Background: an optimization exercise with open tools, aiming at small area and a short achievable clock period. Do not read the settings as production practice. In this exercise RTL edits were held to simulation tests only and were not proved equivalent to the original. Not every run is shown, and edits may drop behaviour that the tests do not exercise. No activity file was given, so power comes from the tool's default toggle rates.

--- flow/config.mk ---
export PLATFORM = sky130hd
export DESIGN_NAME = SingleCycleProcessor
export DESIGN_NICKNAME = SingleCycleProcessor
export VERILOG_FILES = /design/flow/design.v
export SDC_FILE = /design/flow/constraint.sdc
export NUM_CORES = 4
export LEC_CHECK = 0
export CAP_MARGIN = 20
export CORE_MARGIN = 2
export CORE_UTILIZATION = 30
export SLEW_MARGIN = 20
--- flow/constraint.sdc ---
create_clock -name core_clock -period 10.0 [get_ports {clk}]
set_input_delay 2.0000 -clock core_clock [delete_from_list [all_inputs] [get_ports {clk}]]
set_output_delay 2.0000 -clock core_clock [all_outputs]
set_load 0.01 [all_outputs]
--- flow/design.v ---
module  SingleCycleProcessor(DBtheRegVal, PC, DBtheReg, Instr, clk, reset);
	output  [31:0]  DBtheRegVal;
	output  [31:0]  PC;
	input   [3:0]   DBtheReg;
	input   [31:0]  Instr;
	input           clk, reset;
	wire            PCSrc, MemtoReg, MemWrite, ALUSrc, RegWrite;
	wire    [1:0]   ImmSrc, RegSrc;
	wire    [2:0]   ALUControl;
	wire    [31:0]  PCPrime, PCPlus4, PCPlus8, Result, ReadData,
                  ALUResult, SrcA, SrcB, RD2, WriteData, ExtImm;
	wire    [3:0]   RA1, RA2, ALUFlags;
	reg     [31:0]  PC;
	controlunit     u1(PCSrc, MemtoReg, MemWrite, ALUControl, ALUSrc, ImmSrc, RegWrite, RegSrc, Instr, ALUFlags, clk);
	regfile         u3(SrcA, RD2, RA1, RA2, Instr[15:12], Result, PCPlus8, RegWrite, clk, reset, DBtheRegVal, DBtheReg);
	extend          u4(ExtImm, Instr[23:0], ImmSrc);
	alu             u5(ALUResult, ALUFlags, ALUControl, SrcA, SrcB);
	dmem            u6(ReadData, ALUResult, WriteData, MemWrite, clk);
	always @(posedge clk, posedge reset) begin
		if(reset)
			PC <= 0;
		else
			PC <= PCPrime;
	end
	assign  PCPrime = PCSrc ? Result : PCPlus4;
	assign  PCPlus4 = PC + 4'h4;
	assign  PCPlus8 = PCPlus4 + 4'h4;
	assign  Result  = MemtoReg ? ReadData : ALUResult;
	assign  RA1     = RegSrc[0] ? 4'd15 : Instr[19:16];
	assign  RA2     = RegSrc[1] ? Instr[15:12] : Instr[3:0];
	assign  SrcB    = ALUSrc ? ExtImm : RD2;
	assign  WriteData = RD2;
endmodule
module controlunit(PCSrc, MemtoReg, MemWrite, ALUControl, ALUSrc, ImmSrc, RegWrite, RegSrc,
                   Instr, ALUFlags, clk);
	output          PCSrc, MemtoReg, MemWrite, ALUSrc, RegWrite;
	output [1:0]    ImmSrc, RegSrc;
	output [2:0]    ALUControl;
	input  [31:0]   Instr;
	input  [3:0]    ALUFlags;
	input           clk;
	reg             N,Z,C,V;
	reg             CondEx;
	reg    [1:0]    FlagW;
	reg    [2:0]    ALUControl;
	reg             NoWrite;
	wire   [3:0]    Cond, Rd;
	wire   [1:0]    Op;
	wire   [5:0]    Funct;
	wire            S;
	wire            Branch, MemW, RegW, ALUOp;
	wire            PCS;
	assign  Cond  = Instr[31:28];
	assign  Op    = Instr[27:26];
	assign  Funct = Instr[25:20];
	assign  Rd    = Instr[15:12];
	assign  S     = Instr[20];
	assign  Branch   = (Op == 2'b10);
	assign  MemtoReg = (Op == 2'b01) && (Funct[0]);
	assign  MemW     = (Op == 2'b01) && (!Funct[0]);
	assign  ALUSrc   = !((Op == 2'b00) && (!Funct[5]));
	assign  ImmSrc   = Op;
	assign  RegW     = (Op == 2'b00) || ((Op == 2'b01) && Funct[0]);
	assign  RegSrc[1]= (Op == 2'b01) && (!Funct[0]);
	assign  RegSrc[0]= (Op == 2'b10);
	assign  ALUOp    = (Op == 2'b00);
	assign  PCS = ((Rd==4'd15) && RegW) || Branch;
	always @(ALUOp,Funct,S) begin
		case(ALUOp)
			1'b0:   {ALUControl, FlagW, NoWrite} = 5'b000_00_0;
			1'b1:   case({Funct[4:1], S})
						5'b0100_0:  {ALUControl, FlagW, NoWrite} = 6'b000_00_0;   
						5'b0100_1:  {ALUControl, FlagW, NoWrite} = 6'b000_11_0;   
						5'b0010_0:  {ALUControl, FlagW, NoWrite} = 6'b001_00_0;   
						5'b0010_1:  {ALUControl, FlagW, NoWrite} = 6'b001_11_0;   
						5'b0000_0:  {ALUControl, FlagW, NoWrite} = 6'b010_00_0;   
						5'b0000_1:  {ALUControl, FlagW, NoWrite} = 6'b010_10_0;   
						5'b1100_0:  {ALUControl, FlagW, NoWrite} = 6'b011_00_0;   
						5'b1100_1:  {ALUControl, FlagW, NoWrite} = 6'b011_10_0;   
						5'b1010_1:  {ALUControl, FlagW, NoWrite} = 6'b001_11_1;   
						5'b0001_0:  {ALUControl, FlagW, NoWrite} = 6'b100_11_0;   
						5'b0001_1:  {ALUControl, FlagW, NoWrite} = 6'b100_11_0;   
						default:    {ALUControl, FlagW, NoWrite} = 6'b00_00_0;  
					endcase
			default: {ALUControl, FlagW, NoWrite} = 6'b00_00_0;
		endcase
	end
	always @(posedge clk) begin
		N <= (FlagW[1] && CondEx) ? ALUFlags[3] : N;
		Z <= (FlagW[1] && CondEx) ? ALUFlags[2] : Z;
		C <= (FlagW[0] && CondEx) ? ALUFlags[1] : C;
		V <= (FlagW[0] && CondEx) ? ALUFlags[0] : V;
    end
	always @(Cond, N, Z, C, V) begin
		case(Cond)
			4'b0000:    CondEx = Z;                      
			4'b0001:    CondEx = !Z;                     
			4'b0010:    CondEx = C;                      
			4'b0011:    CondEx = !C;                     
			4'b0100:    CondEx = N;                      
			4'b0101:    CondEx = !N;                     
			4'b0110:    CondEx = V;                      
			4'b0111:    CondEx = !V;                     
			4'b1000:    CondEx = (!Z) && C;              
			4'b1001:    CondEx = Z || (!C);              
			4'b1010:    CondEx = !(N ^ V);               
			4'b1011:    CondEx = N ^ V;                  
			4'b1100:    CondEx = (!Z) && (!(N ^ V));     
			4'b1101:    CondEx = Z || (N ^ V);           
			4'b1110:    CondEx = 1;                      
			default:    CondEx = 1;
		endcase
	end
	assign  PCSrc = PCS && CondEx;
	assign  RegWrite = RegW && CondEx && (!NoWrite);
	assign  MemWrite = MemW && CondEx;
endmodule
module regfile(RD1, RD2, A1, A2, A3, WD3, R15, WE3, clk, reset, DBtheRegVal, DBtheReg);
	output  [31:0]  RD1, RD2;
	input   [3:0]   A1, A2, A3;
	input   [31:0]  WD3, R15;
	input           WE3, clk, reset;
	output  [31:0]  DBtheRegVal;
	input   [3:0]   DBtheReg;
	reg     [31:0]  rf[14:0];
	always @(posedge clk, posedge reset) begin
		if(reset) begin
			rf[0] <= 32'b0; 
			rf[1] <= 32'b0;
			rf[2] <= 32'b0;
			rf[3] <= 32'b0;
			rf[4] <= 32'b0;
			rf[5] <= 32'b0;
			rf[6] <= 32'b0;
			rf[7] <= 32'b0;
			rf[8] <= 32'b0;
			rf[9] <= 32'b0;
			rf[10] <= 32'b0;
			rf[11] <= 32'b0;
			rf[12] <= 32'b0;
			rf[13] <= 32'b0;
			rf[14] <= 32'b0;
		end
		else if(WE3)
			rf[A3] <= WD3;
		else begin
			rf[0] <= rf[0];
			rf[1] <= rf[1];
			rf[2] <= rf[2];
			rf[3] <= rf[3];
			rf[4] <= rf[4];
			rf[5] <= rf[5];
			rf[6] <= rf[6];
			rf[7] <= rf[7];
			rf[8] <= rf[8];
			rf[9] <= rf[9];
			rf[10] <= rf[10];
			rf[11] <= rf[11];
			rf[12] <= rf[12];
			rf[13] <= rf[13];
			rf[14] <= rf[14];
		end
	end
	assign  RD1 = (A1 == 4'd15) ? R15 : rf[A1];
	assign  RD2 = (A2 == 4'd15) ? R15 : rf[A2];
	assign  DBtheRegVal = (DBtheReg == 4'd15) ? R15 : rf[DBtheReg];
endmodule
module  extend(ExtImm, theData, ImmSrc);
	output  [31:0]  ExtImm;
	input   [23:0]  theData;
	input   [1:0]   ImmSrc;
	reg     [31:0]  ExtImm;
	always  @(theData, ImmSrc) begin
		case(ImmSrc)
			2'b00:  ExtImm = {24'b0, theData[7:0]};                      
			2'b01:  ExtImm = {20'b0, theData[11:0]};                     
			2'b10:  ExtImm = { {6{theData[23]}}, theData[23:0], 2'b00};  
			default:  ExtImm = 32'b0;
		endcase
	end
endmodule
module alu(ALUResult, ALUFlags, ALUControl, SrcA, SrcB);
	output  [31:0]  ALUResult;
	output  [3:0]   ALUFlags;
	input   [2:0]   ALUControl;
	input   [31:0]  SrcA, SrcB;
	reg     [31:0]  ALUResult;
	reg             N,Z,C,V;
	always @(ALUControl,SrcA,SrcB) begin
		case(ALUControl)
			3'b000: begin   {C, ALUResult} = SrcA + SrcB;      
							Z = (ALUResult == 32'b0);
							N = ALUResult[31];
							V = SrcA[31] && SrcB[31] && (!ALUResult[31]) 
								|| (!SrcA[31]) && (!SrcB[31]) && ALUResult[31];
					end
			3'b001: begin   {C, ALUResult} = SrcA + (-SrcB);   
							C = !C;
							Z = (ALUResult == 32'b0);
							N = ALUResult[31];
							V = SrcA[31] && (!SrcB[31]) && (!ALUResult[31])
								|| (!SrcA[31]) && (SrcB[31]) && ALUResult[31];
					end
			3'b010: begin  ALUResult = SrcA & SrcB;           
							Z = (ALUResult == 32'b0);
							N = ALUResult[31];
							V = 0;     
							C = 0;     
					end
			3'b011: begin   ALUResult = SrcA | SrcB;           
							Z = (ALUResult == 32'b0);
							N = ALUResult[31];
							V = 0;     
							C = 0;     
					end
			3'b100: begin   ALUResult = SrcA ^ SrcB;           
							Z = (ALUResult == 32'b0);
							N = ALUResult[31];
							V = 0;     
							C = 0;     
					end
			default:begin ALUResult = 32'b0;
						  {N, Z, C, V} = 4'b0100; 
					end
		endcase
	end
	assign ALUFlags = {N,Z,C,V};
endmodule
module dmem(RD, A, WD, WE, clk);
	output  [31:0]  RD;
	input   [31:0]  A, WD;
	input           WE, clk;
	reg     [31:0]  RD;
	reg     [31:0]  dMem [7:0];
	always @(posedge clk) begin
		if(WE)
			dMem[A[4:2]] <= WD;
	end
	always @(A, dMem[A[4:2]]) begin
		RD = dMem[A[4:2]];
	end
endmodule
--- flow/run.sh ---
#!/bin/bash
# synth_recipe.tcl (not shown) runs the flow's synth.tcl, then flattens the netlist and writes it again
# the make line also repeats each setting of config.mk as NAME=value (left out here)
make -C /OpenROAD-flow-scripts/flow DESIGN_CONFIG=/design/flow/config.mk WORK_HOME=/design/flow/orfs CLKGATE_MAP_FILE= SYNTH_SCRIPT=/design/flow/synth_recipe.tcl finish
### Routed metal, one color a layer, run 1

Only two layers are drawn.
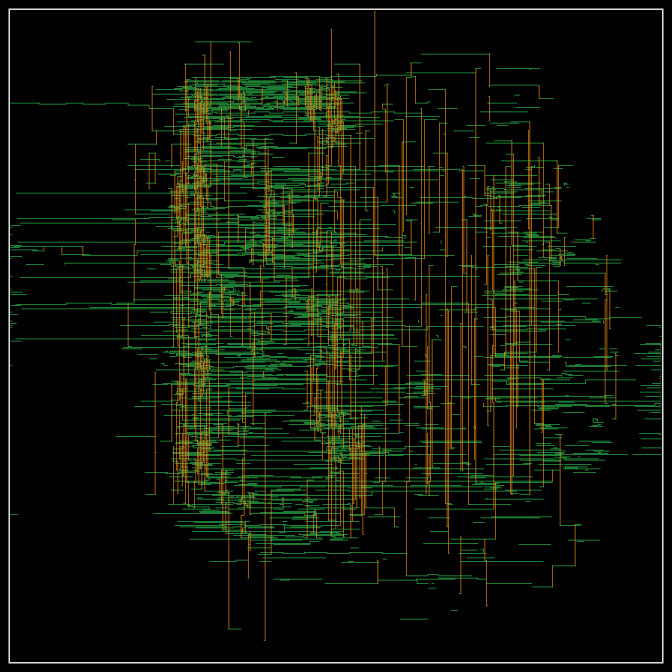
- green: met3 (wire length 30.8 mm)
- orange: met4 (wire length 16100 um)
global-route usage over all layers: 29.0%
average detailed-routed wire length per instance: 35.0 um
total number of vias: 44500
drt total wl: 236 mm

### Clock nets, run 1

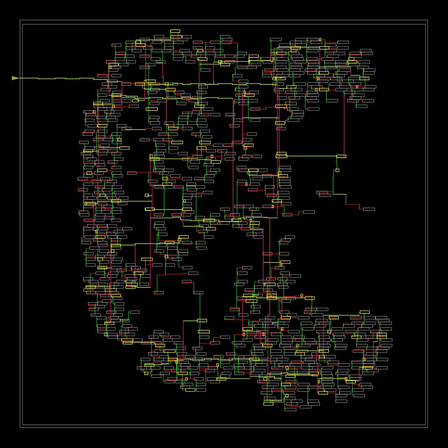
cts bufs inserted: 84
FFs & Latches: 772

### Placed cells, one color a class, run 1

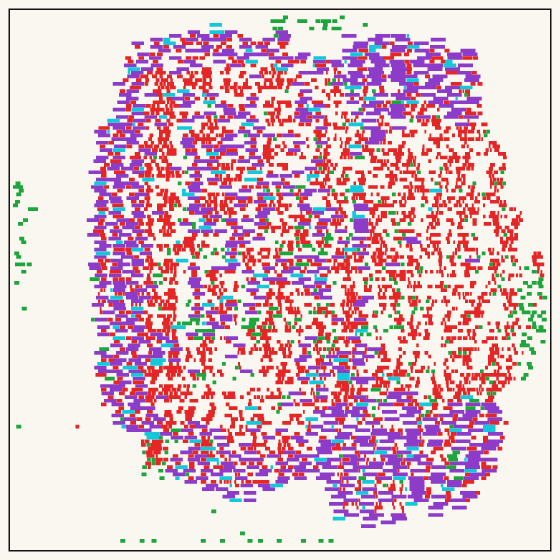
- red: all other logic (cells 3390; share of their area 48%)
- purple: flip-flops (cells 772; share of their area 39%)
- cyan: clock drivers and dummy loads (cells 158; share of their area 5.8%)
- green: other buffers and delay cells (cells 384; share of their area 6.8%)
FP Rows: 144
post-route cell area: 0.0549 mm^2
utilization after layout: 35.5%

==> run 1: Yosys cell counts, types with 11 or more instances <==
cell	number
sky130_fd_sc_hd__a21oi_1	214
sky130_fd_sc_hd__clkbuf_1	314
sky130_fd_sc_hd__nor2b_1	21
sky130_fd_sc_hd__ha_1	104
sky130_fd_sc_hd__buf_1	25
sky130_fd_sc_hd__nand4_1	103
sky130_fd_sc_hd__o221ai_1	11
sky130_fd_sc_hd__a21o_1	37
sky130_fd_sc_hd__a22oi_1	454
sky130_fd_sc_hd__dfrtp_1	512
sky130_fd_sc_hd__mux2_2	437
sky130_fd_sc_hd__nand2_1	273
sky130_fd_sc_hd__o21ai_0	176
sky130_fd_sc_hd__o22ai_1	74
sky130_fd_sc_hd__and3_1	39
sky130_fd_sc_hd__nor4_1	36
sky130_fd_sc_hd__or3_1	20
sky130_fd_sc_hd__a222oi_1	92
sky130_fd_sc_hd__o211ai_1	16
sky130_fd_sc_hd__nor3_1	84
sky130_fd_sc_hd__buf_2	21
sky130_fd_sc_hd__nor2_1	241
sky130_fd_sc_hd__edfxtp_1	260
sky130_fd_sc_hd__and4_1	13
sky130_fd_sc_hd__a211oi_1	24
sky130_fd_sc_hd__nand3_1	162
sky130_fd_sc_hd__o31ai_1	16
sky130_fd_sc_hd__inv_1	88
sky130_fd_sc_hd__o21a_1	38
sky130_fd_sc_hd__a31oi_1	34
sky130_fd_sc_hd__mux2i_1	139
sky130_fd_sc_hd__a22o_1	54
sky130_fd_sc_hd__nand2b_1	36
sky130_fd_sc_hd__a221oi_1	58
sky130_fd_sc_hd__xor2_1	30
sky130_fd_sc_hd__xnor2_1	67
==> run 1: repair_timing <==
| action | CTS | global route |
|---|---|---|
| endpoints found under the setup margin | 0 | 1 |
| hold endpoints to repair | 0 | 0 |
| gates resized for setup | 0 | 2 |
| buffers inserted | 0 | 0 |
==> run 1: worst max-delay path, delay by kind of cell <==
family          cells  cell delay, ps
compound gates      7            3290
simple gates       10            2630
buf+inv             6            1640
mux                 1             490
fa+ha+maj           1             350
==> run 1: cell usage in the layout (no fill, tap or decap), types with 34 or more instances in the layout <==
| cell type | n |
|---|---|
| sky130_fd_sc_hd__a21oi_1 | 214 |
| sky130_fd_sc_hd__o21a_1 | 38 |
| sky130_fd_sc_hd__and3_1 | 39 |
| sky130_fd_sc_hd__nand4_1 | 103 |
| sky130_fd_sc_hd__buf_4 | 249 |
| sky130_fd_sc_hd__nand3_1 | 162 |
| sky130_fd_sc_hd__a221oi_1 | 56 |
| sky130_fd_sc_hd__mux2i_1 | 139 |
| sky130_fd_sc_hd__a22oi_1 | 454 |
| sky130_fd_sc_hd__ha_1 | 104 |
| sky130_fd_sc_hd__o22ai_1 | 74 |
| sky130_fd_sc_hd__o21ai_0 | 172 |
| sky130_fd_sc_hd__clkbuf_16 | 86 |
| sky130_fd_sc_hd__edfxtp_1 | 260 |
| sky130_fd_sc_hd__inv_1 | 87 |
| sky130_fd_sc_hd__nand2_1 | 272 |
| sky130_fd_sc_hd__nand2b_1 | 36 |
| sky130_fd_sc_hd__a21o_1 | 37 |
| sky130_fd_sc_hd__a31oi_1 | 34 |
| sky130_fd_sc_hd__a22o_1 | 54 |
| sky130_fd_sc_hd__dfrtp_1 | 512 |
| sky130_fd_sc_hd__nor2_4 | 47 |
| sky130_fd_sc_hd__mux2_2 | 437 |
| sky130_fd_sc_hd__a222oi_1 | 92 |
| sky130_fd_sc_hd__xnor2_1 | 67 |
| sky130_fd_sc_hd__nor2_1 | 193 |
| sky130_fd_sc_hd__clkdlybuf4s50_1 | 101 |
| sky130_fd_sc_hd__nor3_1 | 65 |
==> run 1: metrics by stage <==
stage                     std cells  util [%]
after floorplan                4537         -
after global placement         6588      33.5
after detailed placement       6590      33.6
after CTS                      6748      35.5
after global routing           6749      35.5
final                          6753      35.5
==> run 1: final timing paths <==
| kind | cells after the start | end | start | slack (ps) |
|---|---|---|---|---|
| max in group asynchronous | 4 | u3.rf[10][9] | reset | 6390 |
| worst min register to register | 1 | u3.rf[3][31] | u3.rf[3][31] | 570 |
| worst max-delay path | 25 | u1.Z | Instr[26] | 120 |
| worst max register to register | 23 | u1.Z | PC[2] | 1560 |
| min in group asynchronous | 2 | u3.rf[11][5] | reset | 1720 |
| worst min-delay path | 1 | u3.rf[3][31] | u3.rf[3][31] | 570 |
==> run summary, run 1 <==
Run status
The run finished with no timing, DRC or antenna violations.

Timing
The number of failing setup endpoints in the final timing report is 0. The hold violation total from the final report was 0. For the final database, setup skew stands at 67.5 ps. The worst hold margin is 569 ps. The least setup slack across all paths after layout is 121 ps. The post-route setup TNS is 0 ps. Static timing analysis puts the maximum clock frequency at 101 MHz.

At the pin with the least slew margin, the transition time is 1230 ps. After layout, the minimum clock period comes to 9880 ps. The number of max-slew violations in the final report is 0.

Routing
For this block, the initial DRC count from the detailed router was 8803. The length of the first detailed-routing pass in iterations is 11. The via-per-instance ratio is 6.59. The routed length on met3 is 30.8 mm.

The topmost layer with routed signal wires is met5. In the routed design, unresolved DRC markers number 0. Detailed routing placed a total of 97.8 mm of wire on met2.

Floorplanning
The die is 399 um wide. The count of pins on the block boundary is 102.

Finish
The cell class ranked first by area is multi-input gates. The sequential cell area is 0.0206 mm^2. The clock tree buffer count of the final layout is 109.

The non-clock buffer share of cell area is 6.50%. For this run, combinational gates with multiple inputs come to 3300. Counting flops per register, the top entry is u3.rf. For this run, the post-layout net count is 4776. The flip-flop count of the largest register after layout is 480.

The area added between synthesis and finish is 17.5%. The proportion of cell area occupied by registers is 37.6%. 5 antenna diodes ended up in the layout. The non-clock inverters instantiated in the layout total 90. The clock network takes up 5.49% of total cell area after layout. The count of buffers not belonging to the clock network in the layout is 384.

Power and ir drop
The leakage power figure is 21.4 nW. The total power of the final layout is 0.0149 W. Dividing total power by cell area gives a power density of 271 mW/mm^2. The biggest power consumer among the groups is combinational cells. The cell-internal power is 0.00834 W. The analysis attributes to net switching a power of 0.00652 W. For the clock group, total power comes out at 0.00341 W. Of the total power, registers draw 36.2%.

The portion of total power attributed to combinational logic is 40.8%. Per report_power, the Sequential row totals 0.00538 W.

Synth
The dominant combinational cell family by area after synthesis is compound AO/OA/AOI/OAI gates. Among all flip-flop cells after synthesis, the most frequent one is sky130_fd_sc_hd__dfrtp_1. The share of synthesized area in the top cell type comes to 27.4%. The complex-gate fraction of the synthesized area is 21.6%. Of the total synthesized cell area, the portion taken by full adders, half adders and majority gates is 2.87%. Ranked by total cell area, the synthesized netlist is headed by sky130_fd_sc_hd__dfrtp_1, sky130_fd_sc_hd__edfxtp_1, sky130_fd_sc_hd__mux2_2, sky130_fd_sc_hd__a22oi_1, sky130_fd_sc_hd__mux2i_1. The number of enable-type register cells in the synthesized netlist is 260. The per-instance average area after synthesis is 10.3 um^2. The distinct cell type count after synthesis is 93. The simple-gate share of the synthesized area is 11.6%. Sequential elements use 44.2% of the synthesized area. Counting every instance in the synthesized netlist gives 4537. After synthesis the cells add up to 0.0467 mm^2. The share of synthesized registers carrying an async set or reset is 66.3%. Synthesis inferred 772 register bits.

GRT
The fraction of met2 tracks used by global routing is 41.7%. In this run the most used layer during global routing was met2. The number of antenna violations at the first check in global routing is 16.

Entering global routing, the biggest net connects 149 pins. Global routing consumed, on the met1 layer, 37.6% of the routing resources. The final global-route overflow total is 0.

The met3 global-route usage is 10.0%.

CTS
TritonCTS built the clock tree. The clock sink count is 772. The cell sitting at the root of the clock tree is a sky130_fd_sc_hd__clkbuf_16.

Worst setup path
STA classifies the critical path startpoint as an input port. Counting stages on the worst path, the most repeated cell is sky130_fd_sc_hd__buf_4. STA classifies the critical path endpoint as a flip-flop. For this design, the slowest cell found on the critical path is sky130_fd_sc_hd__a2111oi_1. The largest stage delay on the critical path is 800 ps. STA puts the critical path data arrival time at 10470 ps. The top fanout value on the critical path is 20.

Place
Summing all placed instances gives a cell area of 0.0518 mm^2. The routability-driven placement congestion ratio is 1.03.

Run
The reported max-cap violation count is 0.

Min path
The min-delay analysis places its worst path in the category reg2reg.
## Run 2: files that changed since run 1, shown whole
==> flow/design.v <==
module  SingleCycleProcessor(DBtheRegVal, PC, DBtheReg, Instr, clk, reset);
	output  [31:0]  DBtheRegVal;
	output  [31:0]  PC;
	input   [3:0]   DBtheReg;
	input   [31:0]  Instr;
	input           clk, reset;
	reg     [31:0]  PC;
	wire    [3:0]   Rn = Instr[19:16];
	wire    [3:0]   Rd = Instr[15:12];
	wire    [3:0]   Rm = Instr[3:0];
	wire            CondEx, RegWrite, MemWrite, PCSrc, MemtoReg, Branch, IsStr;
	wire            UseRegB, Sub, FlagNZ, FlagCV;
	wire    [1:0]   LogicOp;
	wire            IsLogic;
	wire    [31:0]  PCPlus4 = {PC[31:2] + 30'd1, PC[1:0]};
	wire    [31:0]  PCPlus8 = {PC[31:2] + 30'd2, PC[1:0]};
	wire    [31:0]  SrcA, RD2, ALUResult, ReadData, ExtImm;
	wire    [3:0]   ALUFlags;
	wire    [31:0]  Result = MemtoReg ? ReadData : ALUResult;
	controlunit u1(.Instr(Instr), .ALUFlags(ALUFlags), .clk(clk),
	               .CondEx(CondEx), .RegWrite(RegWrite), .MemWrite(MemWrite),
	               .PCSrc(PCSrc), .MemtoReg(MemtoReg), .Branch(Branch), .IsStr(IsStr),
	               .UseRegB(UseRegB), .Sub(Sub), .IsLogic(IsLogic), .LogicOp(LogicOp),
	               .FlagNZ(FlagNZ), .FlagCV(FlagCV));
	regfile     u3(.clk(clk), .reset(reset), .Rn(Rn), .UseR15A(Branch),
	               .RB(IsStr ? Rd : Rm), .Rd(Rd), .WE(RegWrite), .WD(Result),
	               .R15(PCPlus8), .DBtheReg(DBtheReg),
	               .RDA(SrcA), .RDB(RD2), .DBtheRegVal(DBtheRegVal));
	extend      u4(.ExtImm(ExtImm), .theData(Instr[23:0]), .ImmSrc(Instr[27:26]));
	alu         u5(.ALUResult(ALUResult), .ALUFlags(ALUFlags), .Sub(Sub),
	               .IsLogic(IsLogic), .LogicOp(LogicOp),
	               .SrcA(SrcA), .SrcB(UseRegB ? RD2 : ExtImm));
	wire    [4:0]   AddrLo = SrcA[4:0] + Instr[4:0];
	dmem        u6(.RD(ReadData), .Addr(AddrLo[4:2]), .WD(RD2), .WE(MemWrite), .clk(clk));
	always @(posedge clk, posedge reset) begin
		if (reset)
			PC <= 32'b0;
		else
			PC <= PCSrc ? Result : PCPlus4;
	end
endmodule
module controlunit(Instr, ALUFlags, clk, CondEx, RegWrite, MemWrite, PCSrc, MemtoReg,
                   Branch, IsStr, UseRegB, Sub, IsLogic, LogicOp, FlagNZ, FlagCV);
	input  [31:0]   Instr;
	input  [3:0]    ALUFlags;
	input           clk;
	output          CondEx, RegWrite, MemWrite, PCSrc, MemtoReg, Branch, IsStr;
	output          UseRegB, Sub, IsLogic, FlagNZ, FlagCV;
	output [1:0]    LogicOp;
	reg             N, Z, C, V;
	reg             CondEx;
	wire   [3:0]    Cond = Instr[31:28];
	wire   [1:0]    Op   = Instr[27:26];
	wire   [3:0]    Cmd  = Instr[24:21];
	wire            S    = Instr[20];
	wire            RdIs15 = &Instr[15:12];
	wire            IsDP  = (Op == 2'b00);
	wire            IsMem = (Op == 2'b01);
	assign          Branch   = (Op == 2'b10);
	assign          MemtoReg = IsMem & S;
	assign          IsStr    = IsMem & ~S;
	assign          UseRegB  = IsDP & ~Instr[25];
	wire            cADD = (Cmd == 4'b0100);
	wire            cSUB = (Cmd == 4'b0010);
	wire            cAND = (Cmd == 4'b0000);
	wire            cORR = (Cmd == 4'b1100);
	wire            cCMP = (Cmd == 4'b1010) & S;
	wire            cEOR = (Cmd == 4'b0001);
	assign          Sub     = IsDP & (cSUB | cCMP);
	assign          IsLogic = IsDP & (cAND | cORR | cEOR);
	assign          LogicOp = {cEOR, cORR};       
	wire            NoWrite = IsDP & cCMP;
	wire            FW1 = IsDP & ((S & (cADD | cSUB | cAND | cORR | cCMP)) | cEOR);
	wire            FW0 = IsDP & ((S & (cADD | cSUB | cCMP)) | cEOR);
	wire            RegW = IsDP | MemtoReg;
	always @(posedge clk) begin
		if (FlagNZ) begin
			N <= ALUFlags[3];
			Z <= ALUFlags[2];
		end
		if (FlagCV) begin
			C <= ALUFlags[1];
			V <= ALUFlags[0];
		end
	end
	always @(*) begin
		case (Cond)
			4'b0000:    CondEx = Z;
			4'b0001:    CondEx = !Z;
			4'b0010:    CondEx = C;
			4'b0011:    CondEx = !C;
			4'b0100:    CondEx = N;
			4'b0101:    CondEx = !N;
			4'b0110:    CondEx = V;
			4'b0111:    CondEx = !V;
			4'b1000:    CondEx = (!Z) && C;
			4'b1001:    CondEx = Z || (!C);
			4'b1010:    CondEx = !(N ^ V);
			4'b1011:    CondEx = N ^ V;
			4'b1100:    CondEx = (!Z) && (!(N ^ V));
			4'b1101:    CondEx = Z || (N ^ V);
			default:    CondEx = 1'b1;
		endcase
	end
	assign  FlagNZ   = FW1 & CondEx;
	assign  FlagCV   = FW0 & CondEx;
	assign  PCSrc    = ((RdIs15 & RegW) | Branch) & CondEx;
	assign  RegWrite = RegW & ~NoWrite & ~RdIs15 & CondEx;
	assign  MemWrite = IsStr & CondEx;
endmodule
module regfile(clk, reset, Rn, UseR15A, RB, Rd, WE, WD, R15, DBtheReg, RDA, RDB, DBtheRegVal);
	input           clk, reset;
	input   [3:0]   Rn, RB, Rd, DBtheReg;
	input           UseR15A, WE;
	input   [31:0]  WD, R15;
	output  [31:0]  RDA, RDB, DBtheRegVal;
	reg     [31:0]  rf [0:14];
	reg     [14:0]  vld;
	wire    [14:0]  wen;
	genvar g;
	generate
		for (g = 0; g < 15; g = g + 1) begin : w
			assign wen[g] = WE & (Rd == g);
			always @(posedge clk)
				if (wen[g])
					rf[g] <= WD;
		end
	endgenerate
	always @(posedge clk, posedge reset) begin
		if (reset)
			vld <= 15'b0;
		else
			vld <= vld | wen;
	end
	reg     [31:0]  a, b, d;
	integer i;
	always @(*) begin
		a = UseR15A || Rn == 4'd15 ? R15 : 32'b0;
		b = RB == 4'd15 ? R15 : 32'b0;
		d = DBtheReg == 4'd15 ? R15 : 32'b0;
		for (i = 0; i < 15; i = i + 1) begin
			a = a | (rf[i] & {32{vld[i] && !UseR15A && Rn == i}});
			b = b | (rf[i] & {32{vld[i] && RB == i}});
			d = d | (rf[i] & {32{vld[i] && DBtheReg == i}});
		end
	end
	assign  RDA = a;
	assign  RDB = b;
	assign  DBtheRegVal = d;
endmodule
module  extend(ExtImm, theData, ImmSrc);
	output  [31:0]  ExtImm;
	input   [23:0]  theData;
	input   [1:0]   ImmSrc;
	reg     [31:0]  ExtImm;
	always  @(*) begin
		case(ImmSrc)
			2'b00:  ExtImm = {24'b0, theData[7:0]};                      
			2'b01:  ExtImm = {20'b0, theData[11:0]};                     
			2'b10:  ExtImm = { {6{theData[23]}}, theData[23:0], 2'b00};  
			default:  ExtImm = 32'b0;
		endcase
	end
endmodule
module alu(ALUResult, ALUFlags, Sub, IsLogic, LogicOp, SrcA, SrcB);
	output  [31:0]  ALUResult;
	output  [3:0]   ALUFlags;
	input           Sub, IsLogic;
	input   [1:0]   LogicOp;
	input   [31:0]  SrcA, SrcB;
	wire    [31:0]  B = SrcB ^ {32{Sub}};
	wire    [33:0]  s = {1'b0, SrcA, 1'b1} + {1'b0, B, Sub};
	wire    [31:0]  Sum = s[32:1];
	wire            Cout = s[33];
	reg     [31:0]  Logic;
	always @(*) begin
		case (LogicOp)
			2'b00:   Logic = SrcA & SrcB;
			2'b01:   Logic = SrcA | SrcB;
			default: Logic = SrcA ^ SrcB;
		endcase
	end
	assign  ALUResult = IsLogic ? Logic : Sum;
	wire    N = ALUResult[31];
	wire    Z = ~|ALUResult;
	wire    C = ~IsLogic & Cout;
	wire    V = ~IsLogic & ((SrcA[31] & B[31] & ~Sum[31]) | (~SrcA[31] & ~B[31] & Sum[31]));
	assign  ALUFlags = {N, Z, C, V};
endmodule
module dmem(RD, Addr, WD, WE, clk);
	output  [31:0]  RD;
	input   [2:0]   Addr;
	input   [31:0]  WD;
	input           WE, clk;
	reg     [31:0]  mem [0:7];
	genvar g;
	generate
		for (g = 0; g < 8; g = g + 1) begin : w
			always @(posedge clk)
				if (WE && Addr == g)
					mem[g] <= WD;
		end
	endgenerate
	reg     [31:0]  r;
	integer i;
	always @(*) begin
		r = 32'b0;
		for (i = 0; i < 8; i = i + 1)
			r = r | (mem[i] & {32{Addr == i}});
	end
	assign  RD = r;
endmodule
### Placed cells, one color a class, run 2

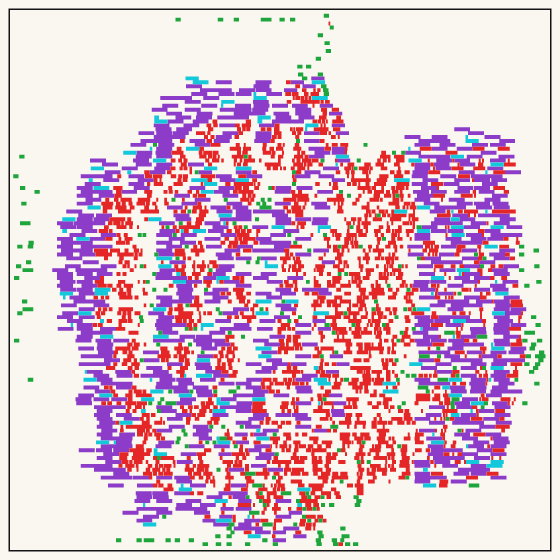
- purple: flip-flops (cells 787; share of their area 50%)
- cyan: clock drivers and dummy loads (cells 157; share of their area 6.4%)
- red: all other logic (cells 2392; share of their area 38%)
- green: other buffers and delay cells (cells 294; share of their area 5.6%)
utilization after layout: 35.4%
total core area: 0.137 mm^2
post-route cell area: 0.0486 mm^2
fraction of standard cell area that is sequential: 48.1%

### The metal 4 layer, run 2

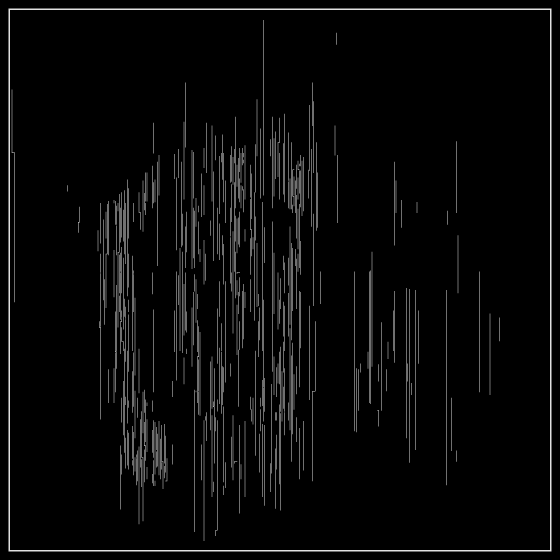
- longest straight run: 135 um
- main direction: vertical
- nets with wire on the layer: 200
total number of vias: 36400
drt total wl: 193 mm

### Clock nets, run 2

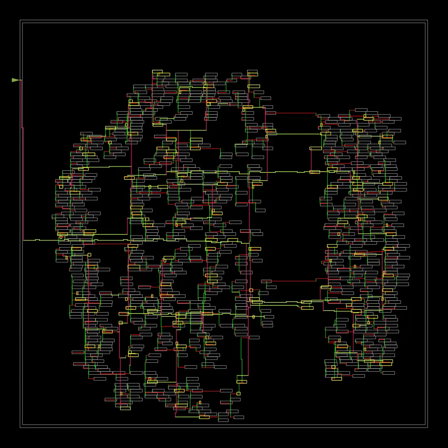
cts bufs inserted: 86
CTS Sinks: 787
clock-net power: 0.00335 W
number of clock buffers in the layout: 99

### Nets reached from selected ports, run 2

The bar under the picture is 100 um long.
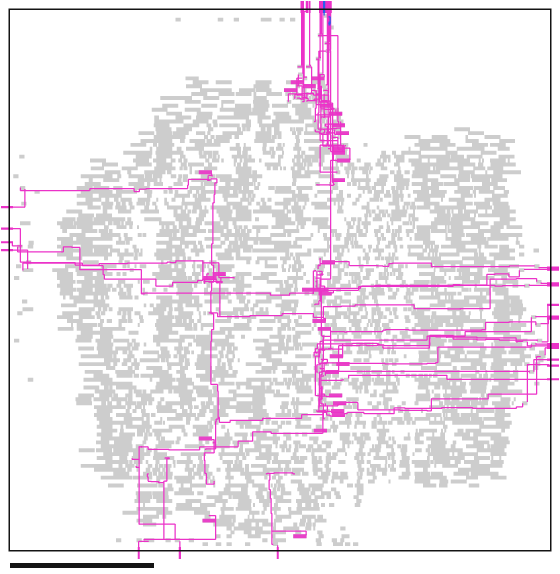
- magenta: `PC` (direction output; end cells 32; buffers 33; wire 6240 um)
- blue: `reset` (direction input; end cells 1; buffers 1; wire 9.80 um)
Buffers on Ports: 101
Ports: 102

==> run summary, run 2 <==
Run status
The run finished with no timing, DRC or antenna violations.

Synth
The distinct cell type count after synthesis is 87 (-6.5%). The number of nets in the synthesized netlist is 3583. The per-instance average area after synthesis came to 12.0 um^2 (+17%). The sequential element share of the synthesized area was 56.6% (+12 points). The share of synthesized registers carrying an async set or reset came to 5.97% (-60 points). The synthesized instance count is 3443 (-24%). The commonest cells after synthesis are sky130_fd_sc_hd__edfxtp_1, sky130_fd_sc_hd__a22oi_1, sky130_fd_sc_hd__nand2_1. For this run, the leading register cell type out of synthesis is sky130_fd_sc_hd__edfxtp_1. The number of enable-type register cells in the synthesized netlist is 740 (+180%). In the post-synthesis netlist, the biggest area contributors are sky130_fd_sc_hd__edfxtp_1, sky130_fd_sc_hd__a22oi_1, sky130_fd_sc_hd__ha_1, sky130_fd_sc_hd__dfrtp_1, sky130_fd_sc_hd__a221oi_1. The share of Yosys cell area claimed by the top area cell type is 53.7% (+26 points). The flip-flop and latch count after synthesis is 787 (+1.9%). Among all cell types in the netlist, the one instantiated most often is sky130_fd_sc_hd__edfxtp_1. The biggest area contributor in the post-synthesis netlist is sky130_fd_sc_hd__edfxtp_1.

The Yosys step of the flow raised 8 warnings. The post-synthesis cell area is 0.0414 mm^2 (-11%).

Floorplanning
The count of standard-cell rows was 136 (-5.6%). The die covers 0.141 mm^2. The die is 375 um tall. For this configuration, the core starts out at a cell density of 30.2%. The die span in x was 375 um (-5.8%).

Worst setup path
The worst endpoint data arrival time is 9700 ps (-770 ps). The most numerous cell type found on the critical path is sky130_fd_sc_hd__o21ai_0. The top fanout value on the critical path is 18 (-10%). The worst setup path is captured at a flip-flop.

The element type at the critical path start is an input port. The cell with the largest stage delay on the worst path is sky130_fd_sc_hd__or3b_1. The critical path goes through clkdlybuf4s50_1 > or3b_1 > mux2i_1 > and2b_1 > buf_12 > a221oi_1 > nand4_1 > a22oi_1 > xor2_1 > ha_1 > a21oi_1 > o21ai_0 > a31o_2 > a221oi_1 > a31oi_1 > o21ai_0 > nand2b_1 > xnor2_1 > o21ai_0 > buf_4 > a211oi_1 > nand4_1 > or4b_1 > nor3_2.

The critical path is of the in2reg type. The largest stage delay on the critical path is 750 ps (-50 ps). The setup slack of the worst register-to-register path is 2340 ps (+780 ps). The worst endpoint required time is 10510 ps.

CTS
The buffer count from post-CTS setup fixing came to 0 (unchanged). The insertion delay to the later sink of the worst-skew pair is 700 ps. The TritonCTS clock tree is done. The hold-fix buffer count after cts is 0. The total of cells resized after clock tree synthesis is 0 (unchanged).

The clock transition at the registers of the reported paths is 60 ps. In this run the deepest clock path goes through 3 buffers. The cell at the root of the clock tree is sky130_fd_sc_hd__clkbuf_16.

The deepest level of the CTS H-tree is 3.

Power and ir drop
The leakage power figure was 16.4 nW (-24%). The worst supply voltage drop on vdd is 0.000119 V. The cell area power density is 222 mW/mm^2 (-18%).

Timing
The hold violation total from the final report is 0 (unchanged). The peak clock frequency supported by timing is 109 MHz (+7.5%). The setup skew after layout is 48.0 ps (-19.5 ps).

The number of max-slew violations in the final report is 0 (unchanged). The slew at the pin with the worst max-slew slack came to 1220 ps (-7.02 ps). The post-route minimum period is 9190 ps (-691 ps). The post-route setup TNS is 0 ps (unchanged).

The number of failing setup endpoints in the final timing report is 0 (unchanged). Setup repair after global routing left no endpoint under its margin. Dividing the final minimum period by the clock period gives 91.9%.

The worst hold margin is 605 ps (+35.3 ps). Measured against its own limit, the worst slew margin works out to 17.6%.

Routing
The via-per-instance ratio was 6.70 (+1.7%). The initial DRC count is 8517 (-3.2%). The length of the first detailed-routing pass in iterations is 13 (+2). In this run the remaining antenna-violating nets after routing total 0. The residual DRC count is 0 (unchanged). The average detailed-routed wire length per instance came to 35.5 um (+1.7%).

Finish
The flip-flop count of the largest register after layout came to 480 (unchanged). The register bank with the most flops is u3.rf. Leaving out fill and tap cells, the most frequent cells in the layout are sky130_fd_sc_hd__edfxtp_1, sky130_fd_sc_hd__a22oi_1, sky130_fd_sc_hd__nand2_1. The library cell used most frequently in the layout, excluding fill and tap cells, is sky130_fd_sc_hd__edfxtp_1.

The number of non-filler instances in the completed layout was 5433 (-20%). The fraction of final layout cells sized beyond drive strength 1 is 13.7%. The post-layout net count is 3701 (-23%). The area added between synthesis and finish is 17.6% (about the same).

Min path
The worst min-delay path class is reg2reg.

Place
The routability-driven placement congestion ratio is 0.993 (-3.3%). The number of cells in the design after placement is 5266 (-20%). Summed over all nets, the half-perimeter wirelength after detailed placement is 124 mm. The post-detailed-placement cell area is 0.0456 mm^2 (-12%).

GRT
The global-route total usage across every layer is 26.5% (-2.4 points). The largest net degree at the start of global routing was 53 (-64%). The number of antenna violations at the first check in global routing is 9 (-7).

The number of global-route vias before repair came to 34300. The first global-routing pass estimated 267 mm of wire. The final global-route overflow total is 0 (unchanged).

Run
The reported max-cap violation count is 0 (unchanged).
## run 2: worst paths after layout
kind | endpoint | cells after the start | from
min in group asynchronous | PC[28] | 3 | reset
min reg2reg | u3.vld[9] | 1 | u3.vld[9]
min | u3.vld[9] | 1 | u3.vld[9]
max reg2reg | u1.Z | 24 | PC[3]
max | u1.Z | 24 | Instr[26]
max in group asynchronous | u3.vld[0] | 3 | reset
## run 2: area by class of cell
class / count / area [um^2]
Clock inverter: 58 / 717
Multi-Input combinational cell: 2304 / 17100
Timing Repair Buffer: 294 / 2610
Inverter: 88 / 330
Antenna cell: 9 / 22.5
Clock buffer: 99 / 2230
Sequential cell: 787 / 23400
Fill cell: 13300 / 88500
Tap cell: 1794 / 2240
## run 2: cell families (layout without fill, tap and decap cells)
group,Yosys count,in the layout,synth area share (%)
other cells,0,9,0
xor+xnor,119,119,2.54
simple gates,856,856,10.5
mux,93,93,3.35
flops,787,787,56.6
buf+inv,352,539,3.27
compound gates,1134,1134,20.6
fa+ha+maj,102,102,3.09
## run 2: per-layer routing
metal	GRT usage (%)	vias to the layer above	share of wire [%]
met4	13.4	2	6.6
met2	39.3	3430	42
met1	34.4	17800	37
met3	8.97	929	15
met5	0	-	0.0062
li1	-	14200	-
## run 2: through the flow
stage               setup slack (ps)  power, W
global placement                 621   0.00734
finish                           812    0.0108
CTS                             1200    0.0107
detailed placement               496   0.00736
floorplan                       2290   0.00582
global route                     562    0.0111
## run 2: report_power, final
part	internal, W	switching (W)	total, W
registers	0.00403	0.000255	0.00429
clock network	0.00195	0.00140	0.00335
logic	0.00103	0.00210	0.00313
## run 2: worst max-delay path: cells and delay by family
kind,cells,cell delay (ps)
buf+inv,3,930
mux,1,400
xor+xnor,2,270
compound gates,10,2680
fa+ha+maj,1,440
simple gates,7,2930
==> run 3: a larger rewrite; changed files in full <==
==> flow/design.v <==
module  SingleCycleProcessor(DBtheRegVal, PC, DBtheReg, Instr, clk, reset);
	output  [31:0]  DBtheRegVal;
	output  [31:0]  PC;
	input   [3:0]   DBtheReg;
	input   [31:0]  Instr;
	input           clk, reset;
	reg     [31:0]  PC;
	reg     [31:0]  rf [0:14];
	reg     [14:0]  vld;
	reg     [31:0]  mem [0:7];
	reg             N, Z, C, V;
	wire    [3:0]   Rn = Instr[19:16];
	wire    [3:0]   Rd = Instr[15:12];
	wire    [3:0]   Rm = Instr[3:0];
	wire            RegWrite, MemWrite, PCSrc, MemtoReg, Branch, IsStr;
	wire            UseRegB, Sub, IsLogic, FlagNZ, FlagCV;
	wire    [1:0]   LogicOp;
	controlunit u1(.Instr(Instr), .Flags({N, Z, C, V}),
	               .RegWrite(RegWrite), .MemWrite(MemWrite), .PCSrc(PCSrc),
	               .MemtoReg(MemtoReg), .Branch(Branch), .IsStr(IsStr),
	               .UseRegB(UseRegB), .Sub(Sub), .IsLogic(IsLogic), .LogicOp(LogicOp),
	               .FlagNZ(FlagNZ), .FlagCV(FlagCV));
	wire    [28:0]  PCHiInc = PC[31:3] + 29'd1;
	wire    [31:0]  PCPlus8 = {PCHiInc, PC[2:0]};
	wire    [31:0]  PCPlus4 = PC[2] ? {PCHiInc, 1'b0, PC[1:0]} : {PC[31:3], 1'b1, PC[1:0]};
	wire    [3:0]   RB = IsStr ? Rd : Rm;
	wire    [15:0]  selA, selB, selD;
	genvar g;
	generate
		for (g = 0; g < 15; g = g + 1) begin : sel
			assign selA[g] = vld[g] & ~Branch & (Rn == g);
			assign selB[g] = vld[g] & (RB == g);
			assign selD[g] = vld[g] & (DBtheReg == g);
		end
	endgenerate
	assign  selA[15] = Branch | (Rn == 4'd15);
	assign  selB[15] = (RB == 4'd15);
	assign  selD[15] = (DBtheReg == 4'd15);
	wire    [31:0]  SrcA, RD2;
	aor16   rda(.s(selA), .d0(rf[0]), .d1(rf[1]), .d2(rf[2]), .d3(rf[3]), .d4(rf[4]),
	            .d5(rf[5]), .d6(rf[6]), .d7(rf[7]), .d8(rf[8]), .d9(rf[9]), .d10(rf[10]),
	            .d11(rf[11]), .d12(rf[12]), .d13(rf[13]), .d14(rf[14]), .d15(PCPlus8), .y(SrcA));
	aor16   rdb(.s(selB), .d0(rf[0]), .d1(rf[1]), .d2(rf[2]), .d3(rf[3]), .d4(rf[4]),
	            .d5(rf[5]), .d6(rf[6]), .d7(rf[7]), .d8(rf[8]), .d9(rf[9]), .d10(rf[10]),
	            .d11(rf[11]), .d12(rf[12]), .d13(rf[13]), .d14(rf[14]), .d15(PCPlus8), .y(RD2));
	aor16   rdd(.s(selD), .d0(rf[0]), .d1(rf[1]), .d2(rf[2]), .d3(rf[3]), .d4(rf[4]),
	            .d5(rf[5]), .d6(rf[6]), .d7(rf[7]), .d8(rf[8]), .d9(rf[9]), .d10(rf[10]),
	            .d11(rf[11]), .d12(rf[12]), .d13(rf[13]), .d14(rf[14]), .d15(PCPlus8), .y(DBtheRegVal));
	wire    [31:0]  ExtImm, ALUResult;
	wire    [3:0]   ALUFlags;
	extend  u4(.ExtImm(ExtImm), .theData(Instr[23:0]), .ImmSrc(Instr[27:26]));
	alu     u5(.ALUResult(ALUResult), .ALUFlags(ALUFlags), .Sub(Sub),
	           .IsLogic(IsLogic), .LogicOp(LogicOp),
	           .SrcA(SrcA), .SrcB(UseRegB ? RD2 : ExtImm));
	wire    [4:0]   AddrLo = SrcA[4:0] + Instr[4:0];
	wire    [7:0]   selM;
	generate
		for (g = 0; g < 8; g = g + 1) begin : msel
			assign selM[g] = (AddrLo[4:2] == g);
		end
	endgenerate
	wire    [31:0]  ReadData;
	aor8    rdm(.s(selM), .d0(mem[0]), .d1(mem[1]), .d2(mem[2]), .d3(mem[3]),
	            .d4(mem[4]), .d5(mem[5]), .d6(mem[6]), .d7(mem[7]), .y(ReadData));
	wire    [31:0]  Result = MemtoReg ? ReadData : ALUResult;
	always @(posedge clk, posedge reset) begin
		if (reset)
			PC <= 32'b0;
		else
			PC <= PCSrc ? Result : PCPlus4;
	end
	wire    [14:0]  wen;
	generate
		for (g = 0; g < 15; g = g + 1) begin : wr
			assign wen[g] = RegWrite & (Rd == g);
			always @(posedge clk)
				if (wen[g])
					rf[g] <= Result;
		end
		for (g = 0; g < 8; g = g + 1) begin : mw
			always @(posedge clk)
				if (MemWrite & selM[g])
					mem[g] <= RD2;
		end
	endgenerate
	always @(posedge clk, posedge reset) begin
		if (reset)
			vld <= 15'b0;
		else
			vld <= vld | wen;
	end
	always @(posedge clk) begin
		if (FlagNZ) begin
			N <= ALUFlags[3];
			Z <= ALUFlags[2];
		end
		if (FlagCV) begin
			C <= ALUFlags[1];
			V <= ALUFlags[0];
		end
	end
endmodule
module controlunit(Instr, Flags, RegWrite, MemWrite, PCSrc, MemtoReg,
                   Branch, IsStr, UseRegB, Sub, IsLogic, LogicOp, FlagNZ, FlagCV);
	input  [31:0]   Instr;
	input  [3:0]    Flags;
	output          RegWrite, MemWrite, PCSrc, MemtoReg, Branch, IsStr;
	output          UseRegB, Sub, IsLogic, FlagNZ, FlagCV;
	output [1:0]    LogicOp;
	wire            N = Flags[3], Z = Flags[2], C = Flags[1], V = Flags[0];
	reg             CondEx;
	wire   [3:0]    Cond = Instr[31:28];
	wire   [1:0]    Op   = Instr[27:26];
	wire   [3:0]    Cmd  = Instr[24:21];
	wire            S    = Instr[20];
	wire            RdIs15 = &Instr[15:12];
	wire            IsDP  = (Op == 2'b00);
	wire            IsMem = (Op == 2'b01);
	assign          Branch   = (Op == 2'b10);
	assign          MemtoReg = IsMem & S;
	assign          IsStr    = IsMem & ~S;
	assign          UseRegB  = IsDP & ~Instr[25];
	wire            cADD = (Cmd == 4'b0100);
	wire            cSUB = (Cmd == 4'b0010);
	wire            cAND = (Cmd == 4'b0000);
	wire            cORR = (Cmd == 4'b1100);
	wire            cCMP = (Cmd == 4'b1010) & S;
	wire            cEOR = (Cmd == 4'b0001);
	assign          Sub     = IsDP & (cSUB | cCMP);
	assign          IsLogic = IsDP & (cAND | cORR | cEOR);
	assign          LogicOp = {cEOR, cORR};       
	wire            NoWrite = cCMP;
	wire            FW1 = IsDP & ((S & (cADD | cSUB | cAND | cORR | cCMP)) | cEOR);
	wire            FW0 = IsDP & ((S & (cADD | cSUB | cCMP)) | cEOR);
	wire            RegW = IsDP | MemtoReg;
	always @(*) begin
		case (Cond)
			4'b0000:    CondEx = Z;
			4'b0001:    CondEx = !Z;
			4'b0010:    CondEx = C;
			4'b0011:    CondEx = !C;
			4'b0100:    CondEx = N;
			4'b0101:    CondEx = !N;
			4'b0110:    CondEx = V;
			4'b0111:    CondEx = !V;
			4'b1000:    CondEx = (!Z) && C;
			4'b1001:    CondEx = Z || (!C);
			4'b1010:    CondEx = !(N ^ V);
			4'b1011:    CondEx = N ^ V;
			4'b1100:    CondEx = (!Z) && (!(N ^ V));
			4'b1101:    CondEx = Z || (N ^ V);
			default:    CondEx = 1'b1;
		endcase
	end
	assign  FlagNZ   = FW1 & CondEx;
	assign  FlagCV   = FW0 & CondEx;
	assign  PCSrc    = ((RdIs15 & RegW) | Branch) & CondEx;
	assign  RegWrite = RegW & ~(IsDP & NoWrite) & ~RdIs15 & CondEx;
	assign  MemWrite = IsStr & CondEx;
endmodule
module aor16(s, d0, d1, d2, d3, d4, d5, d6, d7, d8, d9, d10, d11, d12, d13, d14, d15, y);
	input   [15:0]  s;
	input   [31:0]  d0, d1, d2, d3, d4, d5, d6, d7, d8, d9, d10, d11, d12, d13, d14, d15;
	output  [31:0]  y;
	assign  y = ((d0  & {32{s[0]}})  | (d1  & {32{s[1]}}))  | ((d2  & {32{s[2]}})  | (d3  & {32{s[3]}}))
	          | ((d4  & {32{s[4]}})  | (d5  & {32{s[5]}}))  | ((d6  & {32{s[6]}})  | (d7  & {32{s[7]}}))
	          | ((d8  & {32{s[8]}})  | (d9  & {32{s[9]}}))  | ((d10 & {32{s[10]}}) | (d11 & {32{s[11]}}))
	          | ((d12 & {32{s[12]}}) | (d13 & {32{s[13]}})) | ((d14 & {32{s[14]}}) | (d15 & {32{s[15]}}));
endmodule
module  extend(ExtImm, theData, ImmSrc);
	output  [31:0]  ExtImm;
	input   [23:0]  theData;
	input   [1:0]   ImmSrc;
	reg     [31:0]  ExtImm;
	always  @(*) begin
		case(ImmSrc)
			2'b00:  ExtImm = {24'b0, theData[7:0]};                      
			2'b01:  ExtImm = {20'b0, theData[11:0]};                     
			2'b10:  ExtImm = { {6{theData[23]}}, theData[23:0], 2'b00};  
			default:  ExtImm = 32'b0;
		endcase
	end
endmodule
module alu(ALUResult, ALUFlags, Sub, IsLogic, LogicOp, SrcA, SrcB);
	output  [31:0]  ALUResult;
	output  [3:0]   ALUFlags;
	input           Sub, IsLogic;
	input   [1:0]   LogicOp;
	input   [31:0]  SrcA, SrcB;
	wire    [31:0]  B = SrcB ^ {32{Sub}};
	wire    [33:0]  s = {1'b0, SrcA, 1'b1} + {1'b0, B, Sub};
	wire    [31:0]  Sum = s[32:1];
	wire            Cout = s[33];
	reg     [31:0]  Logic;
	always @(*) begin
		case (LogicOp)
			2'b00:   Logic = SrcA & SrcB;
			2'b01:   Logic = SrcA | SrcB;
			default: Logic = SrcA ^ SrcB;
		endcase
	end
	assign  ALUResult = IsLogic ? Logic : Sum;
	wire    [31:0]  P = SrcA ^ B;
	wire    [31:0]  K = {SrcA[30:0] | B[30:0], Sub};
	wire            ZSum = ~|(P ^ K);
	wire            ZLogic = ~|Logic;
	wire    N = ALUResult[31];
	wire    Z = IsLogic ? ZLogic : ZSum;
	wire    C = ~IsLogic & Cout;
	wire    V = ~IsLogic & ((SrcA[31] & B[31] & ~Sum[31]) | (~SrcA[31] & ~B[31] & Sum[31]));
	assign  ALUFlags = {N, Z, C, V};
endmodule
module aor8(s, d0, d1, d2, d3, d4, d5, d6, d7, y);
	input   [7:0]   s;
	input   [31:0]  d0, d1, d2, d3, d4, d5, d6, d7;
	output  [31:0]  y;
	assign  y = ((d0 & {32{s[0]}}) | (d1 & {32{s[1]}})) | ((d2 & {32{s[2]}}) | (d3 & {32{s[3]}}))
	          | ((d4 & {32{s[4]}}) | (d5 & {32{s[5]}})) | ((d6 & {32{s[6]}}) | (d7 & {32{s[7]}}));
endmodule
==> flow/config.mk <==
export PLATFORM = sky130hd
export DESIGN_NAME = SingleCycleProcessor
export DESIGN_NICKNAME = SingleCycleProcessor
export VERILOG_FILES = /design/flow/design.v
export SDC_FILE = /design/flow/constraint.sdc
export NUM_CORES = 4
export LEC_CHECK = 0
export CAP_MARGIN = 20
export CORE_MARGIN = 2
export CORE_UTILIZATION = 50
export SLEW_MARGIN = 20
export SYNTH_HIERARCHICAL = 1
### Routed metal, one color a layer, run 3

Only two layers are drawn.
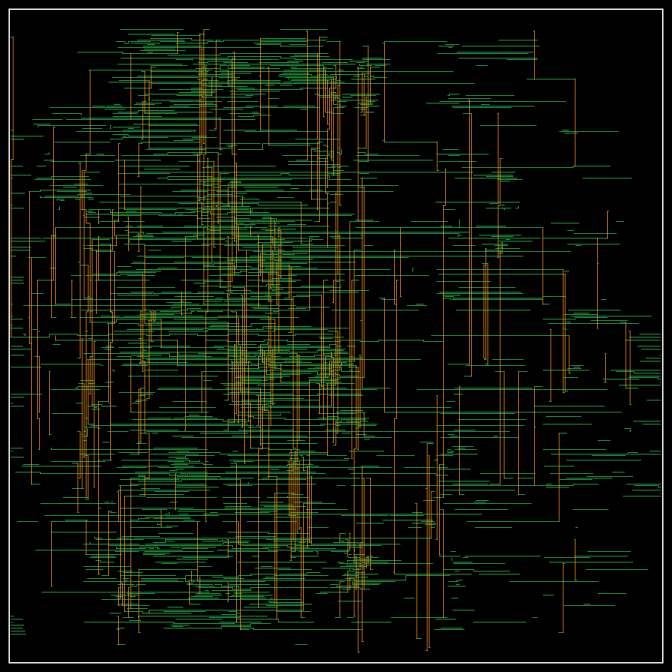
- orange: met4 (wire length 10100 um)
- green: met3 (wire length 23.5 mm)

### The metal 4 layer, run 3

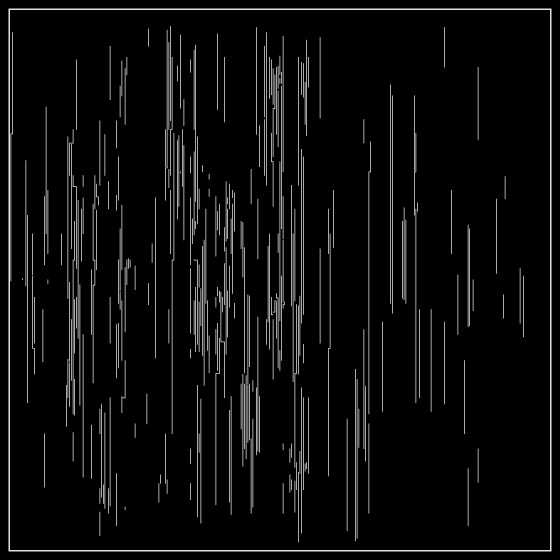
- nets with wire on the layer: 135
- longest straight run: 133 um
- wire length on this layer: 10100 um
- share of all routed wire: 5.9%
drt total wl: 170 mm
total number of vias: 34300

### Placed cells, one color a class, run 3

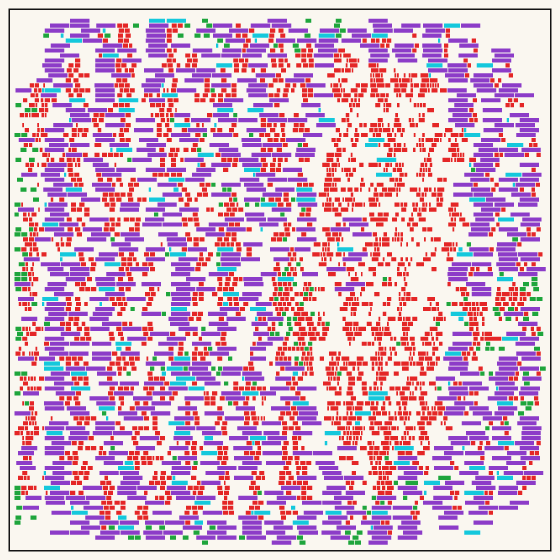
- green: other buffers and delay cells (cells 207; share of their area 4.0%)
- cyan: clock drivers and dummy loads (cells 152; share of their area 6.1%)
- red: all other logic (cells 2304; share of their area 39%)
- purple: flip-flops (cells 787; share of their area 51%)

### Clock nets, run 3

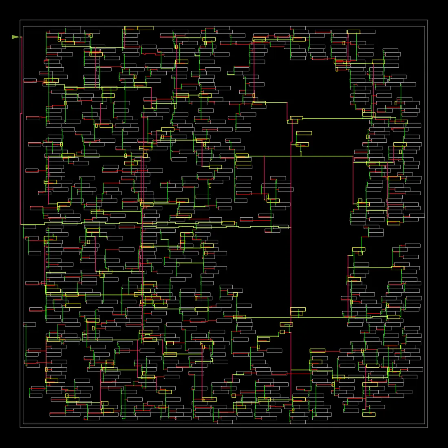
FFs & Latches: 787
clock-net power: 0.00319 W
cts bufs inserted: 83
number of clock buffers in the layout: 107
worst clock skew: 58.0 ps

==> run summary, run 3 <==
Min path
The hold path endpoint is vld[7]. The startpoint identified for the worst hold timing path is vld[7]. The worst min-delay path class is reg2reg.

Synth
The share of Yosys cell area claimed by the top area cell type is 52.3% (-1.5 points). The most used flip-flop cell after synthesis is sky130_fd_sc_hd__edfxtp_1. The distinct cell type count after synthesis is 84 (-3.4%). The number of enable-type register cells in the synthesized netlist is 740 (unchanged).

The synthesized instance count is 3353 (-2.6%). The flip-flop and latch count after synthesis was 787 (unchanged). The cell taking the most area after synthesis is sky130_fd_sc_hd__edfxtp_1.

Timing
The post-route minimum period is 9090 ps (-99.9 ps). The peak clock frequency supported by timing is 110 MHz (+1.1%). The number of max-slew violations in the final report came to 0 (unchanged).

The hold violation total from the final report is 0 (unchanged). The number of failing setup endpoints in the final timing report is 0 (unchanged).

Finish
The flip-flop count of the largest register after layout is 480 (unchanged). The area of combinational cells with multiple inputs was 0.0171 mm^2 (about the same). The area growth from synthesis to layout is 10.6%. The leading cell type in the layout, fill and taps excluded is sky130_fd_sc_hd__edfxtp_1. Ranked by flip-flop count, first place goes to rf. The post-layout net count was 3553 (-4.0%).

The fraction of final layout cells sized beyond drive strength 1 is 11.8% (-1.9 points).

Worst setup path
The worst setup path is of the in2reg kind. STA classifies the critical path endpoint as a flip-flop. The worst endpoint data arrival time came to 9630 ps (-70 ps). The element type at the critical path start is an input port.

The setup slack of the worst register-to-register path is 2450 ps (+110 ps). The worst endpoint required time is 10540 ps (+30 ps).

CTS
The hold-fix buffer count after cts is 0 (unchanged). The number of buffers between clock root and the deepest sink is 3 (unchanged). The clock sink count came to 787 (unchanged). The total of cells resized after clock tree synthesis is 0 (unchanged). The deepest level of the CTS H-tree is 3 (unchanged). The insertion delay to the later sink of the worst-skew pair was 670 ps (-30 ps). The TritonCTS clock tree is done.

Power and ir drop
The worst supply voltage drop on vdd is 0.000157 V (+32%). The proportion of total power due to net switching was 34.1% (-0.79 points). The cell area power density is 217 mW/mm^2 (-1.8%). The part of the total power dissipated in sequential elements was 41.4% (+1.6 points).

Floorplanning
The floorplan die height was 296 um (-21%). The die span in x is 296 um (-21%).

Routing
The number of nets still failing antenna checks after routing is 0 (unchanged).

GRT
The number of antenna violations at the first check in global routing is 4 (-5). The number of global-route vias before repair is 32900 (-4.1%).

Run status
The run finished with no timing, DRC or antenna violations.
## run 3: changes by cell type in the layout (fill, tap and decap cells not counted), moves of 54 or more
cell                       delta
sky130_fd_sc_hd__buf_4       -77
sky130_fd_sc_hd__nor2_1      -64
sky130_fd_sc_hd__a22o_1     +279
sky130_fd_sc_hd__nand4_1     +78
sky130_fd_sc_hd__a222oi_1    -99
sky130_fd_sc_hd__nand2_1    -147
sky130_fd_sc_hd__a22oi_1    -235
sky130_fd_sc_hd__nand3_1     -54
sky130_fd_sc_hd__a221oi_1   +260
sky130_fd_sc_hd__a21oi_1     -76
## run 3: cell families after synthesis
family          share of synthesized area [%]
simple gates                             8.34
mux                                      2.21
xor+xnor                                 2.78
fa+ha+maj                                3.89
flops                                    55.1
compound gates                           22.2
buf+inv                                  5.48
## run 3: layer usage
layer / GRT usage, % / vias to the layer above / part of all wire [%]
met2: 58.2 / 2834 / 43
met4: 18.9 / 4 / 5.9
met3: 11.8 / 692 / 14
met5: 0 / - / 0.015
met1: 49.8 / 16900 / 37
li1: - / 13900 / -
## run 3: power by group through the flow
stage	logic [W]	clock network, W	registers, W
floorplan	0.00156	0	0.00422
global placement	0.00266	0	0.00428
detailed placement	0.00270	0	0.00429
CTS	0.00271	0.00320	0.00422
global route	0.00293	0.00333	0.00424
finish	0.00280	0.00319	0.00423
## run 3: worst max-delay path, stage by stage
cell and delay (ps):
sky130_fd_sc_hd__clkdlybuf4s50_1 420, sky130_fd_sc_hd__buf_4 180, sky130_fd_sc_hd__nor3b_1 190, sky130_fd_sc_hd__buf_4 210, sky130_fd_sc_hd__inv_1 120, sky130_fd_sc_hd__nand2_1 100
sky130_fd_sc_hd__o21ai_0 170, sky130_fd_sc_hd__and3_2 630, sky130_fd_sc_hd__buf_4 380, sky130_fd_sc_hd__a22o_1 230, sky130_fd_sc_hd__a221oi_1 220, sky130_fd_sc_hd__nand4_1 540
sky130_fd_sc_hd__mux2_2 540, sky130_fd_sc_hd__xor2_1 210, sky130_fd_sc_hd__inv_1 70, sky130_fd_sc_hd__ha_1 450, sky130_fd_sc_hd__nand2_1 110, sky130_fd_sc_hd__o21ai_0 530
sky130_fd_sc_hd__a21oi_1 140, sky130_fd_sc_hd__a2111oi_0 830, sky130_fd_sc_hd__nor3_1 160, sky130_fd_sc_hd__xnor2_1 190, sky130_fd_sc_hd__o21ai_0 90, sky130_fd_sc_hd__mux2_2 430
sky130_fd_sc_hd__or2_2 330, sky130_fd_sc_hd__o31a_1 110
## run 3: cell type report
class | count | area share (%)
repair buffers | 207 | 3.90
well taps | 1134 | 3.02
clock inverters | 45 | 1.12
diodes | 2 | 0.0107
clock buffers | 107 | 4.79
flip-flops and latches | 787 | 49.8
multi-input cells | 2171 | 36.3
inverters | 133 | 1.06
## run 3: modules after synthesis, one instance, submodules excluded
module,flip-flops and latches,cell area (um^2),cells inside,times used
SingleCycleProcessor,787,26600,1273,1
alu,0,5410,790,1
aor16,0,2820,336,3
aor8,0,1320,184,1
controlunit,0,423,61,1
extend,0,272,37,1
## run 3: worst max-delay path by stage
| stage | startpoint | end | slack (ps) | depth (start not counted) |
|---|---|---|---|---|
| floorplan | Instr[20] | PC[26] | 2810 | 24 |
| global route | Instr[26] | PC[30] | 450 | 25 |
| detailed placement | Instr[27] | PC[30] | 580 | 25 |
| CTS | Instr[27] | PC[30] | 1200 | 25 |
| global placement | Instr[13] | PC[30] | 620 | 21 |
| finish | Instr[27] | PC[30] | 910 | 26 |
## run 3: per-stage QoR
step	instances	hold WS [ps]	utilization [%]	instance area [um^2]
2_1_floorplan	3353	460	-	42500
3_3_place_gp	4431	528	52.6	44200
5_1_grt	4584	563	56.0	47000
3_5_place_dp	4432	523	52.6	44200
6_report	4586	556	56.0	47000
4_1_cts	4584	538	55.9	47000
==> run 3 -> run 4 <==
--- a/flow/config.mk
+++ b/flow/config.mk
@@ -8,5 +8,7 @@
 export CAP_MARGIN = 20
 export CORE_MARGIN = 2
 export CORE_UTILIZATION = 50
+export SETUP_SLACK_MARGIN = 5
 export SLEW_MARGIN = 20
 export SYNTH_HIERARCHICAL = 1
+export TNS_END_PERCENT = 0
### Clock nets, run 4

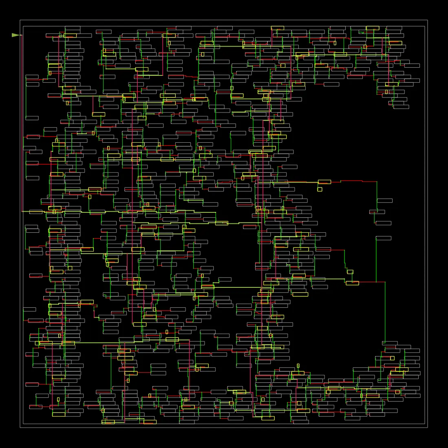
number of clock buffers in the layout: 103
clock latency at the later pin of the worst-skew pair: 670 ps
cts bufs inserted: 85
worst clock skew: 43.4 ps

### The metal 4 layer, run 4

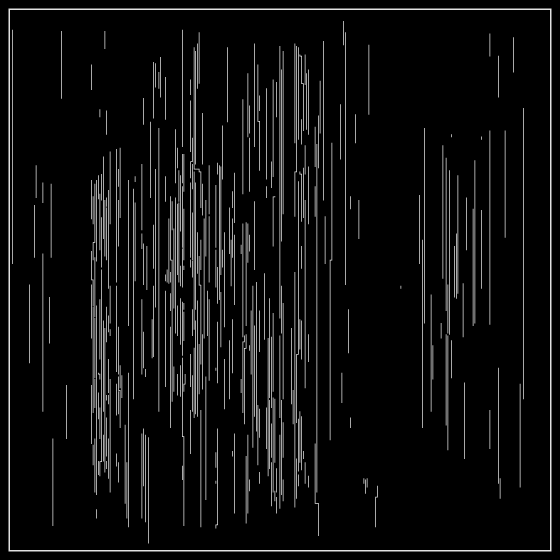
- nets with wire on the layer: 187
- wire length on this layer: 12300 um
- share of all routed wire: 6.9%
- main direction: vertical
total number of vias: 35900
drt total wl: 180 mm

### Nets reached from selected ports, run 4

The bar under the picture is 100 um long.
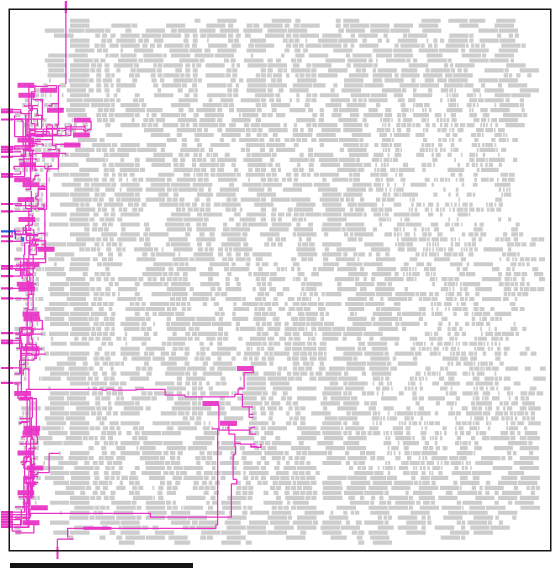
- magenta: `PC` (direction output; end cells 32; buffers 33; wire 2950 um)
- blue: `reset` (direction input; end cells 1; buffers 1; wire 7.20 um)

### Routed metal, one color a layer, run 4

Only two layers are drawn.
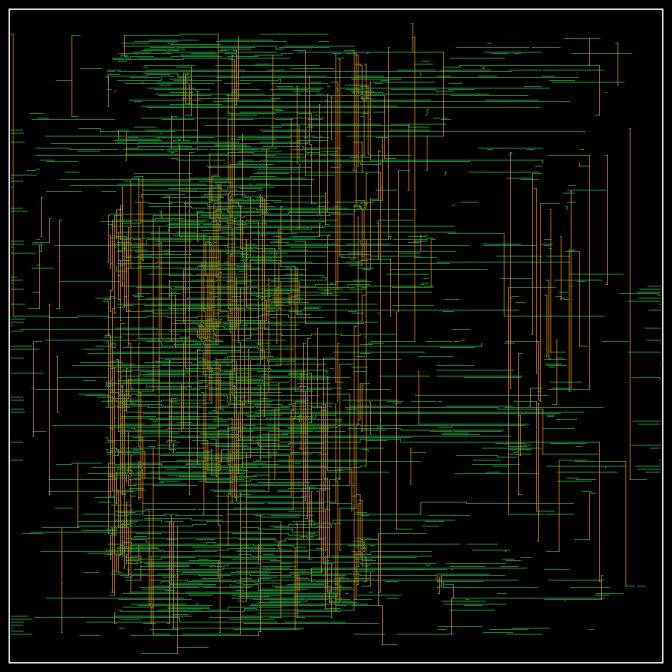
- orange: met4 (wire length 12300 um)
- green: met3 (wire length 26.8 mm)
average detailed-routed wire length per instance: 37.5 um
global-route usage over all layers: 40.3%

==> run summary, run 4 <==
Run status
The flow ran to the end and the layout has no timing, DRC or antenna violations.

Place
The post-detailed-placement cell area is 0.0446 mm^2 (+1.0%). Routability-driven placement finished with a final weighted congestion of 1.01. The number of cells in the design after placement is 4443 (+0.25%).

Timing
The hold violation total from the final report came to 0 (unchanged). The peak clock frequency supported by timing came to 142 MHz (+29%). Adding up every negative setup slack in the final design gives 0 ps. The post-route minimum period is 7060 ps (-2030 ps). The number of failing setup endpoints in the final timing report is 0 (unchanged). The worst slew margin relative to its limit is 23.8%.

The final period utilization is 70.6%. The number of max-slew violations in the final report came to 0 (unchanged).

Synth
The share of synthesized registers carrying an async set or reset is 5.97%. The flip-flop and latch count after synthesis is 787 (unchanged). After synthesis, the mean cell area works out to 12.7 um^2. The share of the Yosys chip area taken by registers is 55.1%.

In the synthesized netlist the dominant register cell turns out to be sky130_fd_sc_hd__edfxtp_1. The number of nets in the synthesized netlist is 3523. Summed over all instances, the cell type with the most area after synthesis is sky130_fd_sc_hd__edfxtp_1. After synthesis, the most frequently instantiated cells are sky130_fd_sc_hd__edfxtp_1, sky130_fd_sc_hd__a22o_1, sky130_fd_sc_hd__a221oi_1. The number of enable-type register cells in the synthesized netlist is 740 (unchanged). In the post-synthesis netlist, the biggest area contributors are sky130_fd_sc_hd__edfxtp_1, sky130_fd_sc_hd__a22o_1, sky130_fd_sc_hd__a221oi_1, sky130_fd_sc_hd__ha_1, sky130_fd_sc_hd__dfrtp_1. The most repeated cell in the gate-level netlist after synthesis is sky130_fd_sc_hd__edfxtp_1.

Summing every instance area after synthesis gives 0.0425 mm^2. The Yosys step of the flow raised 14 warnings. The synthesized instance count is 3353 (unchanged).

The share of Yosys cell area claimed by the top area cell type was 52.3% (unchanged). The distinct cell type count after synthesis came to 84 (unchanged).

GRT
The number of global-route vias before repair is 34300 (+4.5%). The final global-route overflow total is 0. The number of antenna violations at the first check in global routing came to 5 (+1). The first global-routing pass estimated 248 mm of wire.

Routing
The first detailed-routing pass ran for 8 iterations. Using the TritonRoute via totals, the vias-per-cell ratio works out to 7.47. The residual DRC count is 0. The number of nets still failing antenna checks after routing is 0 (unchanged).

Worst setup path
The worst endpoint data arrival time is 5060 ps (-4570 ps). The sort of element at the end of the critical path is an output pin. The cell with the largest stage delay on the worst path is sky130_fd_sc_hd__clkdlybuf4s50_1.

Among the stages of the critical path, the cell type that occurs most often is sky130_fd_sc_hd__clkdlybuf4s50_1. Of all nets on the critical path, the largest fanout is 32. The worst endpoint required time came to 8000 ps (-2540 ps). The largest stage delay on the critical path is 690 ps (-140 ps). The gate family responsible for the most delay along the worst path is buffers and inverters. STA classifies the critical path startpoint as an input port.

The category of the most critical setup path is in2out. Walking the worst path, the cells encountered are clkdlybuf4s50_1 > nor2_1 > and3_1 > buf_4 > a22o_1 > a221oi_1 > nand4_1 > clkdlybuf4s50_1. The worst path buffer plus inverter count is 3 (-3).

CTS
The number of buffers between clock root and the deepest sink is 3 (unchanged). The deepest level of the CTS H-tree is 3 (unchanged). The clock sink count was 787 (unchanged). The TritonCTS clock tree is done. Clock-pin slew was measured on the worst setup and hold paths at 60 ps.

Power and ir drop
The worst supply voltage drop on vdd is 0.000195 V (+24%). The cell area power density is 210 mW/mm^2 (-3.5%). Summed over all cells, the static leakage comes to 17.5 nW.

Floorplanning
The floorplan die height is 296 um (unchanged). The die span in x is 296 um (unchanged). The region available for standard cell placement spans 0.0840 mm^2.

Finish
The post-layout net count was 3764 (+5.9%). Leaving out fill and tap cells, the most frequent cells in the layout are sky130_fd_sc_hd__edfxtp_1, sky130_fd_sc_hd__a22o_1, sky130_fd_sc_hd__a221oi_1. The final standard cell area without fillers is 0.0503 mm^2 (+7.1%).

The number of non-filler instances in the completed layout was 4802 (+4.7%). The leading cell type in the layout, fill and taps excluded is sky130_fd_sc_hd__edfxtp_1. The area of combinational cells with multiple inputs is 0.0185 mm^2 (+8.6%). The register bank with the most flops is rf.

The fraction of final layout cells sized beyond drive strength 1 is 21.6% (+9.8 points). The flip-flop count of the largest register after layout was 480 (unchanged). The filler cell count in the final layout is 6648.

Relative to the synthesized area, the layout overhead comes to 18.4%.

Min path
The worst min-delay path class is reg2reg.
## run 4: changes by cell type in the layout (fill, tap and decap cells not counted), sizes merged, moves of 2 or more
| cell | before | now |
|---|---|---|
| and3 | 52 | 64 |
| buf | 106 | 302 |
| bufinv | 9 | 7 |
| clkbuf | 107 | 103 |
| clkdlybuf4s15 | 0 | 8 |
| clkdlybuf4s50 | 101 | 86 |
| clkinv | 30 | 36 |
| clkinvlp | 3 | 7 |
| diode | 2 | 4 |
| dlygate4sd2 | 0 | 4 |
| mux2 | 64 | 66 |
## run 4: final cells by class
type / instances / share of cell area [%]
Antenna cell: 4 / 0.0199
Tap cell: 1134 / 2.82
Clock buffer: 103 / 4.40
Multi-Input combinational cell: 2187 / 36.8
Inverter: 133 / 1.00
Sequential cell: 787 / 46.5
Timing Repair Buffer: 400 / 7.28
Clock inverter: 54 / 1.17
## run 4: per-stage QoR
step                setup WS, ps  hold slack (ps)  utilization (%)
floorplan                   3380              460                -
global placement             599              516             53.1
detailed placement           379              509             53.2
CTS                         3130              552             59.5
global route                2890              565             59.9
finish                      2940              565             59.9
## run 4: routing by layer
metal | track usage (%) | vias up | wire length (um)
met5 | 0 | - | 88
met4 | 23.0 | 8 | 12300
met3 | 14.9 | 822 | 26800
met2 | 59.2 | 2988 | 75900
met1 | 51.2 | 17700 | 65000
li1 | - | 14400 | -
## run 4: path summary, 6_finish.rpt
kind	slack [ps]	cells past startpoint	from	end
worst min register to register	570	1	vld[2]	vld[2]
worst max-delay path	2940	8	DBtheReg[3]	DBtheRegVal[0]
worst min-delay path	570	1	vld[2]	vld[2]
max in group asynchronous	7580	3	reset	vld[8]
min in group asynchronous	1880	3	reset	PC[28]
worst max register to register	3560	22	PC[3]	PC[30]
## run 4: kinds of logic (layout without fill, tap and decap cells)
kind of cell / count (synthesis) / count (layout) / share of synthesized area, %
compound gates: 1167 / 1168 / 22.2
xor+xnor: 135 / 135 / 2.78
fa+ha+maj: 132 / 132 / 3.89
buf+inv: 395 / 690 / 5.48
flops: 787 / 787 / 55.1
mux: 86 / 88 / 2.21
other cells: 0 / 4 / 0
simple gates: 651 / 664 / 8.34
## run 4: where the power goes
group          internal, W  total, W  switching, W
clock network      0.00179   0.00319       0.00140
registers          0.00404   0.00424      0.000200
logic              0.00111   0.00313       0.00202
total              0.00694    0.0106       0.00362
## run 4: Yosys stat by module (local to each module, per instance)
| module | flip-flops and latches | cell area (um^2) | times used | cells |
|---|---|---|---|---|
| SingleCycleProcessor | 787 | 26600 | 1 | 1273 |
| aor16 | 0 | 2820 | 3 | 336 |
| aor8 | 0 | 1320 | 1 | 184 |
| controlunit | 0 | 423 | 1 | 61 |
| alu | 0 | 5410 | 1 | 790 |
| extend | 0 | 272 | 1 | 37 |
## run 4: what timing repair did
action                                   CTS  global route
endpoints found under the setup margin  1443          1096
setup buffers                            159            22
pin swaps                                 88            19
hold buffers                               0             0
gates cloned                              15             2
gates resized for setup                  273            32
==> run 5: too many edits to list; what changed since run 4 <==
flow/design.v: 219 -> 910 lines; modules unchanged: 4
  SingleCycleProcessor: edited, 102 -> 102 lines
  ao21x32: new, 6 lines
  alu: edited, 29 -> 27 lines
  ksadd: new, 662 lines
  c_inv: new, 1 lines
  c_nand2: new, 1 lines
  c_nor2: new, 1 lines
  c_aoi21: new, 1 lines
  c_oai21: new, 1 lines
  c_xor2: new, 1 lines
  c_xnor2: new, 1 lines
  msel: new, 18 lines
==> module c_aoi21 as of run 5 <==
module c_aoi21(y, a, b, c); output y; input a, b, c; assign y = ~(a | (b & c)); endmodule
==> module c_xnor2 as of run 5 <==
module c_xnor2(y, a, b);   output y; input a, b;    assign y = ~(a ^ b);        endmodule
==> module c_oai21 as of run 5 <==
module c_oai21(y, a, b, c); output y; input a, b, c; assign y = ~(a & (b | c)); endmodule
==> module c_xor2 as of run 5 <==
module c_xor2(y, a, b);    output y; input a, b;    assign y = a ^ b;           endmodule
==> module msel as of run 5 <==
module msel(a, b, sel);
	input   [4:0]   a, b;
	output  [7:0]   sel;
	wire            c2 = (a[1] & b[1]) | ((a[1] | b[1]) & a[0] & b[0]);
	wire    [2:0]   b1 = b[4:2] + 3'd1;
	reg     [7:0]   sel;
	reg     [7:0]   t;
	integer j, k;
	always @(*) begin
		for (j = 0; j < 8; j = j + 1)
			t[j] = c2 ? (b1 == j) : (b[4:2] == j);
		for (j = 0; j < 8; j = j + 1) begin
			sel[j] = 1'b0;
			for (k = 0; k < 8; k = k + 1)
				sel[j] = sel[j] | ((a[4:2] == k) & t[(j - k) & 7]);
		end
	end
endmodule
==> module c_nand2 as of run 5 <==
module c_nand2(y, a, b);   output y; input a, b;    assign y = ~(a & b);        endmodule
==> module SingleCycleProcessor as of run 5 <==
module  SingleCycleProcessor(DBtheRegVal, PC, DBtheReg, Instr, clk, reset);
	output  [31:0]  DBtheRegVal;
	output  [31:0]  PC;
	input   [3:0]   DBtheReg;
	input   [31:0]  Instr;
	input           clk, reset;
	reg     [31:0]  PC;
	reg     [31:0]  rf [0:14];
	reg     [14:0]  vld;
	reg     [31:0]  mem [0:7];
	reg             N, Z, C, V;
	wire    [3:0]   Rn = Instr[19:16];
	wire    [3:0]   Rd = Instr[15:12];
	wire    [3:0]   Rm = Instr[3:0];
	wire            RegWrite, MemWrite, PCSrc, MemtoReg, Branch, IsStr;
	wire            UseRegB, Sub, IsLogic, FlagNZ, FlagCV;
	wire    [1:0]   LogicOp;
	controlunit u1(.Instr(Instr), .Flags({N, Z, C, V}),
	               .RegWrite(RegWrite), .MemWrite(MemWrite), .PCSrc(PCSrc),
	               .MemtoReg(MemtoReg), .Branch(Branch), .IsStr(IsStr),
	               .UseRegB(UseRegB), .Sub(Sub), .IsLogic(IsLogic), .LogicOp(LogicOp),
	               .FlagNZ(FlagNZ), .FlagCV(FlagCV));
	wire    [28:0]  PCHiInc = PC[31:3] + 29'd1;
	wire    [31:0]  PCPlus8 = {PCHiInc, PC[2:0]};
	wire    [31:0]  PCPlus4 = PC[2] ? {PCHiInc, 1'b0, PC[1:0]} : {PC[31:3], 1'b1, PC[1:0]};
	wire    [15:0]  selA, selB, selD;
	wire            selImm = ~UseRegB & ~IsStr;
	genvar g;
	generate
		for (g = 0; g < 15; g = g + 1) begin : sel
			assign selA[g] = vld[g] & ~Branch & (Rn == g);
			assign selB[g] = vld[g] & ((IsStr & (Rd == g)) | (UseRegB & (Rm == g)));
			assign selD[g] = vld[g] & (DBtheReg == g);
		end
	endgenerate
	assign  selA[15] = Branch | (Rn == 4'd15);
	assign  selB[15] = (IsStr & (Rd == 4'd15)) | (UseRegB & (Rm == 4'd15));
	assign  selD[15] = (DBtheReg == 4'd15);
	wire    [31:0]  ExtImm;
	extend  u4(.ExtImm(ExtImm), .theData(Instr[23:0]), .ImmSrc(Instr[27:26]));
	wire    [31:0]  SrcA, SrcB, RD2;
	aor16   rda(.s(selA), .d0(rf[0]), .d1(rf[1]), .d2(rf[2]), .d3(rf[3]), .d4(rf[4]),
	            .d5(rf[5]), .d6(rf[6]), .d7(rf[7]), .d8(rf[8]), .d9(rf[9]), .d10(rf[10]),
	            .d11(rf[11]), .d12(rf[12]), .d13(rf[13]), .d14(rf[14]), .d15(PCPlus8), .y(SrcA));
	aor16   rdb(.s(selB), .d0(rf[0]), .d1(rf[1]), .d2(rf[2]), .d3(rf[3]), .d4(rf[4]),
	            .d5(rf[5]), .d6(rf[6]), .d7(rf[7]), .d8(rf[8]), .d9(rf[9]), .d10(rf[10]),
	            .d11(rf[11]), .d12(rf[12]), .d13(rf[13]), .d14(rf[14]), .d15(PCPlus8), .y(RD2));
	assign  SrcB = RD2 | (ExtImm & {32{selImm}});
	aor16   rdd(.s(selD), .d0(rf[0]), .d1(rf[1]), .d2(rf[2]), .d3(rf[3]), .d4(rf[4]),
	            .d5(rf[5]), .d6(rf[6]), .d7(rf[7]), .d8(rf[8]), .d9(rf[9]), .d10(rf[10]),
	            .d11(rf[11]), .d12(rf[12]), .d13(rf[13]), .d14(rf[14]), .d15(PCPlus8), .y(DBtheRegVal));
	wire    [31:0]  Sum, Logic;
	wire    [3:0]   ALUFlags;
	alu     u5(.Sum(Sum), .Logic(Logic), .ALUFlags(ALUFlags), .Sub(Sub),
	           .IsLogic(IsLogic), .LogicOp(LogicOp), .SrcA(SrcA), .SrcB(SrcB));
	wire    [7:0]   selM;
	msel    ms(.a(SrcA[4:0]), .b(Instr[4:0]), .sel(selM));
	wire    [31:0]  ReadData;
	aor8    rdm(.s(selM), .d0(mem[0]), .d1(mem[1]), .d2(mem[2]), .d3(mem[3]),
	            .d4(mem[4]), .d5(mem[5]), .d6(mem[6]), .d7(mem[7]), .y(ReadData));
	wire            UseSum = ~MemtoReg & ~IsLogic;
	wire    [31:0]  NotSum = MemtoReg ? ReadData : (Logic & {32{IsLogic}});
	wire    [31:0]  Result, PCNext;
	ao21x32 resw(.y(Result), .a(Sum), .s(UseSum), .b(NotSum));
	ao21x32 resp(.y(PCNext), .a(Sum), .s(UseSum & PCSrc), .b(PCSrc ? NotSum : PCPlus4));
	always @(posedge clk, posedge reset) begin
		if (reset)
			PC <= 32'b0;
		else
			PC <= PCNext;
	end
	wire    [14:0]  wen;
	generate
		for (g = 0; g < 15; g = g + 1) begin : wr
			assign wen[g] = RegWrite & (Rd == g);
			always @(posedge clk)
				if (wen[g])
					rf[g] <= Result;
		end
		for (g = 0; g < 8; g = g + 1) begin : mw
			always @(posedge clk)
				if (MemWrite & selM[g])
					mem[g] <= RD2;
		end
	endgenerate
	always @(posedge clk, posedge reset) begin
		if (reset)
			vld <= 15'b0;
		else
			vld <= vld | wen;
	end
	always @(posedge clk) begin
		if (FlagNZ) begin
			N <= ALUFlags[3];
			Z <= ALUFlags[2];
		end
		if (FlagCV) begin
			C <= ALUFlags[1];
			V <= ALUFlags[0];
		end
	end
endmodule
==> module alu as of run 5 <==
module alu(Sum, Logic, ALUFlags, Sub, IsLogic, LogicOp, SrcA, SrcB);
	output  [31:0]  Sum, Logic;
	output  [3:0]   ALUFlags;
	input           Sub, IsLogic;
	input   [1:0]   LogicOp;
	input   [31:0]  SrcA, SrcB;
	wire    [31:0]  B = SrcB ^ {32{Sub}};
	wire    [31:0]  P = SrcA ^ B;
	wire            Cout, C31;
	ksadd   add(.a(SrcA), .b(B), .p(P), .ci(Sub), .s(Sum), .co(Cout), .c31(C31));
	reg     [31:0]  Logic;
	always @(*) begin
		case (LogicOp)
			2'b00:   Logic = SrcA & SrcB;
			2'b01:   Logic = SrcA | SrcB;
			default: Logic = SrcA ^ SrcB;
		endcase
	end
	wire    [31:0]  K = {SrcA[30:0] | B[30:0], Sub};
	wire            ZSum = ~|(P ^ K);
	wire            ZLogic = ~|Logic;
	wire    N = IsLogic ? Logic[31] : Sum[31];
	wire    Z = IsLogic ? ZLogic : ZSum;
	wire    C = ~IsLogic & Cout;
	wire    V = ~IsLogic & (Cout ^ C31);
	assign  ALUFlags = {N, Z, C, V};
endmodule
==> module c_nor2 as of run 5 <==
module c_nor2(y, a, b);    output y; input a, b;    assign y = ~(a | b);        endmodule
==> module ao21x32 as of run 5 <==
module ao21x32(y, a, s, b);
	output  [31:0]  y;
	input   [31:0]  a, b;
	input           s;
	assign  y = (a & {32{s}}) | b;
endmodule
==> module c_inv as of run 5 <==
module c_inv(y, a);        output y; input a;       assign y = ~a;              endmodule
### Routed metal, one color a layer, run 5

Only two layers are drawn.
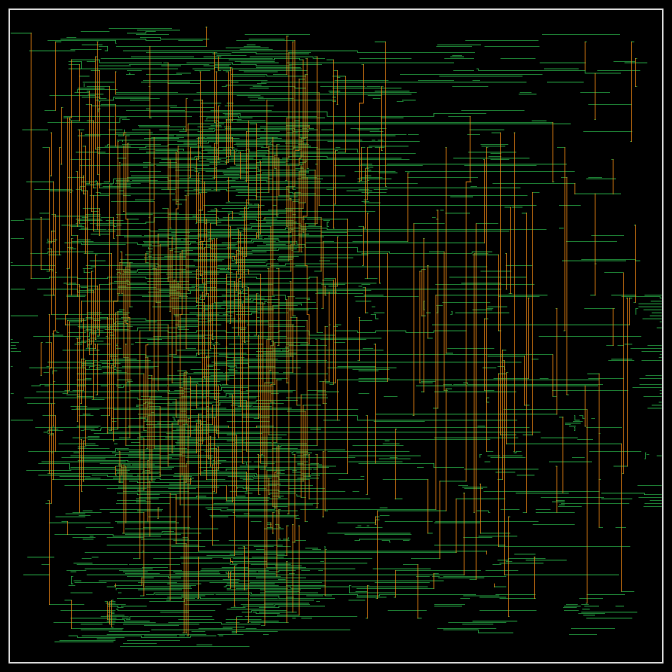
- orange: met4 (wire length 15200 um)
- green: met3 (wire length 28.5 mm)

### Placed cells, one color a class, run 5

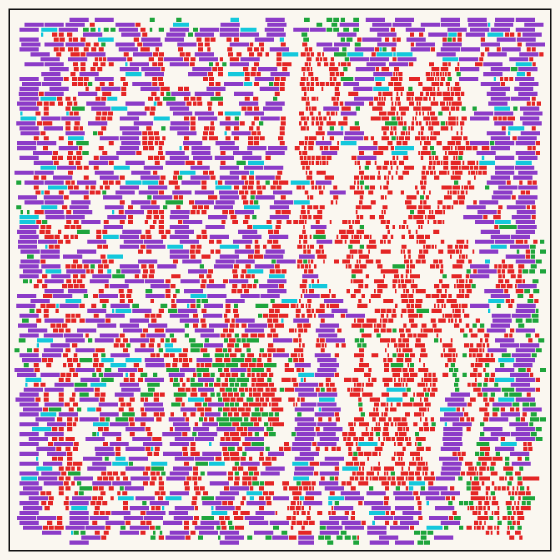
- cyan: clock drivers and dummy loads (cells 152; share of their area 5.5%)
- green: other buffers and delay cells (cells 423; share of their area 8.2%)
- purple: flip-flops (cells 787; share of their area 46%)
- red: all other logic (cells 2483; share of their area 40%)

### Nets reached from selected ports, run 5

The bar under the picture is 100 um long.
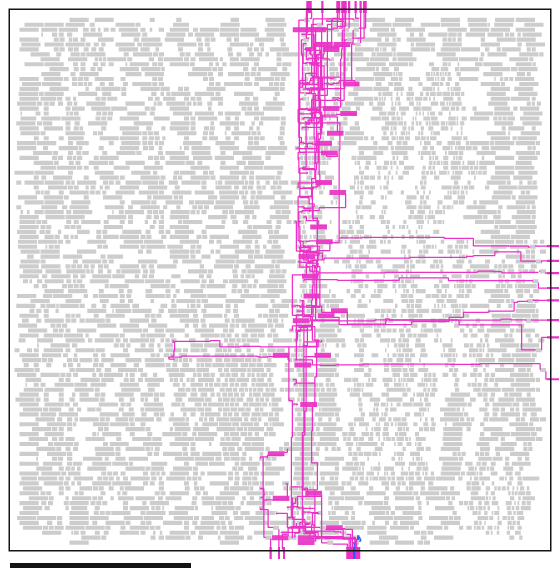
- magenta: `PC` (direction output; end cells 32; buffers 33; wire 4950 um)
- blue: `reset` (direction input; end cells 1; buffers 1; wire 8.80 um)

### The metal 4 layer, run 5

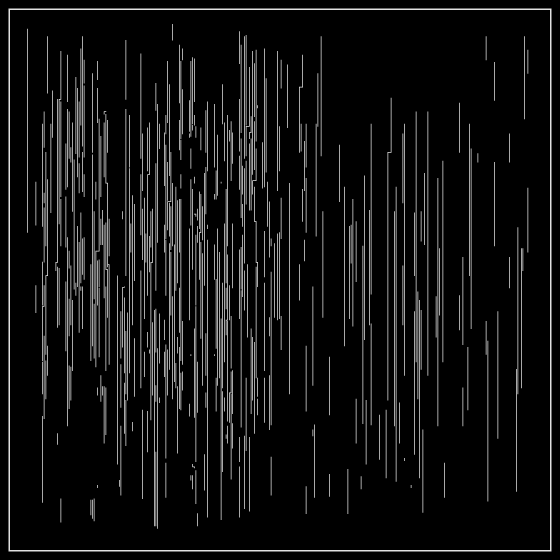
- share of all routed wire: 7.7%
- nets with wire on the layer: 232
- longest straight run: 163 um
- wire length on this layer: 15200 um
- main direction: vertical
total number of vias: 37900
drt total wl: 197 mm

==> run summary, run 5 <==
Run status
The flow ran to the end and the layout has no timing, DRC or antenna violations.

GRT
The first-pass GRT wire length was 269 mm (+8.6%). The number of global-route vias before repair is 36400 (+6.0%). The number of antenna violations at the first check in global routing is 10 (+5). The global-route total usage across every layer is 42.9% (+2.7 points).

Routing
The residual DRC count is 0 (unchanged). The number of nets still failing antenna checks after routing is 0 (unchanged). The average detailed-routed wire length per instance is 39.5 um (+5.4%). The length of the first detailed-routing pass in iterations is 8 (unchanged).

The via-per-instance ratio is 7.59 (+1.6%). The initial DRC count is 5857.

Timing
The hold violation total from the final report is 0 (unchanged). The number of max-slew violations in the final report is 0 (unchanged). The final period utilization is 63.2% (-7.4 points).

The post-route setup TNS came to 0 ps (unchanged). The number of failing setup endpoints in the final timing report is 0 (unchanged). The post-route minimum period is 6320 ps (-744 ps). The setup skew after layout was 47.4 ps (+4.00 ps). The peak clock frequency supported by timing is 158 MHz (+12%). The worst slew margin relative to its limit is 31.7% (+7.9 points).

Worst setup path
The top fanout value on the critical path came to 11 (-66%). The category of the most critical setup path is in2reg. The sort of element at the end of the critical path is a flip-flop. The worst endpoint required time is 10410 ps (+2410 ps). The worst setup path is launched from an input port.

The worst endpoint data arrival time came to 6720 ps (+1660 ps).

Power and ir drop
The cell area power density is 204 mW/mm^2 (-2.9%). The worst supply voltage drop on vdd is 0.000161 V (-18%). The leakage power figure was 18.3 nW (+4.2%).

Finish
The final cell utilization of the core was 61.1% (+1.2 points). The leading cell type in the layout, fill and taps excluded is sky130_fd_sc_hd__edfxtp_1. The post-layout net count came to 3916 (+4.0%).

Counting flops per register, the top entry is rf. The library cells used most frequently in the layout, excluding fill and tap cells, are sky130_fd_sc_hd__edfxtp_1, sky130_fd_sc_hd__a22o_1, sky130_fd_sc_hd__a221oi_1. The fraction of final layout cells sized beyond drive strength 1 is 25.7% (+4.1 points). The flip-flop count of the largest register after layout came to 480 (unchanged).

The area added between synthesis and finish is 20.9%.

Synth
The synthesized-area fraction occupied by adder cells is 2.87% (-1.0 points). The synthesized-area fraction occupied by xor and xnor cells is 2.90% (+0.12 points). The complex-gate fraction of the synthesized area was 24.7% (+2.5 points).

The mux cell area share after synthesis was 0.583% (-1.6 points). The number of enable-type register cells in the synthesized netlist is 740 (unchanged). The flip-flop and latch count after synthesis is 787 (unchanged). The dominant combinational cell family by area after synthesis is compound AO/OA/AOI/OAI gates.

The Yosys warning count is 15 (+1). The post-synthesis cell area is 0.0432 mm^2 (+1.6%). Summed over all instances, the cell type with the most area after synthesis is sky130_fd_sc_hd__edfxtp_1. The simple-gate share of the synthesized area is 9.31% (+0.97 points). The share of Yosys cell area claimed by the top area cell type came to 51.5% (-0.81 points). The synthesized instance count came to 3502 (+4.4%).

sky130_fd_sc_hd__edfxtp_1 is the most common cell in the netlist. Ranked by instance count, the synthesized netlist is headed by sky130_fd_sc_hd__edfxtp_1, sky130_fd_sc_hd__a22o_1, sky130_fd_sc_hd__a221oi_1. The sequential element share of the synthesized area was 54.2% (-0.85 points). Yosys attributes the largest share of cell area to sky130_fd_sc_hd__edfxtp_1, sky130_fd_sc_hd__a22o_1, sky130_fd_sc_hd__a221oi_1, sky130_fd_sc_hd__ha_1, sky130_fd_sc_hd__dfrtp_1. The number of nets in the synthesized netlist is 3639 (+3.3%). The share of synthesized registers carrying an async set or reset was 5.97% (unchanged). The per-instance average area after synthesis was 12.3 um^2 (-2.7%). The distinct cell type count after synthesis is 88 (+4.8%).

CTS
The hold-fix buffer count after cts is 0 (unchanged). The TritonCTS buffer count is 84 (-1.2%). The deepest level of the CTS H-tree is 3 (unchanged).

The clock sink count is 787 (unchanged). The number of buffers between clock root and the deepest sink is 3 (unchanged). The insertion delay to the later sink of the worst-skew pair is 710 ps (+40 ps). The clock transition at the registers of the reported paths is 60 ps (about the same).

Min path
The worst hold path belongs to the class reg2reg.

Place
The routability-driven placement congestion ratio is 1.02 (+0.99%).

Floorplanning
The die span in x is 298 um (+0.77%). The floorplan die height was 298 um (+0.77%). The count of standard-cell rows is 107.
-- run 5: changes by cell type after synthesis, sizes merged, moves of 13 or more --
| cell | change |
|---|---|
| nand3 | -13 |
| and3 | -16 |
| a21o | +87 |
| nor2 | +30 |
| o22ai | +14 |
| o21ai | +45 |
| nor2b | +17 |
| a22o | +31 |
| nand2 | +50 |
| mux2 | -58 |
| buf | -14 |
| and2 | +37 |
| ha | -33 |
| a211oi | -17 |
-- run 5: path summary, 6_finish.rpt --
check | from | to | slack, ps | cells after the start
max in group asynchronous | reset | PC[29] | 7620 | 3
worst min register to register | vld[8] | vld[8] | 560 | 1
worst min-delay path | vld[8] | vld[8] | 560 | 1
worst max register to register | PC[3] | Z | 4410 | 18
min in group asynchronous | reset | PC[3] | 1840 | 3
worst max-delay path | Instr[20] | rf[1][24] | 3680 | 21
-- run 5: repair_timing --
item                       in CTS  in global routing
cloned                         16                  5
pin swaps                     106                 55
setup endpoints to repair    1467               1182
resized for setup             521                130
setup buffers                 169                 41
-- run 5: layout make-up --
type / count / area [um^2]
fill: 6810 / 33200
sequential: 787 / 23400
multi-input combinational: 2354 / 19900
timing repair buffer: 423 / 4170
clock buffer: 110 / 2260
tap: 1144 / 1430
clock inverter: 42 / 522
inverter: 129 / 492
antenna: 5 / 12.5
-- run 5: critical path, cell delays in order --
cell and delay [ps]:
sky130_fd_sc_hd__dlygate4sd2_1 320, sky130_fd_sc_hd__nor3b_1 230, sky130_fd_sc_hd__buf_4 210, sky130_fd_sc_hd__nand3b_1 190, sky130_fd_sc_hd__o22ai_2 490, sky130_fd_sc_hd__and2_4 340
sky130_fd_sc_hd__buf_4 270, sky130_fd_sc_hd__a221oi_1 150, sky130_fd_sc_hd__nand4_1 140, sky130_fd_sc_hd__buf_4 180, sky130_fd_sc_hd__a21o_1 170, sky130_fd_sc_hd__xor2_2 260
sky130_fd_sc_hd__nand2_1 190, sky130_fd_sc_hd__o21ai_2 240, sky130_fd_sc_hd__a21oi_2 110, sky130_fd_sc_hd__o21ai_2 250, sky130_fd_sc_hd__a21oi_2 100, sky130_fd_sc_hd__o21ai_4 300
sky130_fd_sc_hd__xor2_2 90, sky130_fd_sc_hd__buf_4 170, sky130_fd_sc_hd__a21o_2 290
-- run 5: power breakdown --
group | switching (W) | internal (W) | total (W)
clock | 0.00139 | 0.00179 | 0.00318
sequential | 0.000247 | 0.00397 | 0.00422
combinational | 0.00211 | 0.00113 | 0.00323
total | 0.00374 | 0.00690 | 0.0106
-- run 5: routing by layer --
layer  wire, um  track usage (%)  vias to the layer above
li1           -                -                    15000
met1      68700             52.4                    18800
met2      84700             64.3                     3175
met3      28500             16.2                      945
met4      15200             26.5                       12
met5        242             1.41                        -
-- run 5: logic make-up after synthesis --
kind of cell	count (synthesis)
AOI/OAI and AO/OA	1314
DFF	787
and+or+nand+nor	755
buffers and inverters	380
xor gates and xnor gates	143
adders and majority gates	99
muxes	24
-- run 5: stage by stage --
stage / total power [W] / hold WS, ps / cell area (um^2) / worst slack (ps) / instances
final: 0.0106 / 555 / 52200 / 3680 / 4994
after global placement: 0.00682 / 505 / 45000 / 1150 / 4606
after CTS: 0.0104 / 529 / 51200 / 3930 / 4943
after floorplan: 0.00569 / 460 / 43300 / 4060 / 3502
after detailed placement: 0.00686 / 499 / 45000 / 1090 / 4606
after global routing: 0.0109 / 583 / 52200 / 3670 / 4989
-- run 5: per-module statistics from Yosys, one instance, submodules excluded, excerpt --
module,cell area [um^2],cells,copies in the design,flops+latches
alu,3170,431,1,0
c_nand2,3.75,1,78,0
c_inv,3.75,1,9,0
ao21x32,277,35,2,0
c_aoi21,8.76,1,57,0
aor16,2820,336,3,0
c_oai21,5.00,1,78,0
c_xnor2,8.76,1,10,0
c_xor2,8.76,1,22,0
controlunit,423,61,1,0
aor8,1320,184,1,0
==> run 5 -> run 6 <==
--- a/flow/design.v
+++ b/flow/design.v
@@ -23,29 +23,22 @@
 	wire    [28:0]  PCHiInc = PC[31:3] + 29'd1;
 	wire    [31:0]  PCPlus8 = {PCHiInc, PC[2:0]};
 	wire    [31:0]  PCPlus4 = PC[2] ? {PCHiInc, 1'b0, PC[1:0]} : {PC[31:3], 1'b1, PC[1:0]};
-	wire    [15:0]  selA, selB, selD;
-	wire            selImm = ~UseRegB & ~IsStr;
 	genvar g;
-	generate
-		for (g = 0; g < 15; g = g + 1) begin : sel
-			assign selA[g] = vld[g] & ~Branch & (Rn == g);
-			assign selB[g] = vld[g] & ((IsStr & (Rd == g)) | (UseRegB & (Rm == g)));
-			assign selD[g] = vld[g] & (DBtheReg == g);
-		end
-	endgenerate
-	assign  selA[15] = Branch | (Rn == 4'd15);
-	assign  selB[15] = (IsStr & (Rd == 4'd15)) | (UseRegB & (Rm == 4'd15));
-	assign  selD[15] = (DBtheReg == 4'd15);
+	wire    [15:0]  selA, selB, selD;
+	wire            selImm;
+	controlsel  u2(.Instr(Instr), .vld(vld), .DBtheReg(DBtheReg),
+	               .selA(selA), .selB(selB), .selD(selD), .selImm(selImm));
 	wire    [31:0]  ExtImm;
 	extend  u4(.ExtImm(ExtImm), .theData(Instr[23:0]), .ImmSrc(Instr[27:26]));
 	wire    [31:0]  SrcA, SrcB, RD2;
 	aor16   rda(.s(selA), .d0(rf[0]), .d1(rf[1]), .d2(rf[2]), .d3(rf[3]), .d4(rf[4]),
 	            .d5(rf[5]), .d6(rf[6]), .d7(rf[7]), .d8(rf[8]), .d9(rf[9]), .d10(rf[10]),
 	            .d11(rf[11]), .d12(rf[12]), .d13(rf[13]), .d14(rf[14]), .d15(PCPlus8), .y(SrcA));
-	aor16   rdb(.s(selB), .d0(rf[0]), .d1(rf[1]), .d2(rf[2]), .d3(rf[3]), .d4(rf[4]),
+	aor17   rdb(.s(selB), .d0(rf[0]), .d1(rf[1]), .d2(rf[2]), .d3(rf[3]), .d4(rf[4]),
 	            .d5(rf[5]), .d6(rf[6]), .d7(rf[7]), .d8(rf[8]), .d9(rf[9]), .d10(rf[10]),
-	            .d11(rf[11]), .d12(rf[12]), .d13(rf[13]), .d14(rf[14]), .d15(PCPlus8), .y(RD2));
-	assign  SrcB = RD2 | (ExtImm & {32{selImm}});
+	            .d11(rf[11]), .d12(rf[12]), .d13(rf[13]), .d14(rf[14]), .d15(PCPlus8),
+	            .si(selImm), .di(ExtImm), .y(SrcB));
+	assign  RD2 = SrcB;
 	aor16   rdd(.s(selD), .d0(rf[0]), .d1(rf[1]), .d2(rf[2]), .d3(rf[3]), .d4(rf[4]),
 	            .d5(rf[5]), .d6(rf[6]), .d7(rf[7]), .d8(rf[8]), .d9(rf[9]), .d10(rf[10]),
 	            .d11(rf[11]), .d12(rf[12]), .d13(rf[13]), .d14(rf[14]), .d15(PCPlus8), .y(DBtheRegVal));
@@ -158,6 +151,60 @@
 	assign  RegWrite = RegW & ~(IsDP & NoWrite) & ~RdIs15 & CondEx;
 	assign  MemWrite = IsStr & CondEx;
 endmodule
+module controlsel(Instr, vld, DBtheReg, selA, selB, selD, selImm);
+	input   [31:0]  Instr;
+	input   [14:0]  vld;
+	input   [3:0]   DBtheReg;
+	output  [15:0]  selA, selB, selD;
+	output          selImm;
+	wire    [1:0]   Op = Instr[27:26];
+	wire            Branch  = Op[1] & ~Op[0];
+	wire            IsStr   = ~Op[1] & Op[0] & ~Instr[20];
+	wire            UseRegB = ~Op[1] & ~Op[0] & ~Instr[25];
+	assign          selImm  = ~(IsStr | UseRegB);
+	wire    [3:0]   loA, loAu, hiA, loD, hiD, loM, hiM, loX, hiX;
+	dec2q   p0(.a(Instr[17:16]), .q(~Branch), .y(loA));
+	dec2    p1(.a(Instr[17:16]), .y(loAu));
+	dec2    p2(.a(Instr[19:18]), .y(hiA));
+	dec2q   p3(.a(Instr[13:12]), .q(IsStr),   .y(loD));
+	dec2    p4(.a(Instr[15:14]), .y(hiD));
+	dec2q   p5(.a(Instr[1:0]),   .q(UseRegB), .y(loM));
+	dec2    p6(.a(Instr[3:2]), .y(hiM));
+	dec2    p7(.a(DBtheReg[1:0]), .y(loX));
+	dec2    p8(.a(DBtheReg[3:2]), .y(hiX));
+	genvar g;
+	generate
+		for (g = 0; g < 15; g = g + 1) begin : s
+			and3s  a(.y(selA[g]), .a(loA[g % 4]), .b(hiA[g / 4]), .c(vld[g]));
+			selb2  b(.y(selB[g]), .a(loD[g % 4]), .b(hiD[g / 4]), .c(loM[g % 4]), .d(hiM[g / 4]), .v(vld[g]));
+			and3s  d(.y(selD[g]), .a(loX[g % 4]), .b(hiX[g / 4]), .c(vld[g]));
+		end
+	endgenerate
+	assign  selA[15] = Branch | (loAu[3] & hiA[3]);
+	assign  selB[15] = (loD[3] & hiD[3]) | (loM[3] & hiM[3]);
+	assign  selD[15] = loX[3] & hiX[3];
+endmodule
+module dec2q(a, q, y);
+	input   [1:0]   a;
+	input           q;
+	output  [3:0]   y;
+	assign  y = {a[1] & a[0] & q, a[1] & ~a[0] & q, ~a[1] & a[0] & q, ~a[1] & ~a[0] & q};
+endmodule
+module and3s(y, a, b, c);
+	output  y;
+	input   a, b, c;
+	assign  y = a & b & c;
+endmodule
+module selb2(y, a, b, c, d, v);
+	output  y;
+	input   a, b, c, d, v;
+	assign  y = v & ((a & b) | (c & d));
+endmodule
+module dec2(a, y);
+	input   [1:0]   a;
+	output  [3:0]   y;
+	assign  y = {a[1] & a[0], a[1] & ~a[0], ~a[1] & a[0], ~a[1] & ~a[0]};
+endmodule
 module aor16(s, d0, d1, d2, d3, d4, d5, d6, d7, d8, d9, d10, d11, d12, d13, d14, d15, y);
 	input   [15:0]  s;
 	input   [31:0]  d0, d1, d2, d3, d4, d5, d6, d7, d8, d9, d10, d11, d12, d13, d14, d15;
@@ -173,6 +220,17 @@
 	input           s;
 	assign  y = (a & {32{s}}) | b;
 endmodule
+module aor17(s, d0, d1, d2, d3, d4, d5, d6, d7, d8, d9, d10, d11, d12, d13, d14, d15, si, di, y);
+	input   [15:0]  s;
+	input           si;
+	input   [31:0]  d0, d1, d2, d3, d4, d5, d6, d7, d8, d9, d10, d11, d12, d13, d14, d15, di;
+	output  [31:0]  y;
+	assign  y = ((d0  & {32{s[0]}})  | (d1  & {32{s[1]}}))  | ((d2  & {32{s[2]}})  | (d3  & {32{s[3]}}))
+	          | ((d4  & {32{s[4]}})  | (d5  & {32{s[5]}}))  | ((d6  & {32{s[6]}})  | (d7  & {32{s[7]}}))
+	          | ((d8  & {32{s[8]}})  | (d9  & {32{s[9]}}))  | ((d10 & {32{s[10]}}) | (d11 & {32{s[11]}}))
+	          | ((d12 & {32{s[12]}}) | (d13 & {32{s[13]}})) | ((d14 & {32{s[14]}}) | (d15 & {32{s[15]}}))
+	          | (di & {32{si}});
+endmodule
 module  extend(ExtImm, theData, ImmSrc);
 	output  [31:0]  ExtImm;
 	input   [23:0]  theData;
### Routed metal, one color a layer, run 6

Only two layers are drawn.
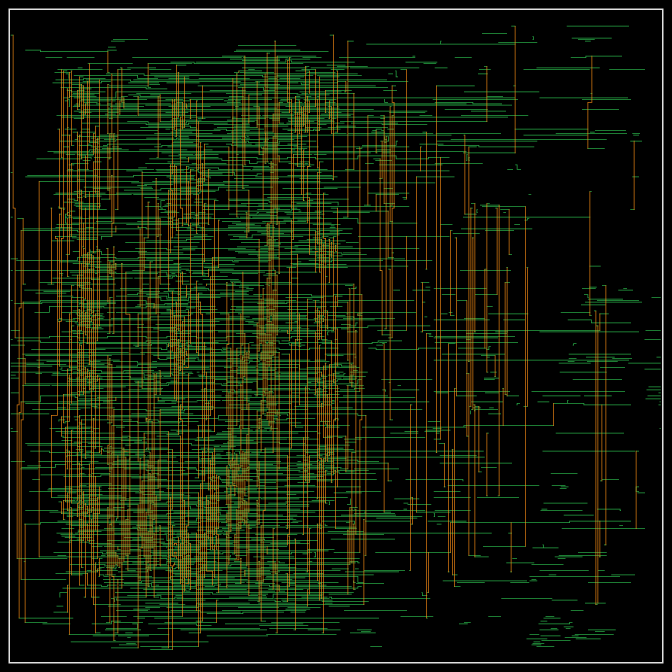
- orange: met4 (wire length 18800 um)
- green: met3 (wire length 31.8 mm)

### Clock nets, run 6

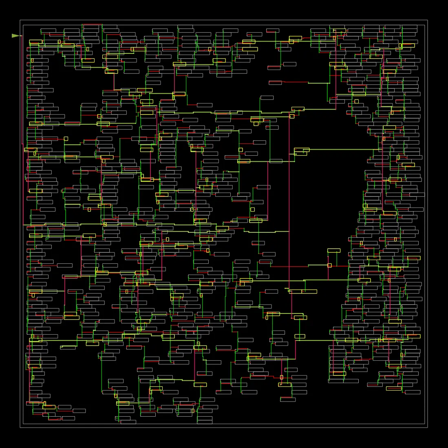
number of clock buffers in the layout: 104
clock-net power: 0.00315 W
clock latency at the later pin of the worst-skew pair: 690 ps
worst clock skew: 41.3 ps

### Placed cells, one color a class, run 6

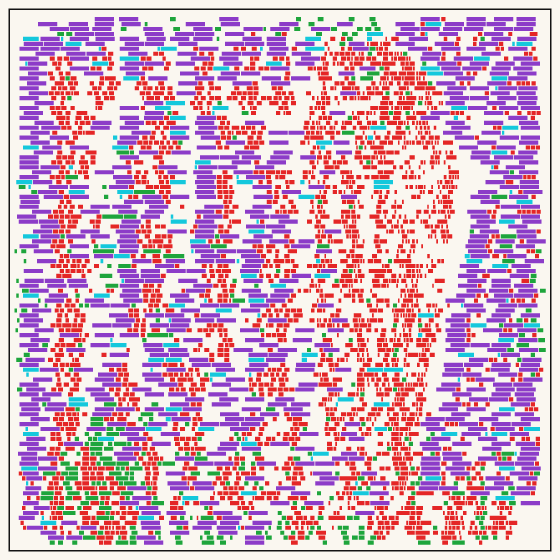
- cyan: clock drivers and dummy loads (cells 154; share of their area 5.4%)
- purple: flip-flops (cells 787; share of their area 47%)
- green: other buffers and delay cells (cells 371; share of their area 7.8%)
- red: all other logic (cells 2503; share of their area 40%)

### The metal 4 layer, run 6

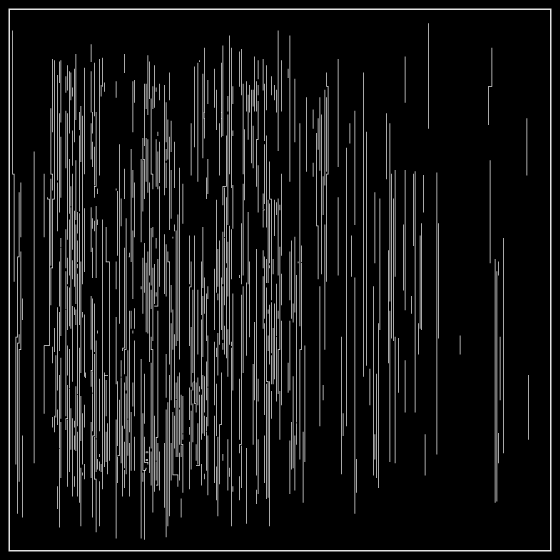
- wire length on this layer: 18800 um
- nets with wire on the layer: 279
- main direction: vertical

==> run summary, run 6 <==
Finish
The area added between synthesis and finish is 20.1%. The post-layout net count is 3885 (-0.79%). The library cell used most frequently in the layout, excluding fill and tap cells, is sky130_fd_sc_hd__edfxtp_1. The fraction of final layout cells sized beyond drive strength 1 is 24.0% (-1.7 points). The flip-flop count of the largest register after layout is 480 (unchanged). The final cell utilization of the core is 60.6% (-0.50 points). The final standard cell area without fillers is 0.0517 mm^2 (-0.98%).

Power and ir drop
The switching component of the power was 0.00362 W (-3.3%). The proportion of total power due to net switching is 35.0% (-0.19 points). The cell-internal power was 0.00673 W (-2.5%). The relative contribution of the clock network to total power is 30.5% (+0.6 points). The worst supply voltage drop on vdd is 0.000166 V (+2.9%).

The leakage power figure is 18.0 nW (-1.6%). The part of the total power dissipated in sequential elements came to 40.7% (+1.0 points). The portion of total power attributed to combinational logic was 28.8% (-1.6 points). The cell area power density is 200 mW/mm^2 (-1.8%). The total power of the final layout is 0.0103 W (-2.8%).

Timing
The number of failing setup endpoints in the final timing report came to 0 (unchanged). The peak clock frequency supported by timing is 159 MHz (+0.47%). The final period utilization is 62.9% (-0.30 points). The worst slew margin relative to its limit came to 29.9% (-1.8 points). The hold violation total from the final report was 0 (unchanged). The least setup slack across all paths after layout came to 3710 ps (+29.8 ps).

The post-route minimum period is 6290 ps (-29.8 ps). The post-route setup TNS is 0 ps (unchanged).

Floorplanning
The floorplan die height came to 297 um (-0.13%). For this design the top-level I/O count stands at 102. The count of standard-cell rows is 107 (unchanged).

Worst setup path
The worst endpoint required time is 10390 ps (-20 ps). The category of the most critical setup path is in2reg. The number of cells on the worst reg-to-reg path came to 14 (-4). The most numerous cell type found on the critical path is sky130_fd_sc_hd__nor2_4. STA classifies the critical path endpoint as a flip-flop. The top fanout value on the critical path is 8 (-3). The worst flop-to-flop path endpoint is Z. The largest individual stage delay along the critical path comes from the cell sky130_fd_sc_hd__a311o_2. The worst endpoint data arrival time is 6680 ps (-40 ps). The start of the worst register-to-register path is PC[12]. The setup slack of the worst register-to-register path is 4500 ps (+90 ps).

Walking the worst path, the cells encountered are buf_2 > nor2_4 > and3_4 > a22o_1 > a221oi_2 > nand4_1 > buf_6 > a31oi_4 > nor2_4 > mux2i_4 > buf_12 > buf_6 > nor2_4 > a221o_2 > a311o_2 > clkbuf_16 > a22oi_1 > nand4_1 > a22o_2 > a21o_2.

Routing
The initial DRC count came to 7840 (+34%). The average detailed-routed wire length per instance is 41.9 um (+6.0%). The final wirelength is 208 mm (+5.5%). The via-per-instance ratio is 7.87 (+3.8%). The length of the first detailed-routing pass in iterations is 14 (+6).

The residual DRC count came to 0 (unchanged). The number of nets still failing antenna checks after routing was 0 (unchanged).

Place
The routability-driven placement congestion ratio is 1.03 (+0.14%). The setup slack at placement is 1180 ps (+89.6 ps). The post-detailed-placement cell area is 0.0451 mm^2 (+0.28%).

Synth
The synthesized instance count is 3516 (+0.40%). The post-synthesis cell area came to 0.0431 mm^2 (-0.27%). The Yosys warning count is 15 (unchanged). The per-instance average area after synthesis is 12.2 um^2 (-0.67%). The number of nets in the synthesized netlist is 3653 (+0.38%).

GRT
The first-pass GRT wire length came to 281 mm (+4.5%). The number of antenna violations at the first check in global routing came to 15 (+5). The global-route total usage across every layer is 45.2% (+2.3 points).

The number of global-route vias before repair was 36700 (+0.92%).

CTS
The deepest level of the CTS H-tree is 3 (unchanged). The number of buffers between clock root and the deepest sink is 3 (unchanged). The clock sink count is 787 (unchanged). The TritonCTS buffer count is 85 (+1.2%). The clock transition at the registers of the reported paths is 60 ps (about the same).

Min path
The worst hold path terminates at vld[8]. The beginning of the worst hold path is vld[8]. The worst hold path stage count is 1 (unchanged).

Run status
The flow ran to the end and the layout has no timing, DRC or antenna violations.
[run 6: cell types whose count changed in the layout (fill, tap and decap cells not counted), sizes merged, moves of 30 or more]
cell    delta
and3      +33
xor2      +37
buf       -53
nand4     -35
a21o      -33
a221oi    -64
a222oi    +32
a22o      -95
nand2     +30
a22oi    +142
xnor2     -39
[run 6: area by class of cell]
class | instances | area (um^2)
Clock buffer | 104 | 2240
Tap cell | 1144 | 1430
Sequential cell | 787 | 23400
Inverter | 126 | 477
Timing Repair Buffer | 371 | 3930
Antenna cell | 11 | 27.5
Clock inverter | 50 | 488
Fill cell | 6756 | 33600
Multi-Input combinational cell | 2377 | 19700
[run 6: repair_timing]
action                     in CTS  in global routing
hold buffers                    0                  0
setup endpoints to repair    1518               1010
gates resized for setup       442                136
gates cloned                   20                  6
setup buffers                 120                 42
pin swaps                      74                 59
[run 6: power groups by stage]
stage / Combinational (W) / Sequential (W) / Clock (W)
final: 0.00298 / 0.00421 / 0.00315
after global routing: 0.00307 / 0.00421 / 0.00327
after CTS: 0.00270 / 0.00419 / 0.00314
after detailed placement: 0.00249 / 0.00424 / 0
after global placement: 0.00246 / 0.00424 / 0
after floorplan: 0.00142 / 0.00415 / 0
[run 6: worst max-delay path: cells and delay by family]
kind            cells  cell delay, ps
compound gates      8            2100
simple gates        6            1450
buf+inv             5             810
mux                 1             280
[run 6: worst max-delay path by stage]
stage                     startpoint          to  slack, ps  depth (start not counted)
after floorplan            Instr[26]      PC[21]       3970                         20
after global placement     Instr[27]  mem[7][27]       1360                         15
after detailed placement   Instr[27]  mem[7][25]       1180                         15
after CTS                  Instr[16]      PC[29]       3970                         23
after global routing       Instr[16]   rf[10][4]       3750                         22
final                      Instr[18]   rf[3][23]       3710                         20
[run 6: through the flow]
| stage | hold WS, ps | std cells |
|---|---|---|
| 4_1_cts | 567 | 4911 |
| 5_1_grt | 601 | 4960 |
| 6_report | 589 | 4970 |
| 2_1_floorplan | 463 | 3516 |
| 3_5_place_dp | 547 | 4617 |
| 3_3_place_gp | 540 | 4617 |
[run 6: per-layer routing]
metal	track usage [%]	wire length, um	share of wire [%]	vias up
met3	18.8	31800	15	1239
met5	1.24	214	0.10	-
met1	54.9	71200	34	19000
met4	31.7	18800	9.0	14
li1	-	-	-	14900
met2	65.0	86200	41	3967
==> run 6 -> run 7 <==
--- a/flow/design.v
+++ b/flow/design.v
@@ -51,11 +51,13 @@
 	wire    [31:0]  ReadData;
 	aor8    rdm(.s(selM), .d0(mem[0]), .d1(mem[1]), .d2(mem[2]), .d3(mem[3]),
 	            .d4(mem[4]), .d5(mem[5]), .d6(mem[6]), .d7(mem[7]), .y(ReadData));
-	wire            UseSum = ~MemtoReg & ~IsLogic;
-	wire    [31:0]  NotSum = MemtoReg ? ReadData : (Logic & {32{IsLogic}});
+	wire            uR = MemtoReg;
+	wire            uL = IsLogic;
+	wire            uS = ~MemtoReg & ~IsLogic;
 	wire    [31:0]  Result, PCNext;
-	ao21x32 resw(.y(Result), .a(Sum), .s(UseSum), .b(NotSum));
-	ao21x32 resp(.y(PCNext), .a(Sum), .s(UseSum & PCSrc), .b(PCSrc ? NotSum : PCPlus4));
+	sel3x32 resw(.y(Result), .a(Sum), .sa(uS), .b(ReadData), .sb(uR), .c(Logic), .sc(uL));
+	sel4x32 resp(.y(PCNext), .a(Sum), .sa(uS & PCSrc), .b(ReadData), .sb(uR & PCSrc),
+	             .c(Logic), .sc(uL & PCSrc), .d(PCPlus4), .sd(~PCSrc));
 	always @(posedge clk, posedge reset) begin
 		if (reset)
 			PC <= 32'b0;
@@ -214,11 +216,17 @@
 	          | ((d8  & {32{s[8]}})  | (d9  & {32{s[9]}}))  | ((d10 & {32{s[10]}}) | (d11 & {32{s[11]}}))
 	          | ((d12 & {32{s[12]}}) | (d13 & {32{s[13]}})) | ((d14 & {32{s[14]}}) | (d15 & {32{s[15]}}));
 endmodule
-module ao21x32(y, a, s, b);
+module sel3x32(y, a, sa, b, sb, c, sc);
 	output  [31:0]  y;
-	input   [31:0]  a, b;
-	input           s;
-	assign  y = (a & {32{s}}) | b;
+	input   [31:0]  a, b, c;
+	input           sa, sb, sc;
+	assign  y = (a & {32{sa}}) | (b & {32{sb}}) | (c & {32{sc}});
+endmodule
+module sel4x32(y, a, sa, b, sb, c, sc, d, sd);
+	output  [31:0]  y;
+	input   [31:0]  a, b, c, d;
+	input           sa, sb, sc, sd;
+	assign  y = ((a & {32{sa}}) | (b & {32{sb}})) | ((c & {32{sc}}) | (d & {32{sd}}));
 endmodule
 module aor17(s, d0, d1, d2, d3, d4, d5, d6, d7, d8, d9, d10, d11, d12, d13, d14, d15, si, di, y);
 	input   [15:0]  s;
@@ -951,18 +959,46 @@
 module msel(a, b, sel);
 	input   [4:0]   a, b;
 	output  [7:0]   sel;
-	wire            c2 = (a[1] & b[1]) | ((a[1] | b[1]) & a[0] & b[0]);
-	wire    [2:0]   b1 = b[4:2] + 3'd1;
-	reg     [7:0]   sel;
-	reg     [7:0]   t;
-	integer j, k;
-	always @(*) begin
-		for (j = 0; j < 8; j = j + 1)
-			t[j] = c2 ? (b1 == j) : (b[4:2] == j);
-		for (j = 0; j < 8; j = j + 1) begin
-			sel[j] = 1'b0;
-			for (k = 0; k < 8; k = k + 1)
-				sel[j] = sel[j] | ((a[4:2] == k) & t[(j - k) & 7]);
+	wire            c2;
+	wire    [7:0]   da, t0, t;
+	carry2  u0(.a(a[1:0]), .b(b[1:0]), .c(c2));
+	dec3    u1(.a(a[4:2]), .y(da));
+	dec3    u2(.a(b[4:2]), .y(t0));
+	rot1    u3(.t0(t0), .c(c2), .t(t));
+	xbar8   u4(.da(da), .t(t), .sel(sel));
+endmodule
+module carry2(a, b, c);
+	input   [1:0]   a, b;
+	output          c;
+	assign  c = (a[1] & b[1]) | ((a[1] | b[1]) & a[0] & b[0]);
+endmodule
+module dec3(a, y);
+	input   [2:0]   a;
+	output  [7:0]   y;
+	genvar k;
+	generate
+		for (k = 0; k < 8; k = k + 1) begin : d
+			assign y[k] = (a == k);
 		end
-	end
+	endgenerate
+endmodule
+module rot1(t0, c, t);
+	input   [7:0]   t0;
+	input           c;
+	output  [7:0]   t;
+	assign  t = c ? {t0[6:0], t0[7]} : t0;
+endmodule
+module xbar8(da, t, sel);
+	input   [7:0]   da, t;
+	output  [7:0]   sel;
+	genvar j, k;
+	generate
+		for (j = 0; j < 8; j = j + 1) begin : s
+			wire [7:0] p;
+			for (k = 0; k < 8; k = k + 1) begin : pk
+				assign p[k] = da[k] & t[(j - k) & 7];
+			end
+			assign sel[j] = |p;
+		end
+	endgenerate
 endmodule
==> flow/flow/run.sh (new file) <==
#!/bin/bash
# The standard layout (standard.sh) with two changes:
#  - plain buffers (sky130_fd_sc_hd__buf_2) on the ports instead of the
#    resizer's default choice (a delay cell);
#  - clock tree synthesis without dummy loads.
# The full output of the flow goes to standard_flow.log (ORFS's own per-step
# logs are under orfs/logs).
set -o pipefail
export BUFFER_PORTS_ARGS="-buffer_cell sky130_fd_sc_hd__buf_2"
export CTS_ARGS="-sink_clustering_enable -repair_clock_nets -dont_use_dummy_load"
bash standard.sh > standard_flow.log 2>&1
==> flow/standard.sh (new file) <==
#!/bin/bash
# synth_recipe.tcl (not shown) runs the flow's synth.tcl, then flattens the netlist and writes it again
# the make line also repeats each setting of config.mk as NAME=value (left out here)
make -C /OpenROAD-flow-scripts/flow DESIGN_CONFIG=/design/flow/config.mk WORK_HOME=/design/flow/orfs CLKGATE_MAP_FILE= SYNTH_SCRIPT=/design/flow/synth_recipe.tcl "${@:-finish}"
removed: flow/run.sh
### Clock nets, run 7

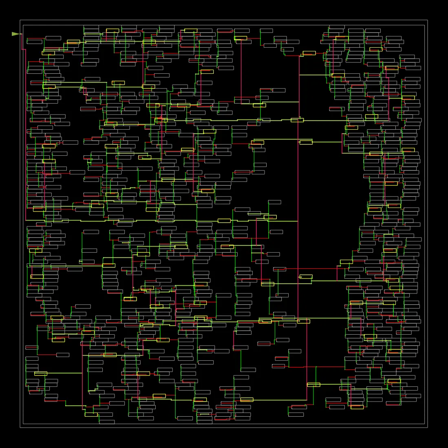
clock-net power: 0.00269 W
worst clock skew: 103 ps

### Nets reached from selected ports, run 7

The bar under the picture is 100 um long.
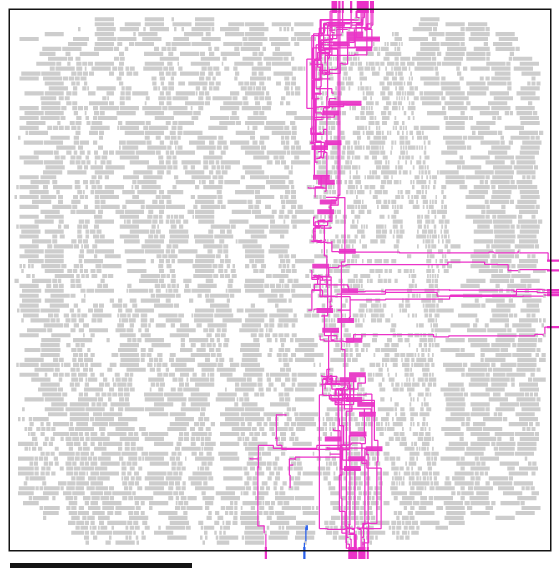
- magenta: `PC` (direction output; end cells 32; buffers 33; wire 4490 um)
- blue: `reset` (direction input; end cells 1; buffers 1; wire 11.1 um)

### The metal 4 layer, run 7

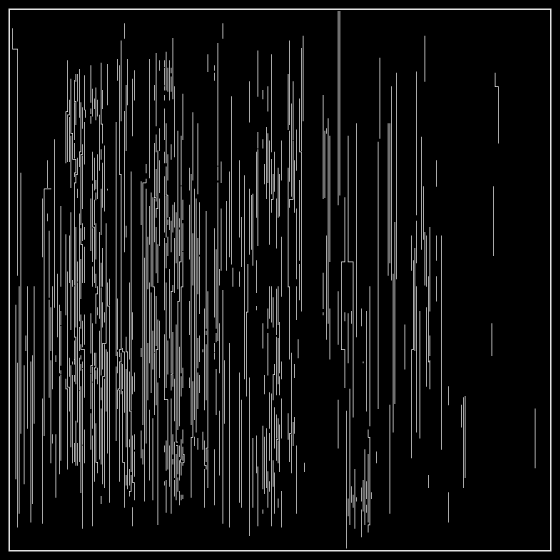
- main direction: vertical
- nets with wire on the layer: 296
- longest straight run: 147 um
- share of all routed wire: 8.9%
- wire length on this layer: 17900 um

### Routed metal, one color a layer, run 7

Only two layers are drawn.
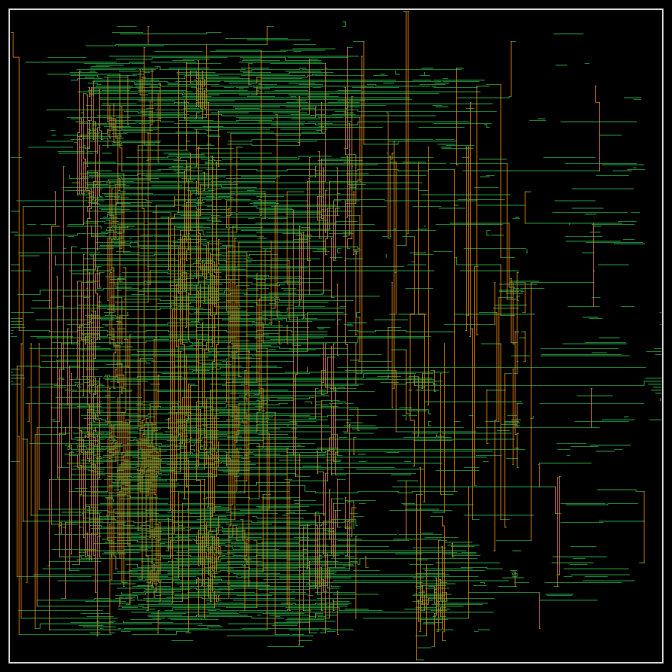
- orange: met4 (wire length 17900 um)
- green: met3 (wire length 32.4 mm)
drt total wl: 202 mm
total number of vias: 38100
global-route usage over all layers: 44.4%
average detailed-routed wire length per instance: 41.6 um

==> run summary, run 7 <==
GRT
The number of global-route vias before repair is 36700 (-0.18%). The number of antenna violations at the first check in global routing is 17 (+2). Summed over all layers, the global routing overflow is 0. The first-pass GRT wire length is 277 mm (-1.4%).

Finish
The fraction of final layout cells sized beyond drive strength 1 is 23.6% (-0.49 points). The library cell used most frequently in the layout, excluding fill and tap cells, is sky130_fd_sc_hd__edfxtp_1. The final standard cell area without fillers is 0.0495 mm^2 (-4.2%).

Leaving out fill and tap cells, the most frequent cells in the layout are sky130_fd_sc_hd__edfxtp_1, sky130_fd_sc_hd__a22oi_1, sky130_fd_sc_hd__a22o_1, sky130_fd_sc_hd__a221oi_1, sky130_fd_sc_hd__buf_4. More flip-flops sit in one register than any other, and that register is rf. The number of non-filler instances in the completed layout came to 4857 (-2.3%). The final cell utilization of the core is 58.1% (-2.5 points). The flip-flop count of the largest register after layout was 480 (unchanged). The area growth from synthesis to layout is 15.0%. The post-layout net count is 3843 (-1.1%).

Timing
The peak clock frequency supported by timing is 149 MHz (-6.5%). The number of failing setup endpoints in the final timing report is 0 (unchanged). The post-route setup TNS is 0 ps (unchanged).

The final period utilization was 67.2% (+4.4 points). The worst slew margin relative to its limit is 12.3% (-18 points). The post-route minimum period is 6720 ps (+436 ps). The hold violation total from the final report is 0 (unchanged).

The slew at the pin with the worst max-slew slack is 1320 ps.

Worst setup path
The top fanout value on the critical path is 26 (+18). The worst endpoint data arrival time was 7050 ps (+370 ps). The element type at the critical path start is an input port. The sort of element at the end of the critical path is a flip-flop. The worst endpoint required time is 10330 ps (-60 ps). The worst setup path is of the in2reg kind.

CTS
The clock sink count is 787 (unchanged). The number of buffers between clock root and the deepest sink is 3 (unchanged). The insertion delay to the later sink of the worst-skew pair is 690 ps (about the same).

The hold-fix buffer count after cts is 0 (unchanged). The deepest level of the CTS H-tree was 3 (unchanged). The clock transition at the registers of the reported paths came to 50 ps (about the same). The TritonCTS buffer count is 84 (-1.2%).

Synth
The synthesized instance count was 3498 (-0.51%). The Yosys warning count was 14 (-1). The number of nets in the synthesized netlist is 3632 (-0.57%). The post-synthesis cell area is 0.0431 mm^2 (about the same). The per-instance average area after synthesis was 12.3 um^2 (+0.57%).

Routing
The residual DRC count came to 0 (unchanged). The length of the first detailed-routing pass in iterations is 15 (+1). The initial DRC count is 7761 (-1.0%). The number of nets still failing antenna checks after routing is 0 (unchanged).

The via-per-instance ratio is 7.85 (-0.28%).

Power and ir drop
The cell area power density is 199 mW/mm^2 (-0.79%). The relative contribution of the clock network to total power is 27.4% (-3.1 points). The worst supply voltage drop on vdd is 0.000138 V (-16%).

The cell-internal power was 0.00640 W (-4.9%). The portion of total power attributed to combinational logic is 29.7% (+0.9 points). The switching component of the power is 0.00344 W (-5.1%). The part of the total power dissipated in sequential elements was 43.0% (+2.3 points).

The total power of the final layout is 0.00983 W (-4.9%). The proportion of total power due to net switching came to 34.9% (-0.059 points). The leakage power figure was 17.3 nW (-4.0%).

Place
The number of cells in the design after placement was 4584 (-0.71%). The post-detailed-placement cell area was 0.0443 mm^2 (-1.8%). The routability-driven placement congestion ratio is 1.02 (-0.56%).

Run status
The flow ran to the end and the layout has no timing, DRC or antenna violations.

Floorplanning
The floorplan die height is 298 um (about the same). The floorplan step defined a die boundary enclosing 0.0885 mm^2. The count of standard-cell rows is 107 (unchanged).

The count of pins on the block boundary is 102 (unchanged). The die is 298 um wide.

Run
Max-cap violations in this run came to 0.
[run 7: worst max-delay path, cell delays in order]
cell and delay, ps:
sky130_fd_sc_hd__buf_2 180, sky130_fd_sc_hd__nor2_4 360, sky130_fd_sc_hd__and3_2 540, sky130_fd_sc_hd__buf_6 470, sky130_fd_sc_hd__a221oi_1 220, sky130_fd_sc_hd__nand4_1 110
sky130_fd_sc_hd__buf_4 200, sky130_fd_sc_hd__and3b_2 300, sky130_fd_sc_hd__a22oi_1 270, sky130_fd_sc_hd__nand4_1 120, sky130_fd_sc_hd__buf_4 190, sky130_fd_sc_hd__bufbuf_16 290
sky130_fd_sc_hd__a22oi_1 150, sky130_fd_sc_hd__nand4_1 230, sky130_fd_sc_hd__a222oi_1 1060, sky130_fd_sc_hd__inv_2 320
[run 7: layout make-up]
class / count / area (um^2)
tap: 1144 / 1430
clock buffer: 84 / 2100
timing repair buffer: 374 / 3320
sequential: 787 / 23400
multi-input combinational: 2307 / 18700
antenna: 6 / 15.0
inverter: 155 / 582
fill: 6875 / 35800
[run 7: path summary, 6_finish.rpt]
kind,slack [ps],from,to,cells after the start
setup reg to reg,3800,PC[3],rf[13][30],20
max in group asynchronous,7700,reset,PC[22],3
hold reg to reg,570,vld[9],vld[9],1
min in group asynchronous,1360,reset,vld[4],2
setup / recovery,3280,Instr[19],rf[8][3],16
hold / removal,570,vld[9],vld[9],1
[run 7: per-layer routing]
| layer | up-vias | share of wire (%) | global-route usage, % |
|---|---|---|---|
| met4 | 16 | 8.9 | 29.7 |
| li1 | 14700 | - | - |
| met3 | 1194 | 16 | 20.1 |
| met5 | - | 0.18 | 2.44 |
| met2 | 3763 | 42 | 64.4 |
| met1 | 18500 | 33 | 52.8 |
[run 7: repair_timing]
item,CTS,global route
pin swaps,79,25
endpoints found under the setup margin,1276,1179
setup buffers,153,12
hold endpoints to repair,0,0
cloned,17,0
gates resized for setup,254,44
[run 7: power groups by stage]
stage               Sequential (W)  Combinational, W  Clock, W
detailed placement         0.00425           0.00240         0
finish                     0.00423           0.00292   0.00269
global route               0.00423           0.00302   0.00280
CTS                        0.00421           0.00272   0.00268
floorplan                  0.00416           0.00145         0
global placement           0.00425           0.00236         0
[run 7: per-stage QoR]
| stage | hold WS, ps | setup WS [ps] |
|---|---|---|
| CTS | 576 | 3750 |
| global route | 587 | 3350 |
| floorplan | 462 | 4270 |
| finish | 572 | 3280 |
| detailed placement | 544 | 1450 |
| global placement | 544 | 1430 |

[static timing again, ports no longer ideal]
No port has a modelled driver above. Below, the same layouts with a new extraction and two added sets of constraints.
Step 1, drivers: a clkbuf_16 drives clk and a buf_2 each remaining input, both assumed.
Step 2 also shifts input and output timing later by t, the mid clock arrival at the registers, as if the neighbouring blocks saw the same clock.
Slacks: ideal / step 1 / step 2; pairs: ideal / step 1.
run	shift t [ns]	setup WS [ns]	worst data-port slew with drivers (ns)
run 1	0.794	0.121 / 0.178 / -0.616	0.16
run 2	0.760	0.812 / 0.866 / 0.105	0.19
run 3	0.707	0.912 / 0.947 / 0.240	0.05
run 4	0.715	2.938 / 2.908 / 2.274	0.06
run 5	0.760	3.683 / 3.733 / 2.973	0.07
run 6	0.736	3.712 / 3.728 / 3.014	0.09
run 7	0.713	3.276 / 3.292 / 2.580	0.18
Met with ideal ports but missed after step 2: setup timing in run 1. For run 1, which loses most, drivers alone change the setup slack by +0.057 ns; drivers and shift together by -0.737 ns.
